Context: an optimization exercise on an open-source flow, tuned for small area and a short achievable clock period. The choices shown serve that exercise and are no tape-out recipe. Only simulation tests tie the RTL to the original design; equivalence was not proved. Not every run is shown, and edits may drop behaviour that the tests do not exercise.

run_1/placement_by_type.png
Fill, decap, tap and diode cells in grey.
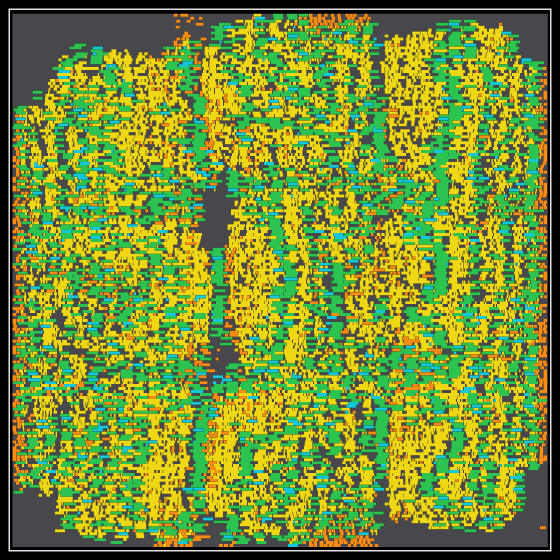
run_1/sizes.png
Scale bar: 100 µm.
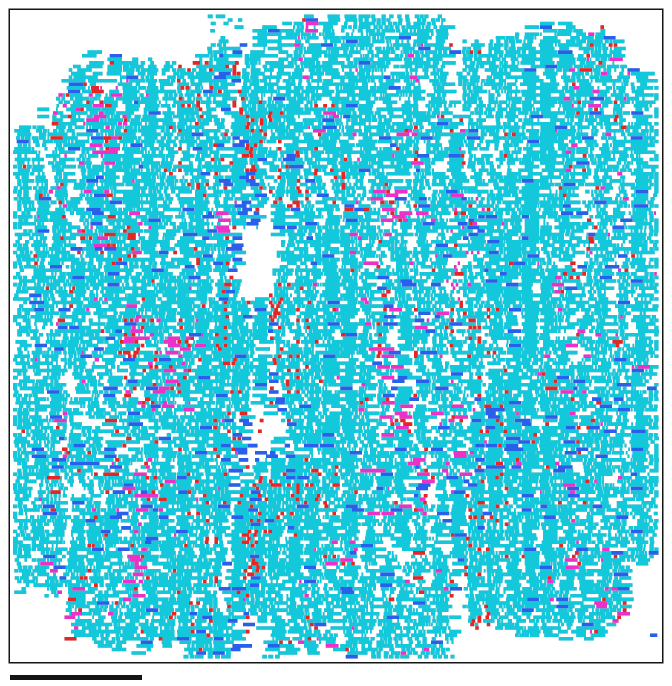
run_1/clock_tree.png
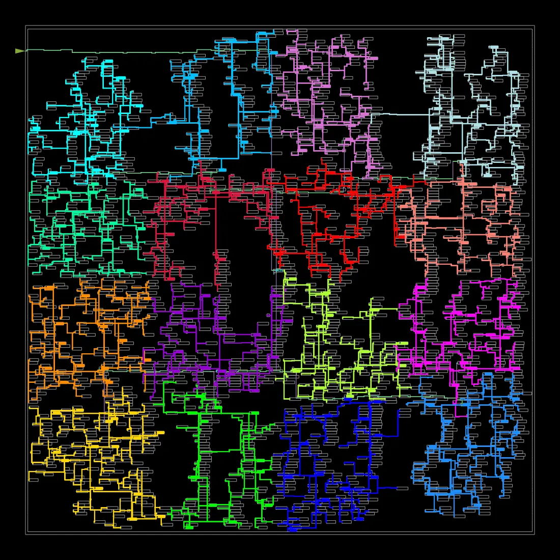
## flow/design.v

```verilog
module Zero_detection (
    input  wire [15:0] A,
    input  wire [15:0] B,
    input  wire [1:0]  Thres,
    output wire        Zero
);
    wire a_hi = |A[14:13];
    wire b_hi = |B[14:13];
    wire a_e1 = a_hi | A[12] | A[11];
    wire a_e2 = a_hi | A[12];
    wire b_e1 = b_hi | B[12] | B[11];
    wire b_e2 = b_hi | B[12];
    wire neg  = (Thres == 2'd1) ? ~(a_e1 | b_e1) :
                (Thres == 2'd2) ? ~(a_e2 | b_e2) :
                (Thres == 2'd3) ? ~(a_hi | b_hi) : 1'b0;
    assign Zero = ~|A | ~|B | neg;
endmodule
module booth_mul_cs (
    input  wire [15:0] a,
    input  wire [7:0]  bone,    
    input  wire [7:0]  btwo,    
    input  wire [7:0]  bneg,    
    output wire [31:0] r0,
    output wire [31:0] r1,
    output wire [31:0] r2
);
    wire one0 = bone[0];
    wire two0 = btwo[0];
    wire neg0 = bneg[0];
    wire nz0 = one0 | two0;
    wire pp0_0 = ((one0 & a[0]) | (two0 & 1'b0)) ^ neg0;
    wire pp0_1 = ((one0 & a[1]) | (two0 & a[0])) ^ neg0;
    wire pp0_2 = ((one0 & a[2]) | (two0 & a[1])) ^ neg0;
    wire pp0_3 = ((one0 & a[3]) | (two0 & a[2])) ^ neg0;
    wire pp0_4 = ((one0 & a[4]) | (two0 & a[3])) ^ neg0;
    wire pp0_5 = ((one0 & a[5]) | (two0 & a[4])) ^ neg0;
    wire pp0_6 = ((one0 & a[6]) | (two0 & a[5])) ^ neg0;
    wire pp0_7 = ((one0 & a[7]) | (two0 & a[6])) ^ neg0;
    wire pp0_8 = ((one0 & a[8]) | (two0 & a[7])) ^ neg0;
    wire pp0_9 = ((one0 & a[9]) | (two0 & a[8])) ^ neg0;
    wire pp0_10 = ((one0 & a[10]) | (two0 & a[9])) ^ neg0;
    wire pp0_11 = ((one0 & a[11]) | (two0 & a[10])) ^ neg0;
    wire pp0_12 = ((one0 & a[12]) | (two0 & a[11])) ^ neg0;
    wire pp0_13 = ((one0 & a[13]) | (two0 & a[12])) ^ neg0;
    wire pp0_14 = ((one0 & a[14]) | (two0 & a[13])) ^ neg0;
    wire pp0_15 = ((one0 & a[15]) | (two0 & a[14])) ^ neg0;
    wire pp0_16 = ~(((one0 | two0) & a[15]) ^ neg0);
    wire one1 = bone[1];
    wire two1 = btwo[1];
    wire neg1 = bneg[1];
    wire nz1 = one1 | two1;
    wire pp1_0 = ((one1 & a[0]) | (two1 & 1'b0)) ^ neg1;
    wire pp1_1 = ((one1 & a[1]) | (two1 & a[0])) ^ neg1;
    wire pp1_2 = ((one1 & a[2]) | (two1 & a[1])) ^ neg1;
    wire pp1_3 = ((one1 & a[3]) | (two1 & a[2])) ^ neg1;
    wire pp1_4 = ((one1 & a[4]) | (two1 & a[3])) ^ neg1;
    wire pp1_5 = ((one1 & a[5]) | (two1 & a[4])) ^ neg1;
    wire pp1_6 = ((one1 & a[6]) | (two1 & a[5])) ^ neg1;
    wire pp1_7 = ((one1 & a[7]) | (two1 & a[6])) ^ neg1;
    wire pp1_8 = ((one1 & a[8]) | (two1 & a[7])) ^ neg1;
    wire pp1_9 = ((one1 & a[9]) | (two1 & a[8])) ^ neg1;
    wire pp1_10 = ((one1 & a[10]) | (two1 & a[9])) ^ neg1;
    wire pp1_11 = ((one1 & a[11]) | (two1 & a[10])) ^ neg1;
    wire pp1_12 = ((one1 & a[12]) | (two1 & a[11])) ^ neg1;
    wire pp1_13 = ((one1 & a[13]) | (two1 & a[12])) ^ neg1;
    wire pp1_14 = ((one1 & a[14]) | (two1 & a[13])) ^ neg1;
    wire pp1_15 = ((one1 & a[15]) | (two1 & a[14])) ^ neg1;
    wire pp1_16 = ~(((one1 | two1) & a[15]) ^ neg1);
    wire one2 = bone[2];
    wire two2 = btwo[2];
    wire neg2 = bneg[2];
    wire nz2 = one2 | two2;
    wire pp2_0 = ((one2 & a[0]) | (two2 & 1'b0)) ^ neg2;
    wire pp2_1 = ((one2 & a[1]) | (two2 & a[0])) ^ neg2;
    wire pp2_2 = ((one2 & a[2]) | (two2 & a[1])) ^ neg2;
    wire pp2_3 = ((one2 & a[3]) | (two2 & a[2])) ^ neg2;
    wire pp2_4 = ((one2 & a[4]) | (two2 & a[3])) ^ neg2;
    wire pp2_5 = ((one2 & a[5]) | (two2 & a[4])) ^ neg2;
    wire pp2_6 = ((one2 & a[6]) | (two2 & a[5])) ^ neg2;
    wire pp2_7 = ((one2 & a[7]) | (two2 & a[6])) ^ neg2;
    wire pp2_8 = ((one2 & a[8]) | (two2 & a[7])) ^ neg2;
    wire pp2_9 = ((one2 & a[9]) | (two2 & a[8])) ^ neg2;
    wire pp2_10 = ((one2 & a[10]) | (two2 & a[9])) ^ neg2;
    wire pp2_11 = ((one2 & a[11]) | (two2 & a[10])) ^ neg2;
    wire pp2_12 = ((one2 & a[12]) | (two2 & a[11])) ^ neg2;
    wire pp2_13 = ((one2 & a[13]) | (two2 & a[12])) ^ neg2;
    wire pp2_14 = ((one2 & a[14]) | (two2 & a[13])) ^ neg2;
    wire pp2_15 = ((one2 & a[15]) | (two2 & a[14])) ^ neg2;
    wire pp2_16 = ~(((one2 | two2) & a[15]) ^ neg2);
    wire one3 = bone[3];
    wire two3 = btwo[3];
    wire neg3 = bneg[3];
    wire nz3 = one3 | two3;
    wire pp3_0 = ((one3 & a[0]) | (two3 & 1'b0)) ^ neg3;
    wire pp3_1 = ((one3 & a[1]) | (two3 & a[0])) ^ neg3;
    wire pp3_2 = ((one3 & a[2]) | (two3 & a[1])) ^ neg3;
    wire pp3_3 = ((one3 & a[3]) | (two3 & a[2])) ^ neg3;
    wire pp3_4 = ((one3 & a[4]) | (two3 & a[3])) ^ neg3;
    wire pp3_5 = ((one3 & a[5]) | (two3 & a[4])) ^ neg3;
    wire pp3_6 = ((one3 & a[6]) | (two3 & a[5])) ^ neg3;
    wire pp3_7 = ((one3 & a[7]) | (two3 & a[6])) ^ neg3;
    wire pp3_8 = ((one3 & a[8]) | (two3 & a[7])) ^ neg3;
    wire pp3_9 = ((one3 & a[9]) | (two3 & a[8])) ^ neg3;
    wire pp3_10 = ((one3 & a[10]) | (two3 & a[9])) ^ neg3;
    wire pp3_11 = ((one3 & a[11]) | (two3 & a[10])) ^ neg3;
    wire pp3_12 = ((one3 & a[12]) | (two3 & a[11])) ^ neg3;
    wire pp3_13 = ((one3 & a[13]) | (two3 & a[12])) ^ neg3;
    wire pp3_14 = ((one3 & a[14]) | (two3 & a[13])) ^ neg3;
    wire pp3_15 = ((one3 & a[15]) | (two3 & a[14])) ^ neg3;
    wire pp3_16 = ~(((one3 | two3) & a[15]) ^ neg3);
    wire one4 = bone[4];
    wire two4 = btwo[4];
    wire neg4 = bneg[4];
    wire nz4 = one4 | two4;
    wire pp4_0 = ((one4 & a[0]) | (two4 & 1'b0)) ^ neg4;
    wire pp4_1 = ((one4 & a[1]) | (two4 & a[0])) ^ neg4;
    wire pp4_2 = ((one4 & a[2]) | (two4 & a[1])) ^ neg4;
    wire pp4_3 = ((one4 & a[3]) | (two4 & a[2])) ^ neg4;
    wire pp4_4 = ((one4 & a[4]) | (two4 & a[3])) ^ neg4;
    wire pp4_5 = ((one4 & a[5]) | (two4 & a[4])) ^ neg4;
    wire pp4_6 = ((one4 & a[6]) | (two4 & a[5])) ^ neg4;
    wire pp4_7 = ((one4 & a[7]) | (two4 & a[6])) ^ neg4;
    wire pp4_8 = ((one4 & a[8]) | (two4 & a[7])) ^ neg4;
    wire pp4_9 = ((one4 & a[9]) | (two4 & a[8])) ^ neg4;
    wire pp4_10 = ((one4 & a[10]) | (two4 & a[9])) ^ neg4;
    wire pp4_11 = ((one4 & a[11]) | (two4 & a[10])) ^ neg4;
    wire pp4_12 = ((one4 & a[12]) | (two4 & a[11])) ^ neg4;
    wire pp4_13 = ((one4 & a[13]) | (two4 & a[12])) ^ neg4;
    wire pp4_14 = ((one4 & a[14]) | (two4 & a[13])) ^ neg4;
    wire pp4_15 = ((one4 & a[15]) | (two4 & a[14])) ^ neg4;
    wire pp4_16 = ~(((one4 | two4) & a[15]) ^ neg4);
    wire one5 = bone[5];
    wire two5 = btwo[5];
    wire neg5 = bneg[5];
    wire nz5 = one5 | two5;
    wire pp5_0 = ((one5 & a[0]) | (two5 & 1'b0)) ^ neg5;
    wire pp5_1 = ((one5 & a[1]) | (two5 & a[0])) ^ neg5;
    wire pp5_2 = ((one5 & a[2]) | (two5 & a[1])) ^ neg5;
    wire pp5_3 = ((one5 & a[3]) | (two5 & a[2])) ^ neg5;
    wire pp5_4 = ((one5 & a[4]) | (two5 & a[3])) ^ neg5;
    wire pp5_5 = ((one5 & a[5]) | (two5 & a[4])) ^ neg5;
    wire pp5_6 = ((one5 & a[6]) | (two5 & a[5])) ^ neg5;
    wire pp5_7 = ((one5 & a[7]) | (two5 & a[6])) ^ neg5;
    wire pp5_8 = ((one5 & a[8]) | (two5 & a[7])) ^ neg5;
    wire pp5_9 = ((one5 & a[9]) | (two5 & a[8])) ^ neg5;
    wire pp5_10 = ((one5 & a[10]) | (two5 & a[9])) ^ neg5;
    wire pp5_11 = ((one5 & a[11]) | (two5 & a[10])) ^ neg5;
    wire pp5_12 = ((one5 & a[12]) | (two5 & a[11])) ^ neg5;
    wire pp5_13 = ((one5 & a[13]) | (two5 & a[12])) ^ neg5;
    wire pp5_14 = ((one5 & a[14]) | (two5 & a[13])) ^ neg5;
    wire pp5_15 = ((one5 & a[15]) | (two5 & a[14])) ^ neg5;
    wire pp5_16 = ~(((one5 | two5) & a[15]) ^ neg5);
    wire one6 = bone[6];
    wire two6 = btwo[6];
    wire neg6 = bneg[6];
    wire nz6 = one6 | two6;
    wire pp6_0 = ((one6 & a[0]) | (two6 & 1'b0)) ^ neg6;
    wire pp6_1 = ((one6 & a[1]) | (two6 & a[0])) ^ neg6;
    wire pp6_2 = ((one6 & a[2]) | (two6 & a[1])) ^ neg6;
    wire pp6_3 = ((one6 & a[3]) | (two6 & a[2])) ^ neg6;
    wire pp6_4 = ((one6 & a[4]) | (two6 & a[3])) ^ neg6;
    wire pp6_5 = ((one6 & a[5]) | (two6 & a[4])) ^ neg6;
    wire pp6_6 = ((one6 & a[6]) | (two6 & a[5])) ^ neg6;
    wire pp6_7 = ((one6 & a[7]) | (two6 & a[6])) ^ neg6;
    wire pp6_8 = ((one6 & a[8]) | (two6 & a[7])) ^ neg6;
    wire pp6_9 = ((one6 & a[9]) | (two6 & a[8])) ^ neg6;
    wire pp6_10 = ((one6 & a[10]) | (two6 & a[9])) ^ neg6;
    wire pp6_11 = ((one6 & a[11]) | (two6 & a[10])) ^ neg6;
    wire pp6_12 = ((one6 & a[12]) | (two6 & a[11])) ^ neg6;
    wire pp6_13 = ((one6 & a[13]) | (two6 & a[12])) ^ neg6;
    wire pp6_14 = ((one6 & a[14]) | (two6 & a[13])) ^ neg6;
    wire pp6_15 = ((one6 & a[15]) | (two6 & a[14])) ^ neg6;
    wire pp6_16 = ~(((one6 | two6) & a[15]) ^ neg6);
    wire one7 = bone[7];
    wire two7 = btwo[7];
    wire neg7 = bneg[7];
    wire nz7 = one7 | two7;
    wire pp7_0 = ((one7 & a[0]) | (two7 & 1'b0)) ^ neg7;
    wire pp7_1 = ((one7 & a[1]) | (two7 & a[0])) ^ neg7;
    wire pp7_2 = ((one7 & a[2]) | (two7 & a[1])) ^ neg7;
    wire pp7_3 = ((one7 & a[3]) | (two7 & a[2])) ^ neg7;
    wire pp7_4 = ((one7 & a[4]) | (two7 & a[3])) ^ neg7;
    wire pp7_5 = ((one7 & a[5]) | (two7 & a[4])) ^ neg7;
    wire pp7_6 = ((one7 & a[6]) | (two7 & a[5])) ^ neg7;
    wire pp7_7 = ((one7 & a[7]) | (two7 & a[6])) ^ neg7;
    wire pp7_8 = ((one7 & a[8]) | (two7 & a[7])) ^ neg7;
    wire pp7_9 = ((one7 & a[9]) | (two7 & a[8])) ^ neg7;
    wire pp7_10 = ((one7 & a[10]) | (two7 & a[9])) ^ neg7;
    wire pp7_11 = ((one7 & a[11]) | (two7 & a[10])) ^ neg7;
    wire pp7_12 = ((one7 & a[12]) | (two7 & a[11])) ^ neg7;
    wire pp7_13 = ((one7 & a[13]) | (two7 & a[12])) ^ neg7;
    wire pp7_14 = ((one7 & a[14]) | (two7 & a[13])) ^ neg7;
    wire pp7_15 = ((one7 & a[15]) | (two7 & a[14])) ^ neg7;
    wire pp7_16 = ~(((one7 | two7) & a[15]) ^ neg7);
    wire pp0_16_n = ~pp0_16;
    wire pp1_15_n = ~pp1_15;
    wire pp2_15_n = ~pp2_15;
    wire pp3_15_n = ~pp3_15;
    wire pp4_15_n = ~pp4_15;
    wire pp5_15_n = ~pp5_15;
    wire pp6_15_n = ~pp6_15;
    wire pp7_15_n = ~pp7_15;
    wire s0 = neg5 ^ pp0_10;
    wire k0 = neg5 & pp0_10;
    wire s1 = pp0_11 ^ pp1_9;
    wire k1 = pp0_11 & pp1_9;
    wire s2 = neg6 ^ pp0_12 ^ pp1_10;
    wire k2 = (neg6 & pp0_12) | (neg6 & pp1_10) | (pp0_12 & pp1_10);
    wire s3 = pp2_8 ^ pp3_6;
    wire k3 = pp2_8 & pp3_6;
    wire s4 = pp0_13 ^ pp1_11 ^ pp2_9;
    wire k4 = (pp0_13 & pp1_11) | (pp0_13 & pp2_9) | (pp1_11 & pp2_9);
    wire s5 = pp3_7 ^ pp4_5;
    wire k5 = pp3_7 & pp4_5;
    wire s6 = neg7 ^ pp0_14 ^ pp1_12;
    wire k6 = (neg7 & pp0_14) | (neg7 & pp1_12) | (pp0_14 & pp1_12);
    wire s7 = pp2_10 ^ pp3_8 ^ pp4_6;
    wire k7 = (pp2_10 & pp3_8) | (pp2_10 & pp4_6) | (pp3_8 & pp4_6);
    wire s8 = pp5_4 ^ pp6_2;
    wire k8 = pp5_4 & pp6_2;
    wire s9 = pp0_15 ^ pp1_13 ^ pp2_11;
    wire k9 = (pp0_15 & pp1_13) | (pp0_15 & pp2_11) | (pp1_13 & pp2_11);
    wire s10 = pp3_9 ^ pp4_7 ^ pp5_5;
    wire k10 = (pp3_9 & pp4_7) | (pp3_9 & pp5_5) | (pp4_7 & pp5_5);
    wire s11 = pp6_3 ^ pp7_1;
    wire k11 = pp6_3 & pp7_1;
    wire s12 = pp1_14 ^ pp2_12 ^ pp3_10;
    wire k12 = (pp1_14 & pp2_12) | (pp1_14 & pp3_10) | (pp2_12 & pp3_10);
    wire s13 = pp4_8 ^ pp5_6 ^ pp6_4;
    wire k13 = (pp4_8 & pp5_6) | (pp4_8 & pp6_4) | (pp5_6 & pp6_4);
    wire s14 = pp7_2 ^ pp0_16_n;
    wire k14 = pp7_2 & pp0_16_n;
    wire s15 = pp2_13 ^ pp3_11 ^ pp4_9;
    wire k15 = (pp2_13 & pp3_11) | (pp2_13 & pp4_9) | (pp3_11 & pp4_9);
    wire s16 = pp5_7 ^ pp6_5 ^ pp7_3;
    wire k16 = (pp5_7 & pp6_5) | (pp5_7 & pp7_3) | (pp6_5 & pp7_3);
    wire s17 = pp0_16 ^ pp1_15_n;
    wire k17 = pp0_16 & pp1_15_n;
    wire s18 = pp1_16 ^ pp2_14 ^ pp3_12;
    wire k18 = (pp1_16 & pp2_14) | (pp1_16 & pp3_12) | (pp2_14 & pp3_12);
    wire s19 = pp4_10 ^ pp5_8 ^ pp6_6;
    wire k19 = (pp4_10 & pp5_8) | (pp4_10 & pp6_6) | (pp5_8 & pp6_6);
    wire s20 = pp7_4 ^ pp1_15;
    wire k20 = pp7_4 & pp1_15;
    wire s21 = pp3_13 ^ pp4_11 ^ pp5_9;
    wire k21 = (pp3_13 & pp4_11) | (pp3_13 & pp5_9) | (pp4_11 & pp5_9);
    wire s22 = pp6_7 ^ pp7_5;
    wire k22 = pp6_7 & pp7_5;
    wire s23 = pp2_16 ^ pp3_14 ^ pp4_12;
    wire k23 = (pp2_16 & pp3_14) | (pp2_16 & pp4_12) | (pp3_14 & pp4_12);
    wire s24 = pp5_10 ^ pp6_8;
    wire k24 = pp5_10 & pp6_8;
    wire s25 = pp4_13 ^ pp5_11;
    wire k25 = pp4_13 & pp5_11;
    wire s26 = pp3_16 ^ pp4_14;
    wire k26 = pp3_16 & pp4_14;
    wire s27 = neg3 ^ pp0_6;
    wire k27 = neg3 & pp0_6;
    wire s28 = pp0_7 ^ pp1_5;
    wire k28 = pp0_7 & pp1_5;
    wire s29 = neg4 ^ pp0_8 ^ pp1_6;
    wire k29 = (neg4 & pp0_8) | (neg4 & pp1_6) | (pp0_8 & pp1_6);
    wire s30 = pp2_4 ^ pp3_2;
    wire k30 = pp2_4 & pp3_2;
    wire s31 = pp0_9 ^ pp1_7 ^ pp2_5;
    wire k31 = (pp0_9 & pp1_7) | (pp0_9 & pp2_5) | (pp1_7 & pp2_5);
    wire s32 = pp3_3 ^ pp4_1;
    wire k32 = pp3_3 & pp4_1;
    wire s33 = pp1_8 ^ pp2_6 ^ pp3_4;
    wire k33 = (pp1_8 & pp2_6) | (pp1_8 & pp3_4) | (pp2_6 & pp3_4);
    wire s34 = pp4_2 ^ pp5_0 ^ s0;
    wire k34 = (pp4_2 & pp5_0) | (pp4_2 & s0) | (pp5_0 & s0);
    wire s35 = pp2_7 ^ pp3_5 ^ pp4_3;
    wire k35 = (pp2_7 & pp3_5) | (pp2_7 & pp4_3) | (pp3_5 & pp4_3);
    wire s36 = pp5_1 ^ k0 ^ s1;
    wire k36 = (pp5_1 & k0) | (pp5_1 & s1) | (k0 & s1);
    wire s37 = pp4_4 ^ pp5_2 ^ pp6_0;
    wire k37 = (pp4_4 & pp5_2) | (pp4_4 & pp6_0) | (pp5_2 & pp6_0);
    wire s38 = k1 ^ s2 ^ s3;
    wire k38 = (k1 & s2) | (k1 & s3) | (s2 & s3);
    wire s39 = pp5_3 ^ pp6_1 ^ k2;
    wire k39 = (pp5_3 & pp6_1) | (pp5_3 & k2) | (pp6_1 & k2);
    wire s40 = k3 ^ s4 ^ s5;
    wire k40 = (k3 & s4) | (k3 & s5) | (s4 & s5);
    wire s41 = pp7_0 ^ k4 ^ k5;
    wire k41 = (pp7_0 & k4) | (pp7_0 & k5) | (k4 & k5);
    wire s42 = s6 ^ s7 ^ s8;
    wire k42 = (s6 & s7) | (s6 & s8) | (s7 & s8);
    wire s43 = k6 ^ k7 ^ k8;
    wire k43 = (k6 & k7) | (k6 & k8) | (k7 & k8);
    wire s44 = s9 ^ s10 ^ s11;
    wire k44 = (s9 & s10) | (s9 & s11) | (s10 & s11);
    wire s45 = k9 ^ k10 ^ k11;
    wire k45 = (k9 & k10) | (k9 & k11) | (k10 & k11);
    wire s46 = s12 ^ s13 ^ s14;
    wire k46 = (s12 & s13) | (s12 & s14) | (s13 & s14);
    wire s47 = k12 ^ k13 ^ k14;
    wire k47 = (k12 & k13) | (k12 & k14) | (k13 & k14);
    wire s48 = s15 ^ s16 ^ s17;
    wire k48 = (s15 & s16) | (s15 & s17) | (s16 & s17);
    wire s49 = k15 ^ k16 ^ k17;
    wire k49 = (k15 & k16) | (k15 & k17) | (k16 & k17);
    wire s50 = s18 ^ s19 ^ s20;
    wire k50 = (s18 & s19) | (s18 & s20) | (s19 & s20);
    wire s51 = pp2_15_n ^ k18 ^ k19;
    wire k51 = (pp2_15_n & k18) | (pp2_15_n & k19) | (k18 & k19);
    wire s52 = k20 ^ s21 ^ s22;
    wire k52 = (k20 & s21) | (k20 & s22) | (s21 & s22);
    wire s53 = pp7_6 ^ pp2_15 ^ k21;
    wire k53 = (pp7_6 & pp2_15) | (pp7_6 & k21) | (pp2_15 & k21);
    wire s54 = k22 ^ s23 ^ s24;
    wire k54 = (k22 & s23) | (k22 & s24) | (s23 & s24);
    wire s55 = pp6_9 ^ pp7_7 ^ pp3_15_n;
    wire k55 = (pp6_9 & pp7_7) | (pp6_9 & pp3_15_n) | (pp7_7 & pp3_15_n);
    wire s56 = k23 ^ k24 ^ s25;
    wire k56 = (k23 & k24) | (k23 & s25) | (k24 & s25);
    wire s57 = pp5_12 ^ pp6_10 ^ pp7_8;
    wire k57 = (pp5_12 & pp6_10) | (pp5_12 & pp7_8) | (pp6_10 & pp7_8);
    wire s58 = pp3_15 ^ k25 ^ s26;
    wire k58 = (pp3_15 & k25) | (pp3_15 & s26) | (k25 & s26);
    wire s59 = pp5_13 ^ pp6_11 ^ pp7_9;
    wire k59 = (pp5_13 & pp6_11) | (pp5_13 & pp7_9) | (pp6_11 & pp7_9);
    wire s60 = pp4_15_n ^ k26;
    wire k60 = pp4_15_n & k26;
    wire s61 = pp4_16 ^ pp5_14 ^ pp6_12;
    wire k61 = (pp4_16 & pp5_14) | (pp4_16 & pp6_12) | (pp5_14 & pp6_12);
    wire s62 = pp7_10 ^ pp4_15;
    wire k62 = pp7_10 & pp4_15;
    wire s63 = pp6_13 ^ pp7_11;
    wire k63 = pp6_13 & pp7_11;
    wire s64 = pp5_16 ^ pp6_14;
    wire k64 = pp5_16 & pp6_14;
    wire s65 = neg2 ^ pp0_4;
    wire k65 = neg2 & pp0_4;
    wire s66 = pp0_5 ^ pp1_3;
    wire k66 = pp0_5 & pp1_3;
    wire s67 = pp1_4 ^ pp2_2 ^ pp3_0;
    wire k67 = (pp1_4 & pp2_2) | (pp1_4 & pp3_0) | (pp2_2 & pp3_0);
    wire s68 = pp2_3 ^ pp3_1 ^ k27;
    wire k68 = (pp2_3 & pp3_1) | (pp2_3 & k27) | (pp3_1 & k27);
    wire s69 = pp4_0 ^ k28 ^ s29;
    wire k69 = (pp4_0 & k28) | (pp4_0 & s29) | (k28 & s29);
    wire s70 = k29 ^ k30 ^ s31;
    wire k70 = (k29 & k30) | (k29 & s31) | (k30 & s31);
    wire s71 = k31 ^ k32 ^ s33;
    wire k71 = (k31 & k32) | (k31 & s33) | (k32 & s33);
    wire s72 = k33 ^ s35 ^ k34;
    wire k72 = (k33 & s35) | (k33 & k34) | (s35 & k34);
    wire s73 = k35 ^ s37 ^ k36;
    wire k73 = (k35 & s37) | (k35 & k36) | (s37 & k36);
    wire s74 = k37 ^ k38 ^ s39;
    wire k74 = (k37 & k38) | (k37 & s39) | (k38 & s39);
    wire s75 = k39 ^ k40 ^ s41;
    wire k75 = (k39 & k40) | (k39 & s41) | (k40 & s41);
    wire s76 = k41 ^ k42 ^ s43;
    wire k76 = (k41 & k42) | (k41 & s43) | (k42 & s43);
    wire s77 = k43 ^ k44 ^ s45;
    wire k77 = (k43 & k44) | (k43 & s45) | (k44 & s45);
    wire s78 = k45 ^ k46 ^ s47;
    wire k78 = (k45 & k46) | (k45 & s47) | (k46 & s47);
    wire s79 = k47 ^ k48 ^ s49;
    wire k79 = (k47 & k48) | (k47 & s49) | (k48 & s49);
    wire s80 = k49 ^ k50 ^ s51;
    wire k80 = (k49 & k50) | (k49 & s51) | (k50 & s51);
    wire s81 = k51 ^ k52 ^ s53;
    wire k81 = (k51 & k52) | (k51 & s53) | (k52 & s53);
    wire s82 = s55 ^ k53 ^ k54;
    wire k82 = (s55 & k53) | (s55 & k54) | (k53 & k54);
    wire s83 = k55 ^ s57 ^ k56;
    wire k83 = (k55 & s57) | (k55 & k56) | (s57 & k56);
    wire s84 = k57 ^ s59 ^ k58;
    wire k84 = (k57 & s59) | (k57 & k58) | (s59 & k58);
    wire s85 = k59 ^ s61 ^ s62;
    wire k85 = (k59 & s61) | (k59 & s62) | (s61 & s62);
    wire s86 = pp5_15_n ^ k61 ^ k62;
    wire k86 = (pp5_15_n & k61) | (pp5_15_n & k62) | (k61 & k62);
    wire s87 = pp7_12 ^ pp5_15 ^ k63;
    wire k87 = (pp7_12 & pp5_15) | (pp7_12 & k63) | (pp5_15 & k63);
    wire s88 = pp7_13 ^ pp6_15_n;
    wire k88 = pp7_13 & pp6_15_n;
    wire s89 = pp6_16 ^ pp7_14;
    wire k89 = pp6_16 & pp7_14;
    assign r0 = {1'b0, pp7_16, pp7_15_n, pp6_15, k64, s64, s63, k60, s60, s58, s56, s54, s52, s50, s48, s46, s44, s42, s40, s38, k71, k70, s32, s30, k67, k66, pp2_1, pp1_2, pp0_3, neg1, pp0_1, neg0};
    assign r1 = {1'b0, pp7_15, k89, k88, s88, k86, k85, s85, k83, k82, k81, k80, k79, k78, k77, k76, k75, k74, k73, k72, s36, s71, k69, k68, s28, s67, k65, pp2_0, pp1_1, pp0_2, 1'b0, pp0_0};
    assign r2 = {1'b0, 1'b0, 1'b0, s89, k87, s87, s86, k84, s84, s83, s82, s81, s80, s79, s78, s77, s76, s75, s74, s73, s72, s34, s70, s69, s68, s27, s66, s65, 1'b0, pp1_0, 1'b0, 1'b0};
endmodule
module processing_element_os (
    input  wire        clk,
    input  wire        rst_n,
    input  wire [15:0] a_in,
    input  wire [23:0] w_in,       
    input  wire        step,       
    input  wire        clr,        
    input  wire        bclr,       
    input  wire        valid1,     
    input  wire        aval,       
    input  wire        wval,       
    input  wire [1:0]  thr,        
    output reg  [15:0] act,
    output reg  [23:0] wei,
    output reg  [47:0] buf_q
);
    reg  [31:0] q0, q1, q2;
    reg         zf;
    reg  [47:0] mac;
    reg  [5:1] k;       
    wire [7:0] one = wei[7:0];
    wire [7:0] two = wei[15:8];
    wire [7:0] neg = wei[23:16];
    wire [15:0] wdec;
    genvar i;
    generate
        for (i = 0; i < 8; i = i + 1) begin : g_dec
            assign wdec[2*i+1] = neg[i];
            if (i == 0) begin : g0
                assign wdec[0] = one[0];
            end else begin : gi
                assign wdec[2*i] = one[i] ^ neg[i-1];
            end
        end
    endgenerate
    wire [31:0] r0, r1, r2;
    booth_mul_cs m0 (.a(act), .bone(one), .btwo(two), .bneg(neg), .r0(r0), .r1(r1), .r2(r2));
    wire zero;
    Zero_detection zd0 (.A(act), .B(wdec), .Thres(thr), .Zero(zero));
    always @(posedge clk) begin
        if (step) begin
            act <= a_in;
            wei <= w_in;
            q0 <= r0;
            q1 <= r1;
            q2 <= r2;
            zf  <= zero | ~aval | ~wval;
        end
    end
    wire [31:0] m32 = mac[31:0];
    wire [31:0] x1 = m32 ^ q0 ^ q1;
    wire [32:0] y1 = {(m32 & q0) | (m32 & q1) | (q0 & q1), 1'b0};
    wire [31:0] x  = x1 ^ y1[31:0] ^ q2;
    wire [32:0] y  = {(x1 & y1[31:0]) | (x1 & q2) | (y1[31:0] & q2), 1'b0};
    wire [1:0]  t  = y1[32] + y[32] + x[31];
    wire [2:0]  d  = {1'b0, t} - 3'd1;     
    wire [47:0] opa = {mac[47:32], ~x[31], x[30:0]};
    wire [47:0] opb = {{13{d[2]}}, d, y[31:0]};
    wire [8:0] sg0 = opa[7:0] + opb[7:0];
    wire [9:0] sx1 = {opa[15:8], 1'b1} + {opb[15:8], k[1]};
    wire [8:0] sg1 = sx1[9:1];
    wire [9:0] sx2 = {opa[23:16], 1'b1} + {opb[23:16], k[2]};
    wire [8:0] sg2 = sx2[9:1];
    wire [9:0] sx3 = {opa[31:24], 1'b1} + {opb[31:24], k[3]};
    wire [8:0] sg3 = sx3[9:1];
    wire [9:0] sx4 = {opa[39:32], 1'b1} + {opb[39:32], k[4]};
    wire [8:0] sg4 = sx4[9:1];
    wire [9:0] sx5 = {opa[47:40], 1'b1} + {opb[47:40], k[5]};
    wire [8:0] sg5 = sx5[9:1];
    wire [47:0] kpend = (48'd1 << 8) & {48{k[1]}} | (48'd1 << 16) & {48{k[2]}} | (48'd1 << 24) & {48{k[3]}} | (48'd1 << 32) & {48{k[4]}} | (48'd1 << 40) & {48{k[5]}};
    wire [47:0] macv  = mac + kpend;
    always @(posedge clk or negedge rst_n) begin
        if (!rst_n) begin
            mac <= 48'd0;
            k   <= 5'd0;
        end else if (clr) begin
            mac <= 48'd0;
            k   <= 5'd0;
        end else if (step & valid1 & ~zf) begin
            mac[7:0] <= sg0[7:0];
            k[1] <= sg0[8];
            mac[15:8] <= sg1[7:0];
            k[2] <= sg1[8];
            mac[23:16] <= sg2[7:0];
            k[3] <= sg2[8];
            mac[31:24] <= sg3[7:0];
            k[4] <= sg3[8];
            mac[39:32] <= sg4[7:0];
            k[5] <= sg4[8];
            mac[47:40] <= sg5[7:0];
        end
    end
    always @(posedge clk or negedge rst_n) begin
        if (!rst_n)
            buf_q <= 48'd0;
        else if (bclr)
            buf_q <= 48'd0;
        else if (step & valid1)
            buf_q <= macv;
    end
endmodule
module systolic_array (
    input  wire         clk,
    input  wire         rst_n,
    input  wire [47:0]  act_flat,
    input  wire [47:0]  wei_flat,
    input  wire         pipeline_en,
    input  wire         reg_clear,
    input  wire         cell_en,
    input  wire         cscan_en,
    input  wire [1:0]   Thres,
    output wire         cell_out,
    output wire [431:0] MAC_out_flat
);
    wire [2:0] cel;            
    wire [2:0] wv;             
    wire [2:0] c_in = {cel[1], cel[0], cell_en};
    wire [2:0] step = c_in & {3{pipeline_en}};
    wire       bclr = reg_clear | cscan_en;
    wire [15:0] act [0:2][0:2];
    wire [23:0] wei [0:2][0:2];    
    wire [23:0] wenc [0:2];
    genvar e, d;
    generate
        for (e = 0; e < 3; e = e + 1) begin : g_enc
            wire [15:0] b = wei_flat[16*e +: 16];
            for (d = 0; d < 8; d = d + 1) begin : g_dig
                wire bm = (d == 0) ? 1'b0 : b[(d == 0) ? 0 : 2*d-1];
                assign wenc[e][d]      = b[2*d] ^ bm;
                assign wenc[e][8 + d]  = (b[2*d+1] & ~b[2*d] & ~bm) | (~b[2*d+1] & b[2*d] & bm);
                assign wenc[e][16 + d] = b[2*d+1];
            end
        end
    endgenerate
    genvar y, x;
    generate
        for (y = 0; y < 3; y = y + 1) begin : g_row
            reg       cell_r;
            reg [2:0] v;           
            reg [1:0] thr;         
            always @(posedge clk or negedge rst_n) begin
                if (!rst_n) begin
                    cell_r <= 1'b0;
                    v      <= 3'b000;
                end else if (reg_clear) begin
                    cell_r <= 1'b0;
                    v      <= 3'b000;
                end else begin
                    cell_r <= c_in[y];
                    if (step[y])
                        v <= {v[1:0], 1'b1};
                end
            end
            assign cel[y] = cell_r;
            always @(posedge clk) begin
                if (step[y])
                    thr <= Thres;
            end
            if (y == 0) begin : g_w0
                assign wv[0] = v[0];
            end else begin : g_wn
                reg wv_r;
                always @(posedge clk or negedge rst_n) begin
                    if (!rst_n)
                        wv_r <= 1'b0;
                    else if (reg_clear)
                        wv_r <= 1'b0;
                    else if (step[y])
                        wv_r <= wv[y-1];
                end
                assign wv[y] = wv_r;
            end
            for (x = 0; x < 3; x = x + 1) begin : g_col
                processing_element_os pe (
                    .clk    (clk),
                    .rst_n  (rst_n),
                    .a_in   (x == 0 ? act_flat[16*y +: 16] : act[y][x-1]),
                    .w_in   (y == 0 ? wenc[x] : wei[y-1][x]),
                    .step   (step[y]),
                    .clr    (reg_clear),
                    .bclr   (bclr),
                    .valid1 (v[1]),
                    .aval   (v[x]),
                    .wval   (wv[y]),
                    .thr    (thr),
                    .act    (act[y][x]),
                    .wei    (wei[y][x]),
                    .buf_q  (MAC_out_flat[48*(3*y+x) +: 48])
                );
            end
        end
    endgenerate
    assign cell_out = cel[2];
endmodule
```

## flow/run.sh

```bash
#!/bin/bash
# synth_recipe.tcl (not shown) runs the flow's synth.tcl, then flattens the netlist and writes it again
# the make line also repeats each setting of config.mk as NAME=value (left out here)
make -C /OpenROAD-flow-scripts/flow DESIGN_CONFIG=/design/flow/config.mk WORK_HOME=/design/flow/orfs CLKGATE_MAP_FILE= SYNTH_SCRIPT=/design/flow/synth_recipe.tcl finish
```

## flow/config.mk

```make
export PLATFORM = sky130hd
export DESIGN_NAME = systolic_array
export DESIGN_NICKNAME = systolic_array
export VERILOG_FILES = /design/flow/design.v
export SDC_FILE = /design/flow/constraint.sdc
export NUM_CORES = 4
export LEC_CHECK = 0
export CAP_MARGIN = 20
export CORE_MARGIN = 2
export CORE_UTILIZATION = 60
export PLACE_DENSITY = 0.75
export SETUP_SLACK_MARGIN = 4.3
export SLEW_MARGIN = 20
```

## flow/constraint.sdc

```tcl
create_clock -name core_clock -period 7.5 [get_ports {clk}]
set_input_delay 1.5000 -clock core_clock [delete_from_list [all_inputs] [get_ports {clk}]]
set_output_delay 1.5000 -clock core_clock [all_outputs]
set_load 0.01 [all_outputs]
```

==> impl_metrics.py, run 1 <==
metrics = {
    "yosys": {
        "yosysWarnings": 2,
        "synth-simple-area-share": 0.07002,
        "ys.flop_type": "edfxtp_1",
        "synth_most_common_cell": "inv_1",
        "synth_edf_count": 1158,
        "synth_fa_ha_area_frac": 0.2229,
        "synthMuxAreaShare": 0.001724,
    },
    "worst_setup_path": {
        "reg2regPathDepth": 9,
        "critical_path.max_stage_delay_ns": 0.59,
        "arrival_ns": 4.11,
        "worstSetupPathType": "flip-flop to flip-flop",
        "critPathBufInv": 0,
        "cp-endpoint": "g_row[0].g_col[2].pe.mac[15]$_DFFE_PN0P_",
        "cp_max_fo": 6,
        "path_cells": "fa_1 -> fa_1 -> ha_1 -> a21oi_4 -> o21bai_2 -> a21o_1 -> a31o_4 -> or4b_4 -> nand3_2",
        "cp.depth": 9,
        "required_ns": 8.29,
    },
    "clocking": {
        "clkTransAtPathRegs_ns": 0.06,
        "cts_hold_buf": 0,
        "cts_buffer_depth": 3,
        "insertion_delay_ns": 0.87,
    },
    "finish": {
        "layout.nonclk_buf_frac": 0.07285,
        "seq_share": 0.3479,
        "num-nonclk-inverters": 1198,
        "biggestCellCategory": "multi-input gates",
        "multi_input_comb_area_mm2": 0.08023,
    },
    "hold_path": {
        "min_path_type": "flip-flop to flip-flop",
    },
    "sta": {
        "fin_skew_ns": 0.02975,
        "maxSlewHeadroom": 0.2418,
        "fmax_mhz": 301.6,
        "hold_viol": 0,
    },
    "drt": {
        "met1_length_um": 162400,
        "highest_layer": "met5",
        "route.met3.wl_um": 45220,
    },
    "global_routing": {
        "grt_use_total": 0.3337,
        "grt_pass1_vias": 108867,
        "use_met3": 0.08055,
    },
    "run_status": {
        "status": "finished clean",
    },
    "die": {
        "die_width_um": 495.8,
        "dieArea_mm2": 0.2458,
        "start_util": 0.6033,
    },
    "place": {
        "place_area_mm2": 0.1526,
    },
}
Notes on placement_by_type.png above:
remaining buffers and delay cells -> orange  # cells 1275
sequential cells -> green  # cells 2081
clock drivers and dummy loads -> cyan  # cells 424
combinational and other logic -> yellow  # cells 10184
final core occ: 0.6929
CORE AREA: 0.2405 mm²
# rows: 180
Design Area, Final: 0.1667 mm²

Notes on sizes.png above:
_0 and _1 cells -> cyan  # cells 12490, share 89%, most used xnor2_1
_6 and larger -> blue  # cells 455, share 3.3%, most used clkbuf_16
_2 cells -> magenta  # cells 346, share 2.5%, most used dfrtp_2
_3 and _4 cells -> red  # cells 673, share 4.8%, most used buf_4
nonclk buf count: 1275
final worst slack: 4.185 ns
area grow syn2layout: 14.85%

Notes on clock_tree.png above:
Sink Count: 2081
seq_cells: 2081
cts bufs inserted: 221
H-tree Lvls: 4

run_1/logic_types.png
Scale bar: 100 µm.
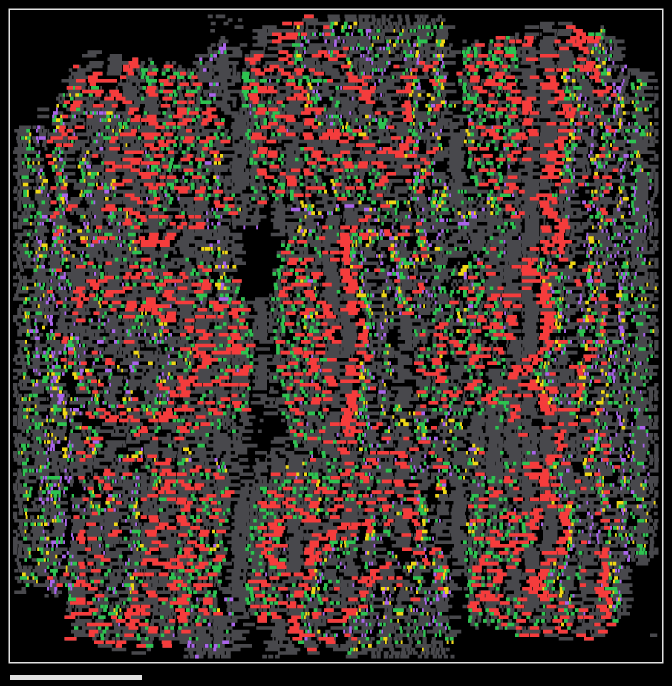

==> inputs of run 2 (changes only) <==
--- a/flow/config.mk
+++ b/flow/config.mk
@@ -8,6 +8,8 @@
 export CAP_MARGIN = 20
 export CORE_MARGIN = 2
 export CORE_UTILIZATION = 60
+export CTS_CLUSTER_DIAMETER = 100
+export CTS_CLUSTER_SIZE = 30
 export PLACE_DENSITY = 0.75
 export SETUP_SLACK_MARGIN = 4.3
 export SLEW_MARGIN = 20
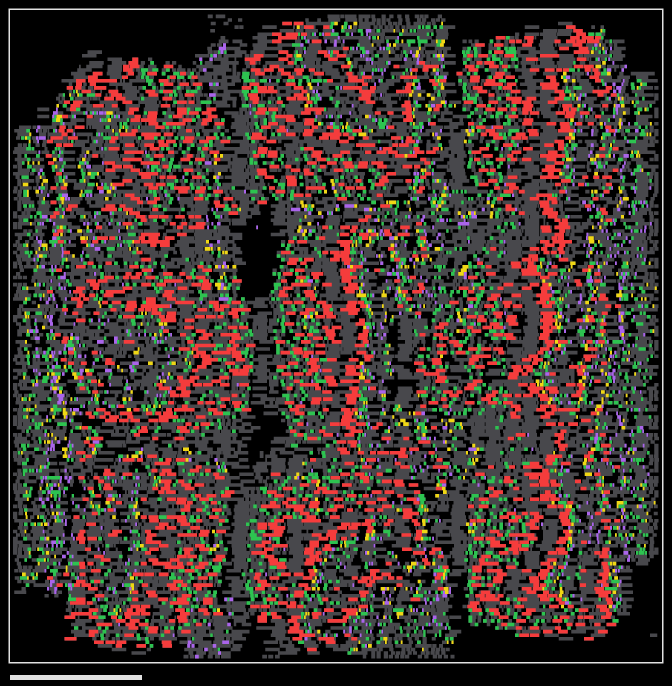
run_2/logic_types.png
Scale bar: 100 µm.
nand cells -> purple  # cells 1167, most used nand2_1, where spread over the die
fa/ha/maj cells -> red  # cells 1899, most used fa_1, where spread over the die
nor cells -> yellow  # cells 798, most used nor2_1, where spread over the die
aoi and oai cells -> green  # cells 2685, most used a22oi_1, where spread over the die

==> impl_metrics.py, run 2 <==
metrics = {
    "yosys": {
        "synth_edf_count": 1158,
        "synthMuxAreaShare": 0.001724,
        "synth-simple-area-share": 0.07002,
        "yosysWarnings": 2,
        "ys.flop_type": "edfxtp_1",
    },
    "worst_setup_path": {
        "critical_path.max_stage_delay_ns": 0.62,
        "critPathBufInv": 0,
        "required_ns": 8.23,
        "cp-endpoint": "g_row[0].g_col[2].pe.mac[15]$_DFFE_PN0P_",
        "cp_max_fo": 6,
        "path_cells": "fa_1 -> fa_1 -> ha_1 -> a21oi_2 -> o21bai_1 -> a21o_1 -> a31o_4 -> or4b_4 -> nand3_2",
        "worstSetupPathType": "flip-flop to flip-flop",
        "rrSetupSlack_ns": 4.17,
        "arrival_ns": 4.05,
        "cp.depth": 9,
        "path_common_cell": "fa_1",
        "reg2regPathDepth": 9,
    },
    "finish": {
        "seq_share": 0.3577,
        "multi_input_comb_area_mm2": 0.08021,
        "layout.nonclk_buf_frac": 0.07516,
        "biggestCellCategory": "multi-input gates",
        "syn2layout_area_growth_pct": 11.72,
        "final_util": 0.6740,
        "seq_cell_count": 2081,
        "num-nonclk-inverters": 1198,
        "nNonClkBuffers": 1291,
        "stdcell_area_mm2": 0.1621,
    },
    "clocking": {
        "htree_num_levels": 3,
        "ctsRootBufferMaster": "clkbuf_16",
        "numCtsBuffers": 93,
        "clkTransAtPathRegs_ns": 0.11,
        "cts_hold_buf": 0,
        "cts_buffer_depth": 3,
        "ctsResizeCount": 616,
        "clock_sinks": 2081,
    },
    "sta": {
        "hold_viol": 0,
        "setup_ws_ns": 4.172,
        "fmax_mhz": 300.5,
        "maxSlewHeadroom": 0.2668,
    },
    "global_routing": {
        "grtUsageMet2": 0.5109,
        "use_met3": 0.07039,
        "grt_use_met1": 0.4548,
        "grt_use_total": 0.3283,
        "grt_pass1_vias": 106521,
    },
    "run_status": {
        "status": "finished clean",
    },
    "drt": {
        "route.met3.wl_um": 43840,
        "highest_layer": "met5",
        "met1_length_um": 161300,
    },
    "die": {
        "die_width_um": 495.8,
        "core-area_mm2": 0.2405,
        "dieArea_mm2": 0.2458,
        "start_util": 0.6033,
        "row_count": 180,
    },
    "hold_path": {
        "min_path_type": "flip-flop to flip-flop",
    },
    "place": {
        "dp_hpwl_um": 280000,
        "place_area_mm2": 0.1526,
    },
}
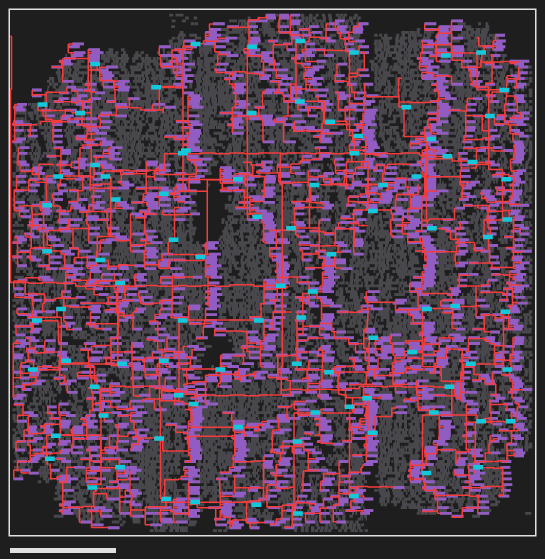
run_2/clk_routes.png
Scale bar: 100 µm.
clock drivers -> cyan  # count 93
flip-flops -> purple  # count 2081
clock wires -> red  # length 23.8 mm
flops lie = spread over the die
routed clock nets = 94
later-pin clock latency in the skew report: 0.81 ns
clk_skew: 0.03488 ns

run_2/placement_by_type.png
Fill, decap, tap and diode cells in grey.
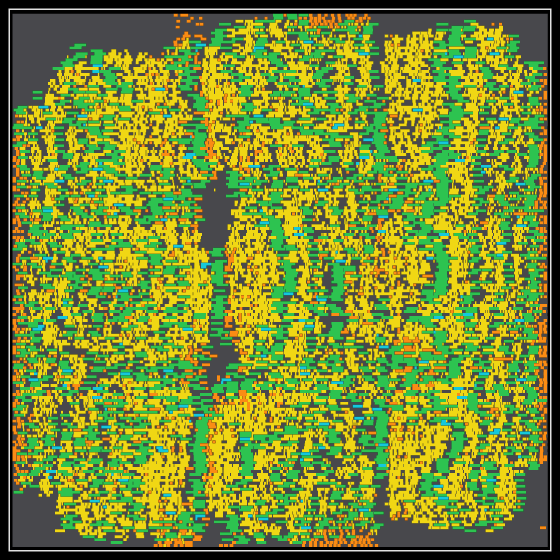

==> inputs of run 3 (changes only) <==
--- a/flow/design.v
+++ b/flow/design.v
@@ -402,8 +402,9 @@
 );
     reg  [31:0] q0, q1, q2;
     reg         zf;
-    reg  [47:0] mac;
-    reg  [5:1] k;       
+    reg  [23:0] mh;
+    reg  [23:0] ml;
+    reg         k;
     wire [7:0] one = wei[7:0];
     wire [7:0] two = wei[15:8];
     wire [7:0] neg = wei[23:16];
@@ -433,47 +434,30 @@
             zf  <= zero | ~aval | ~wval;
         end
     end
-    wire [31:0] m32 = mac[31:0];
+    wire [31:0] m32 = {mh[7:0], ml};
     wire [31:0] x1 = m32 ^ q0 ^ q1;
     wire [32:0] y1 = {(m32 & q0) | (m32 & q1) | (q0 & q1), 1'b0};
     wire [31:0] x  = x1 ^ y1[31:0] ^ q2;
     wire [32:0] y  = {(x1 & y1[31:0]) | (x1 & q2) | (y1[31:0] & q2), 1'b0};
     wire [1:0]  t  = y1[32] + y[32] + x[31];
     wire [2:0]  d  = {1'b0, t} - 3'd1;     
-    wire [47:0] opa = {mac[47:32], ~x[31], x[30:0]};
+    wire [47:0] opa = {mh[23:8], ~x[31], x[30:0]};
     wire [47:0] opb = {{13{d[2]}}, d, y[31:0]};
-    wire [8:0] sg0 = opa[7:0] + opb[7:0];
-    wire [9:0] sx1 = {opa[15:8], 1'b1} + {opb[15:8], k[1]};
-    wire [8:0] sg1 = sx1[9:1];
-    wire [9:0] sx2 = {opa[23:16], 1'b1} + {opb[23:16], k[2]};
-    wire [8:0] sg2 = sx2[9:1];
-    wire [9:0] sx3 = {opa[31:24], 1'b1} + {opb[31:24], k[3]};
-    wire [8:0] sg3 = sx3[9:1];
-    wire [9:0] sx4 = {opa[39:32], 1'b1} + {opb[39:32], k[4]};
-    wire [8:0] sg4 = sx4[9:1];
-    wire [9:0] sx5 = {opa[47:40], 1'b1} + {opb[47:40], k[5]};
-    wire [8:0] sg5 = sx5[9:1];
-    wire [47:0] kpend = (48'd1 << 8) & {48{k[1]}} | (48'd1 << 16) & {48{k[2]}} | (48'd1 << 24) & {48{k[3]}} | (48'd1 << 32) & {48{k[4]}} | (48'd1 << 40) & {48{k[5]}};
-    wire [47:0] macv  = mac + kpend;
+    wire [24:0] lo = opa[23:0] + opb[23:0];
+    wire [23:0] hi = opa[47:24] + opb[47:24] + k;
     always @(posedge clk or negedge rst_n) begin
         if (!rst_n) begin
-            mac <= 48'd0;
-            k   <= 5'd0;
+            ml <= 24'd0;
+            mh <= 24'd0;
+            k  <= 1'b0;
         end else if (clr) begin
-            mac <= 48'd0;
-            k   <= 5'd0;
+            ml <= 24'd0;
+            mh <= 24'd0;
+            k  <= 1'b0;
         end else if (step & valid1 & ~zf) begin
-            mac[7:0] <= sg0[7:0];
-            k[1] <= sg0[8];
-            mac[15:8] <= sg1[7:0];
-            k[2] <= sg1[8];
-            mac[23:16] <= sg2[7:0];
-            k[3] <= sg2[8];
-            mac[31:24] <= sg3[7:0];
-            k[4] <= sg3[8];
-            mac[39:32] <= sg4[7:0];
-            k[5] <= sg4[8];
-            mac[47:40] <= sg5[7:0];
+            ml <= lo[23:0];
+            mh <= hi;
+            k  <= lo[24];
         end
     end
     always @(posedge clk or negedge rst_n) begin
@@ -482,7 +466,7 @@
         else if (bclr)
             buf_q <= 48'd0;
         else if (step & valid1)
-            buf_q <= macv;
+            buf_q <= {mh + k, ml};
     end
 endmodule
 module systolic_array (
==> flow/config.mk (replaced) <==
export PLATFORM = sky130hd
export DESIGN_NAME = systolic_array
export DESIGN_NICKNAME = systolic_array
export VERILOG_FILES = /design/flow/design.v
export SDC_FILE = /design/flow/constraint.sdc
export NUM_CORES = 4
export LEC_CHECK = 0
export CAP_MARGIN = 20
export CORE_MARGIN = 2
export CORE_UTILIZATION = 45
export PLACE_DENSITY = 0.6
export SETUP_SLACK_MARGIN = 4.4
export SLEW_MARGIN = 20
export TNS_END_PERCENT = 10
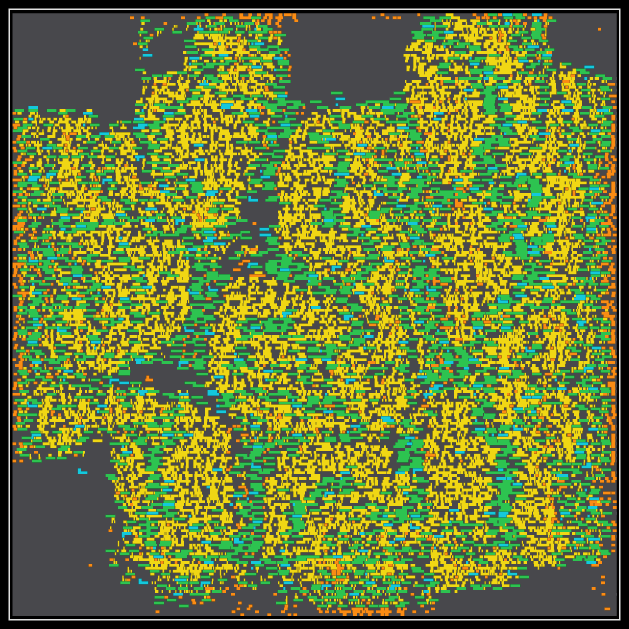
run_3/placement_by_type.png
Fill, decap, tap and diode cells in grey.
sequential cells -> green  # cells 2045
combinational and other logic -> yellow  # cells 10743
clock drivers and dummy loads -> cyan  # cells 440
remaining buffers and delay cells -> orange  # cells 1197
Design Area, Final: 0.1702 mm²
CORE AREA: 0.3209 mm²
# rows: 208

==> impl_metrics.py, run 3 <==
metrics = {
    "run_status": {
        "status": "finished clean",
    },
    "sta": {
        "fin_skew_ns": 0.07038,
        "fmax_mhz": 235.1,
        "hold_viol": 0,
    },
    "clocking": {
        "cts_buffer_depth": 4,
        "htree_num_levels": 4,
        "clock_sinks": 2045,
        "ctsRootBufferMaster": "clkbuf_16",
    },
    "die": {
        "dieArea_mm2": 0.3268,
        "start_util": 0.4519,
    },
    "global_routing": {
        "use_met3": 0.05158,
        "grtUsageMet2": 0.3916,
        "grt_use_total": 0.2613,
        "grt_use_met1": 0.3738,
    },
    "hold_path": {
        "min_path_type": "flip-flop to flip-flop",
    },
    "worst_setup_path": {
        "path_cells": "fa_1 -> fa_1 -> inv_2 -> fa_2 -> inv_2 -> fa_2 -> a21o_1 -> a21o_1 -> a2111oi_4 -> o211ai_1 -> a31o_2 -> a41o_1 -> o31ai_2 -> xor2_1 -> o22ai_1",
        "arrival_ns": 5.02,
        "cp-endpoint": "g_row[1].g_col[2].pe.mh[20]$_DFFE_PN0P_",
        "critPathBufInv": 2,
    },
    "yosys": {
        "synth_fa_ha_area_frac": 0.2154,
        "synth-simple-area-share": 0.07806,
        "synth_most_common_cell": "inv_1",
        "synth_edf_count": 1158,
    },
    "drt": {
        "met1_length_um": 189400,
        "highest_layer": "met5",
    },
    "finish": {
        "multi_input_comb_area_mm2": 0.08254,
        "nNonClkBuffers": 1197,
        "layout.nonclk_buf_frac": 0.06526,
        "num-nonclk-inverters": 1606,
    },
}
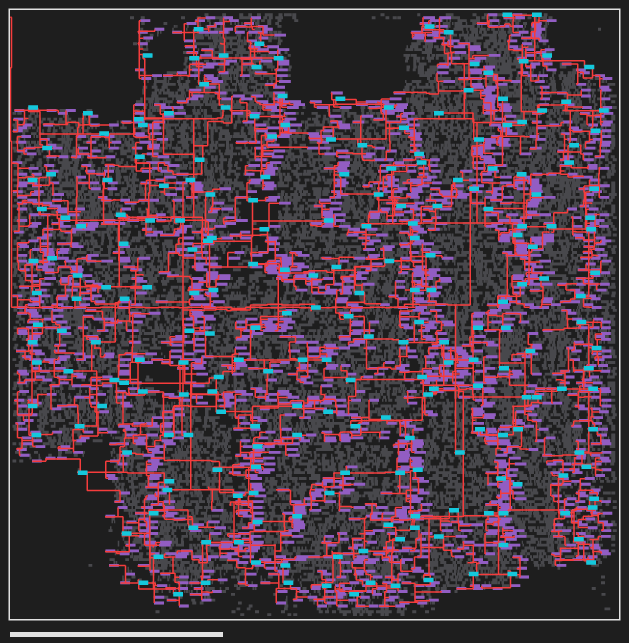
run_3/clk_routes.png
Scale bar: 200 µm.
clock drivers -> cyan  # count 235
flip-flops -> purple  # count 2045
clock wires -> red  # length 30.0 mm
routed clock nets = 236

run_3/clock_tree.png
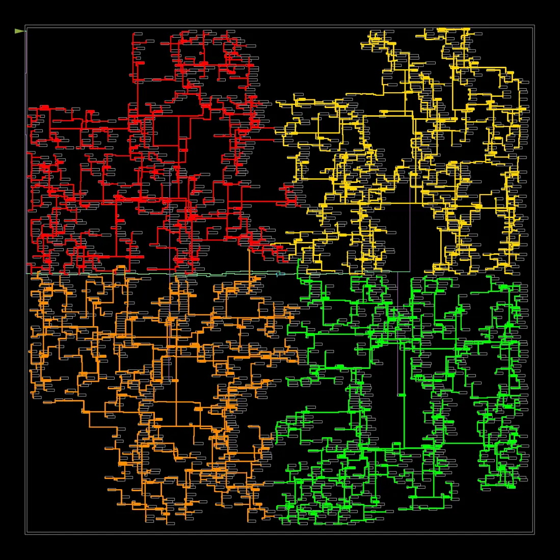

==> inputs of run 4 (changes only) <==
--- a/flow/design.v
+++ b/flow/design.v
@@ -402,9 +402,8 @@
 );
     reg  [31:0] q0, q1, q2;
     reg         zf;
-    reg  [23:0] mh;
-    reg  [23:0] ml;
-    reg         k;
+    reg  [47:0] mac;
+    reg  [7:1] k;       
     wire [7:0] one = wei[7:0];
     wire [7:0] two = wei[15:8];
     wire [7:0] neg = wei[23:16];
@@ -434,30 +433,55 @@
             zf  <= zero | ~aval | ~wval;
         end
     end
-    wire [31:0] m32 = {mh[7:0], ml};
+    wire [31:0] m32 = mac[31:0];
     wire [31:0] x1 = m32 ^ q0 ^ q1;
     wire [32:0] y1 = {(m32 & q0) | (m32 & q1) | (q0 & q1), 1'b0};
     wire [31:0] x  = x1 ^ y1[31:0] ^ q2;
     wire [32:0] y  = {(x1 & y1[31:0]) | (x1 & q2) | (y1[31:0] & q2), 1'b0};
     wire [1:0]  t  = y1[32] + y[32] + x[31];
     wire [2:0]  d  = {1'b0, t} - 3'd1;     
-    wire [47:0] opa = {mh[23:8], ~x[31], x[30:0]};
+    wire [47:0] opa = {mac[47:32], ~x[31], x[30:0]};
     wire [47:0] opb = {{13{d[2]}}, d, y[31:0]};
-    wire [24:0] lo = opa[23:0] + opb[23:0];
-    wire [23:0] hi = opa[47:24] + opb[47:24] + k;
+    wire [6:0] sg0 = opa[5:0] + opb[5:0];
+    wire [7:0] sx1 = {opa[11:6], 1'b1} + {opb[11:6], k[1]};
+    wire [6:0] sg1 = sx1[7:1];
+    wire [7:0] sx2 = {opa[17:12], 1'b1} + {opb[17:12], k[2]};
+    wire [6:0] sg2 = sx2[7:1];
+    wire [7:0] sx3 = {opa[23:18], 1'b1} + {opb[23:18], k[3]};
+    wire [6:0] sg3 = sx3[7:1];
+    wire [7:0] sx4 = {opa[29:24], 1'b1} + {opb[29:24], k[4]};
+    wire [6:0] sg4 = sx4[7:1];
+    wire [7:0] sx5 = {opa[35:30], 1'b1} + {opb[35:30], k[5]};
+    wire [6:0] sg5 = sx5[7:1];
+    wire [7:0] sx6 = {opa[41:36], 1'b1} + {opb[41:36], k[6]};
+    wire [6:0] sg6 = sx6[7:1];
+    wire [7:0] sx7 = {opa[47:42], 1'b1} + {opb[47:42], k[7]};
+    wire [6:0] sg7 = sx7[7:1];
+    wire [47:0] kpend = (48'd1 << 6) & {48{k[1]}} | (48'd1 << 12) & {48{k[2]}} | (48'd1 << 18) & {48{k[3]}} | (48'd1 << 24) & {48{k[4]}} | (48'd1 << 30) & {48{k[5]}} | (48'd1 << 36) & {48{k[6]}} | (48'd1 << 42) & {48{k[7]}};
+    wire [47:0] macv  = mac + kpend;
     always @(posedge clk or negedge rst_n) begin
         if (!rst_n) begin
-            ml <= 24'd0;
-            mh <= 24'd0;
-            k  <= 1'b0;
+            mac <= 48'd0;
+            k   <= 7'd0;
         end else if (clr) begin
-            ml <= 24'd0;
-            mh <= 24'd0;
-            k  <= 1'b0;
+            mac <= 48'd0;
+            k   <= 7'd0;
         end else if (step & valid1 & ~zf) begin
-            ml <= lo[23:0];
-            mh <= hi;
-            k  <= lo[24];
+            mac[5:0] <= sg0[5:0];
+            k[1] <= sg0[6];
+            mac[11:6] <= sg1[5:0];
+            k[2] <= sg1[6];
+            mac[17:12] <= sg2[5:0];
+            k[3] <= sg2[6];
+            mac[23:18] <= sg3[5:0];
+            k[4] <= sg3[6];
+            mac[29:24] <= sg4[5:0];
+            k[5] <= sg4[6];
+            mac[35:30] <= sg5[5:0];
+            k[6] <= sg5[6];
+            mac[41:36] <= sg6[5:0];
+            k[7] <= sg6[6];
+            mac[47:42] <= sg7[5:0];
         end
     end
     always @(posedge clk or negedge rst_n) begin
@@ -466,7 +490,7 @@
         else if (bclr)
             buf_q <= 48'd0;
         else if (step & valid1)
-            buf_q <= {mh + k, ml};
+            buf_q <= macv;
     end
 endmodule
 module systolic_array (
--- a/flow/config.mk
+++ b/flow/config.mk
@@ -8,7 +8,8 @@
 export CAP_MARGIN = 20
 export CORE_MARGIN = 2
 export CORE_UTILIZATION = 45
+export CTS_CLUSTER_DIAMETER = 60
+export CTS_CLUSTER_SIZE = 30
 export PLACE_DENSITY = 0.6
-export SETUP_SLACK_MARGIN = 4.4
+export SETUP_SLACK_MARGIN = 4.3
 export SLEW_MARGIN = 20
-export TNS_END_PERCENT = 10
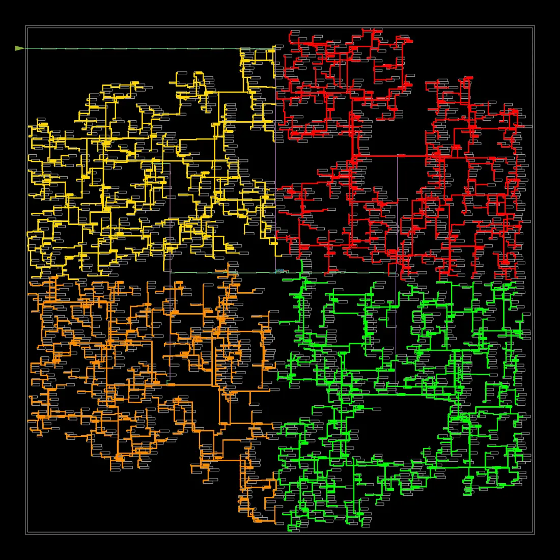
run_4/clock_tree.png
seq_cells: 2099
root buffer cell: clkbuf_16

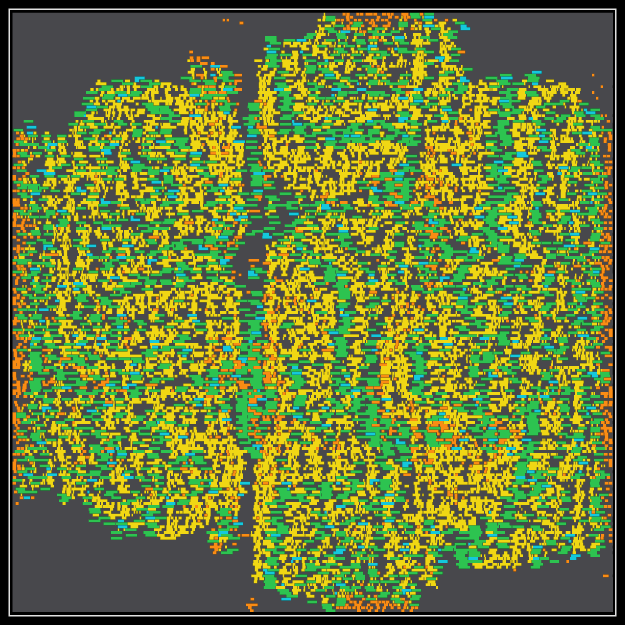
run_4/placement_by_type.png
Fill, decap, tap and diode cells in grey.
remaining buffers and delay cells -> orange  # cells 1254
combinational and other logic -> yellow  # cells 9641
sequential cells -> green  # cells 2099
clock drivers and dummy loads -> cyan  # cells 389
CORE AREA: 0.3175 mm²
# rows: 207
Seq/total area: 0.3517

==> impl_metrics.py, run 4 <==
metrics = {
    "run_status": {
        "status": "finished clean",
    },
    "sta": {
        "fin_skew_ns": 0.05946,
        "setup_ws_ns": 4.330,
        "fmax_mhz": 315.5,
        "hold_viol": 0,
    },
    "die": {
        "start_util": 0.4515,
        "die_width_um": 568.4,
        "dieArea_mm2": 0.3231,
    },
    "worst_setup_path": {
        "arrival_ns": 3.79,
        "reg2regPathDepth": 6,
        "path_cells": "a22oi_1 -> xnor2_1 -> fa_1 -> inv_1 -> fa_1 -> fa_1",
        "critical_path.max_stage_delay_ns": 0.95,
        "rrSetupSlack_ns": 4.33,
        "cp-endpoint": "g_row[1].g_col[1].pe.q2[17]$_DFFE_PP_",
        "path_common_cell": "fa_1",
        "critPathBufInv": 1,
        "required_ns": 8.12,
        "cp_max_fo": 17,
        "worstSetupPathType": "flip-flop to flip-flop",
        "cp.depth": 6,
    },
    "place": {
        "place_area_mm2": 0.1523,
    },
    "clocking": {
        "clock_sinks": 2099,
        "insertion_delay_ns": 0.94,
        "clkTransAtPathRegs_ns": 0.08,
        "numCtsBuffers": 207,
        "cts_buffer_depth": 4,
        "cts_hold_buf": 0,
        "htree_num_levels": 4,
    },
    "yosys": {
        "synth_fa_ha_area_frac": 0.2297,
        "yosysWarnings": 2,
        "synthMuxAreaShare": 0.0006284,
        "ys.flop_type": "edfxtp_1",
        "synth_most_common_cell": "fa_1",
        "synth-simple-area-share": 0.05830,
    },
    "global_routing": {
        "grt_use_met1": 0.3700,
        "use_met3": 0.04904,
        "grt_use_total": 0.2662,
        "grt_pass1_vias": 104691,
    },
    "finish": {
        "syn2layout_area_growth_pct": 15.74,
        "biggestCellCategory": "multi-input gates",
        "layout.nonclk_buf_frac": 0.07437,
        "final_util": 0.5226,
        "multi_input_comb_area_mm2": 0.07898,
        "stdcell_area_mm2": 0.1659,
        "nNonClkBuffers": 1254,
    },
    "drt": {
        "route.met3.wl_um": 37590,
        "met1_length_um": 182600,
        "highest_layer": "met5",
    },
    "hold_path": {
        "min_path_type": "flip-flop to flip-flop",
    },
}
run_4/clk_routes.png
Scale bar: 200 µm.
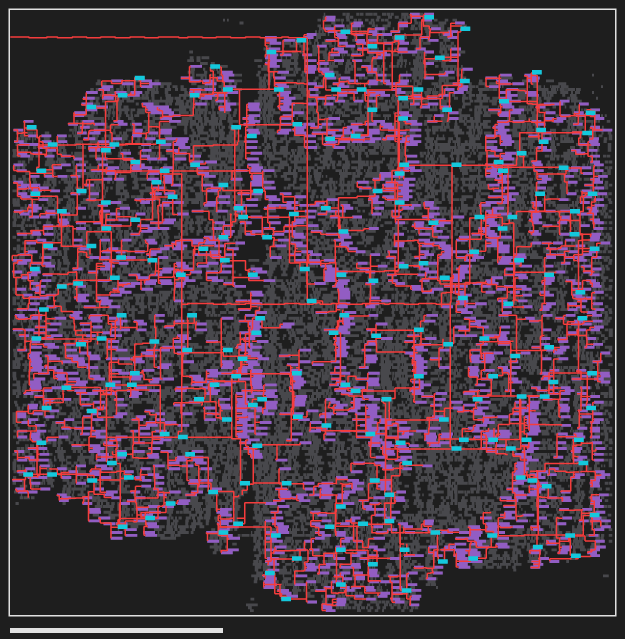

==> inputs of run 5 (changes only) <==
--- a/flow/config.mk
+++ b/flow/config.mk
@@ -8,8 +8,6 @@
 export CAP_MARGIN = 20
 export CORE_MARGIN = 2
 export CORE_UTILIZATION = 45
-export CTS_CLUSTER_DIAMETER = 60
-export CTS_CLUSTER_SIZE = 30
 export PLACE_DENSITY = 0.6
 export SETUP_SLACK_MARGIN = 4.3
 export SLEW_MARGIN = 20
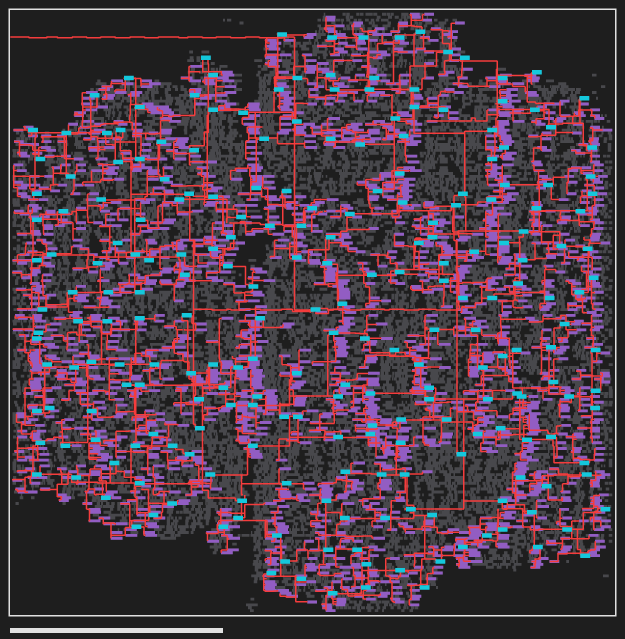
run_5/clk_routes.png
Scale bar: 200 µm.
flip-flops -> purple  # count 2099
clock drivers -> cyan  # count 237
clock wires -> red  # length 29.4 mm
routed clock nets = 238
flops lie = spread over the die
later-pin clock latency in the skew report: 0.93 ns
clk_skew: 0.05940 ns

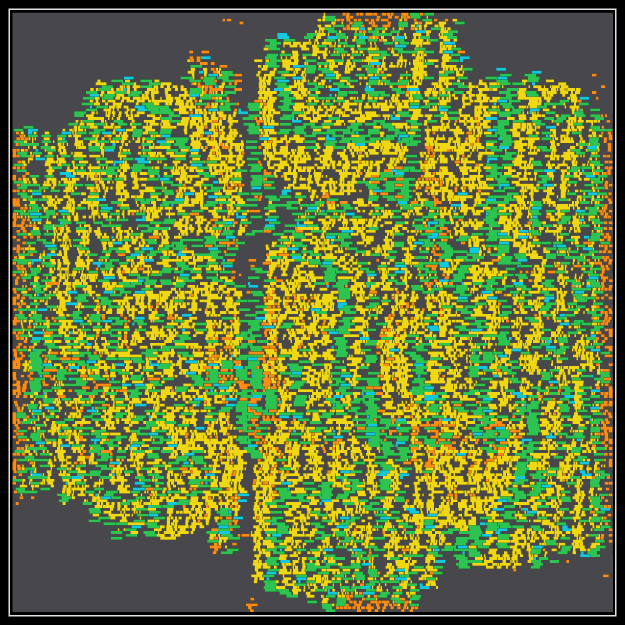
run_5/placement_by_type.png
Fill, decap, tap and diode cells in grey.
sequential cells -> green  # cells 2099
remaining buffers and delay cells -> orange  # cells 1236
clock drivers and dummy loads -> cyan  # cells 448
combinational and other logic -> yellow  # cells 9638
Seq/total area: 0.3504
Design Area, Final: 0.1665 mm²
final core occ: 0.5245

==> impl_metrics.py, run 5 <==
metrics = {
    "yosys": {
        "synthMuxAreaShare": 0.0006284,
        "ys.flop_type": "edfxtp_1",
        "synth_fa_ha_area_frac": 0.2297,
        "yosysWarnings": 2,
        "synth-simple-area-share": 0.05830,
        "synth_most_common_cell": "fa_1",
    },
    "drt": {
        "route.met3.wl_um": 39500,
        "highest_layer": "met5",
        "met1_length_um": 181100,
    },
    "clocking": {
        "htree_num_levels": 4,
        "cts_buffer_depth": 4,
        "clock_sinks": 2099,
        "ctsResizeCount": 664,
        "cts_hold_buf": 0,
        "numCtsBuffers": 237,
    },
    "worst_setup_path": {
        "worstSetupPathType": "flip-flop to flip-flop",
        "arrival_ns": 3.84,
        "reg2regPathDepth": 6,
        "path_common_cell": "fa_1",
        "required_ns": 8.14,
        "cp.depth": 6,
        "cp-endpoint": "g_row[1].g_col[0].pe.q2[16]$_DFFE_PP_",
    },
    "global_routing": {
        "grt_pass1_vias": 104983,
        "use_met3": 0.05256,
        "grt_use_total": 0.2651,
        "grtUsageMet2": 0.4070,
        "grt_use_met1": 0.3685,
    },
    "die": {
        "dieArea_mm2": 0.3231,
        "core-area_mm2": 0.3175,
    },
    "run_status": {
        "status": "finished clean",
    },
    "finish": {
        "num-nonclk-inverters": 888,
        "biggestCellCategory": "multi-input gates",
        "seq_cell_count": 2099,
    },
    "sta": {
        "setup_ws_ns": 4.297,
        "hold_viol": 0,
        "maxSlewHeadroom": 0.1418,
    },
}
run_5/clock_tree.png
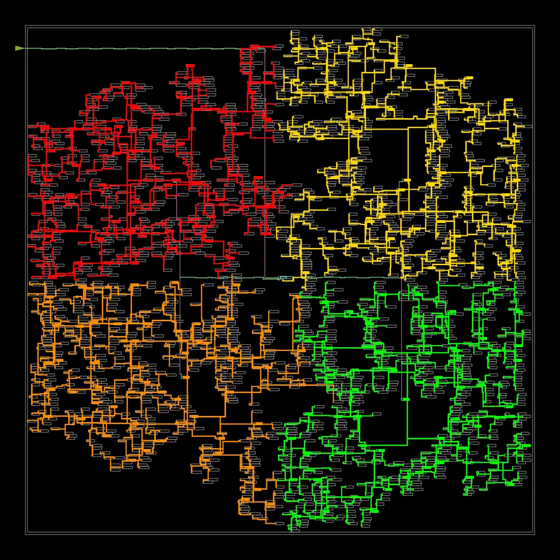

==> inputs of run 6 (changes only) <==
--- a/flow/config.mk
+++ b/flow/config.mk
@@ -8,6 +8,8 @@
 export CAP_MARGIN = 20
 export CORE_MARGIN = 2
 export CORE_UTILIZATION = 45
+export CTS_CLUSTER_DIAMETER = 80
+export CTS_CLUSTER_SIZE = 30
 export PLACE_DENSITY = 0.6
 export SETUP_SLACK_MARGIN = 4.3
 export SLEW_MARGIN = 20
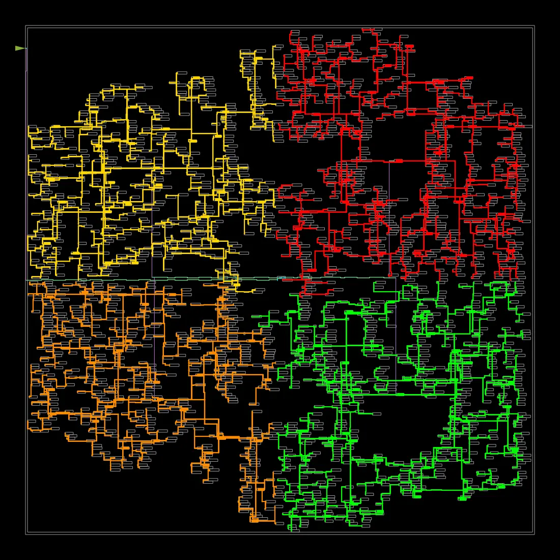
run_6/clock_tree.png
Sink Count: 2099
cts bufs inserted: 139

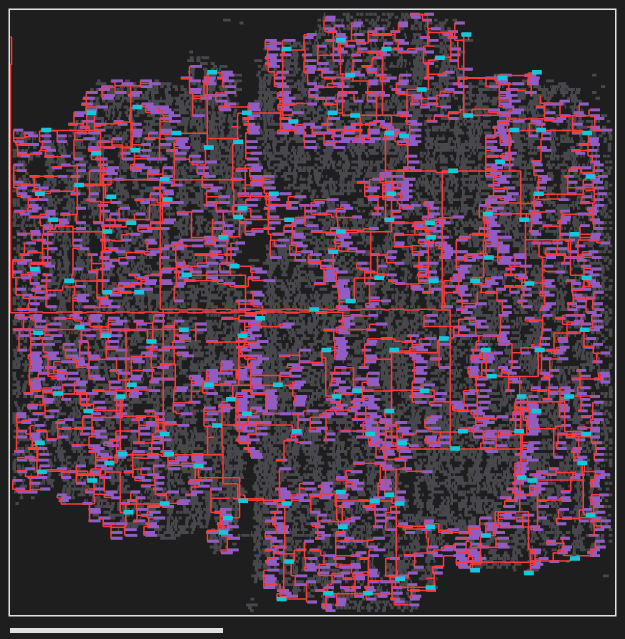
run_6/clk_routes.png
Scale bar: 200 µm.
clock drivers -> cyan  # count 139
flip-flops -> purple  # count 2099
clock wires -> red  # length 26.8 mm
routed clock nets = 140
flops lie = spread over the die
clk_skew: 0.07606 ns
later-pin clock latency in the skew report: 0.92 ns

==> impl_metrics.py, run 6 <==
metrics = {
    "clocking": {
        "clkTransAtPathRegs_ns": 0.11,
        "ctsResizeCount": 583,
        "ctsRootBufferMaster": "clkbuf_16",
        "cts_buffer_depth": 4,
        "htree_num_levels": 4,
        "cts_hold_buf": 0,
    },
    "place": {
        "place_area_mm2": 0.1523,
        "dp_hpwl_um": 300900,
    },
    "global_routing": {
        "use_met3": 0.04807,
        "grtUsageMet2": 0.4096,
        "grt_pass1_vias": 103894,
        "grt_use_met1": 0.3692,
        "grt_use_total": 0.2647,
    },
    "sta": {
        "maxSlewHeadroom": 0.1223,
        "hold_viol": 0,
        "setup_ws_ns": 4.316,
    },
    "yosys": {
        "yosysWarnings": 2,
        "ys.flop_type": "edfxtp_1",
        "synthMuxAreaShare": 0.0006284,
        "synth_edf_count": 1158,
        "synth_most_common_cell": "fa_1",
        "synth-simple-area-share": 0.05830,
        "synth_fa_ha_area_frac": 0.2297,
    },
    "die": {
        "start_util": 0.4515,
        "die_width_um": 568.4,
        "dieArea_mm2": 0.3231,
        "core-area_mm2": 0.3175,
    },
    "finish": {
        "seq_cell_count": 2099,
        "nNonClkBuffers": 1269,
        "final_util": 0.5146,
        "biggestCellCategory": "multi-input gates",
        "syn2layout_area_growth_pct": 13.98,
        "multi_input_comb_area_mm2": 0.07897,
        "stdcell_area_mm2": 0.1634,
        "num-nonclk-inverters": 888,
        "layout.nonclk_buf_frac": 0.07598,
    },
    "worst_setup_path": {
        "path_cells": "a22oi_1 -> xor2_1 -> fa_1 -> inv_1 -> fa_1 -> fa_1",
        "required_ns": 8.11,
        "reg2regPathDepth": 6,
        "path_common_cell": "fa_1",
        "critical_path.max_stage_delay_ns": 0.94,
        "cp.depth": 6,
        "rrSetupSlack_ns": 4.32,
        "critPathBufInv": 1,
    },
    "hold_path": {
        "min_path_type": "flip-flop to flip-flop",
    },
    "drt": {
        "finalWirelength_um": 435700,
    },
    "run_status": {
        "status": "finished clean",
    },
}
run_6/placement_by_type.png
Fill, decap, tap and diode cells in grey.
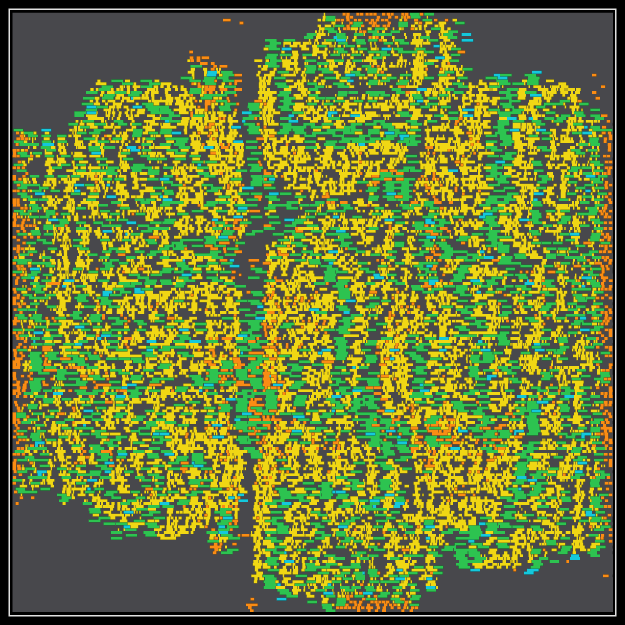

==> inputs of run 7 (changes only) <==
--- a/flow/config.mk
+++ b/flow/config.mk
@@ -8,8 +8,8 @@
 export CAP_MARGIN = 20
 export CORE_MARGIN = 2
 export CORE_UTILIZATION = 45
-export CTS_CLUSTER_DIAMETER = 80
+export CTS_CLUSTER_DIAMETER = 60
 export CTS_CLUSTER_SIZE = 30
 export PLACE_DENSITY = 0.6
-export SETUP_SLACK_MARGIN = 4.3
+export SETUP_SLACK_MARGIN = 4.4
 export SLEW_MARGIN = 20
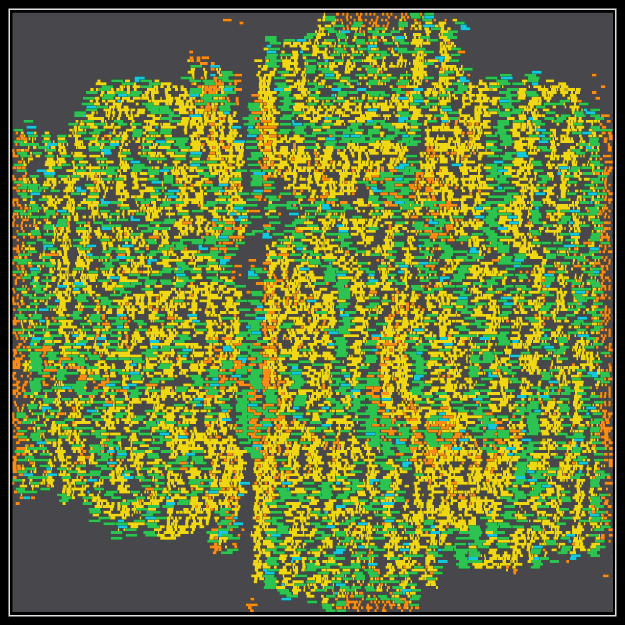
run_7/placement_by_type.png
Fill, decap, tap and diode cells in grey.
sequential cells -> green  # cells 2099
combinational and other logic -> yellow  # cells 9639
clock drivers and dummy loads -> cyan  # cells 389
remaining buffers and delay cells -> orange  # cells 1559
Seq/total area: 0.3476
Design Area, Final: 0.1680 mm²

==> impl_metrics.py, run 7 <==
metrics = {
    "run_status": {
        "status": "finished clean",
    },
    "die": {
        "die_width_um": 568.4,
        "dieArea_mm2": 0.3231,
        "row_count": 207,
        "core-area_mm2": 0.3175,
        "start_util": 0.4515,
    },
    "global_routing": {
        "grtUsageMet2": 0.4119,
        "grt_use_total": 0.2674,
        "grt_use_met1": 0.3719,
        "use_met3": 0.05003,
        "grt_pass1_vias": 105791,
    },
    "clocking": {
        "htree_num_levels": 4,
        "cts_buffer_depth": 4,
        "clock_sinks": 2099,
        "ctsResizeCount": 1687,
        "cts_hold_buf": 0,
        "ctsRootBufferMaster": "clkbuf_16",
        "clkTransAtPathRegs_ns": 0.07,
    },
    "sta": {
        "hold_viol": 0,
        "maxSlewHeadroom": 0.1343,
        "setup_ws_ns": 4.383,
        "fmax_mhz": 320.8,
        "fin_skew_ns": 0.05873,
    },
    "worst_setup_path": {
        "cp.depth": 8,
        "critPathBufInv": 3,
        "required_ns": 8.31,
        "rrSetupSlack_ns": 4.42,
        "worstSetupPathType": "input port to flip-flop",
        "reg2regPathDepth": 6,
        "critical_path.max_stage_delay_ns": 0.57,
        "path_cells": "clkdlybuf4s50_1 -> nand2_8 -> clkinvlp_4 -> nand2_4 -> buf_6 -> nor2_4 -> a32o_1 -> nand3b_1",
        "arrival_ns": 3.93,
    },
    "finish": {
        "layout.nonclk_buf_frac": 0.08465,
        "final_util": 0.5290,
        "nNonClkBuffers": 1559,
        "seq_cell_count": 2099,
        "biggestCellCategory": "multi-input gates",
        "num-nonclk-inverters": 888,
    },
    "yosys": {
        "ys.flop_type": "edfxtp_1",
        "synth_edf_count": 1158,
        "yosysWarnings": 2,
        "synth-simple-area-share": 0.05830,
    },
    "drt": {
        "route.met3.wl_um": 38650,
        "highest_layer": "met5",
        "met1_length_um": 183400,
    },
    "place": {
        "place_area_mm2": 0.1523,
    },
    "hold_path": {
        "min_path_type": "flip-flop to flip-flop",
    },
}
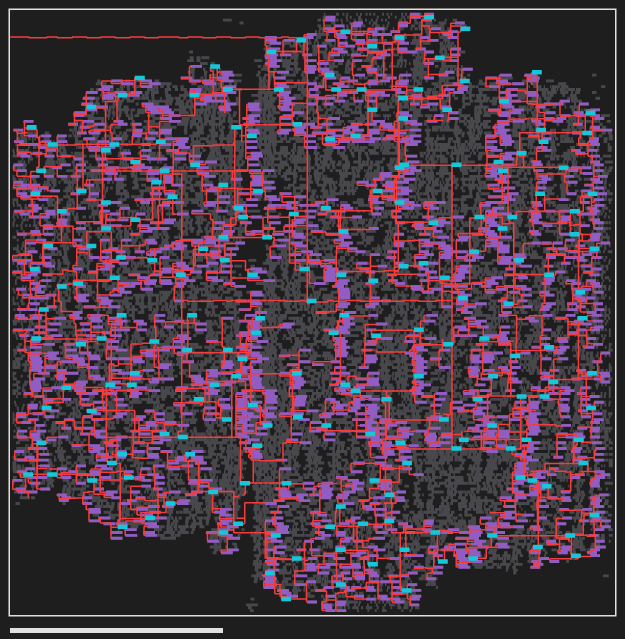
run_7/clk_routes.png
Scale bar: 200 µm.
clock wires -> red  # length 28.6 mm
flip-flops -> purple  # count 2099
clock drivers -> cyan  # count 207
flops lie = spread over the die
routed clock nets = 208

==> what the ideal ports hide <==
No port has a modelled driver above. Below, the same layouts with a new extraction and two added sets of constraints. Step 1 sets driving cells, clkbuf_16 on the clock port and buf_2 on the other inputs (assumed; they add their load-dependent delay and slew). Step 2, shift: input delay + t, output delay - t, t = (earliest + latest rising clock arrival at the registers) / 2. This alone moves slack from input paths to output paths. Slacks: no drivers / after step 1 / after step 2; pairs: no drivers / after step 1.
run	shift t [ns]	slack for setup (ns)	clock arrival spread, ns	pins driven straight from the clock port
run 1	0.953	4.184 / 4.184 / 3.323	0.032 / 0.032	1
run 2	0.905	4.172 / 4.172 / 3.385	0.039 / 0.039	1
run 3	1.014	3.246 / 3.246 / 2.895	0.075 / 0.075	1
run 4	1.011	4.330 / 4.235 / 3.373	0.071 / 0.070	1
run 5	1.006	4.297 / 4.247 / 3.364	0.071 / 0.071	1
run 6	0.985	4.316 / 4.216 / 3.302	0.080 / 0.080	1
run 7	1.008	4.383 / 4.308 / 3.379	0.072 / 0.073	1
After both steps every run listed still meets setup and hold. For run 6, which loses most, drivers alone change the setup slack by -0.100 ns; drivers and shift together by -1.014 ns.
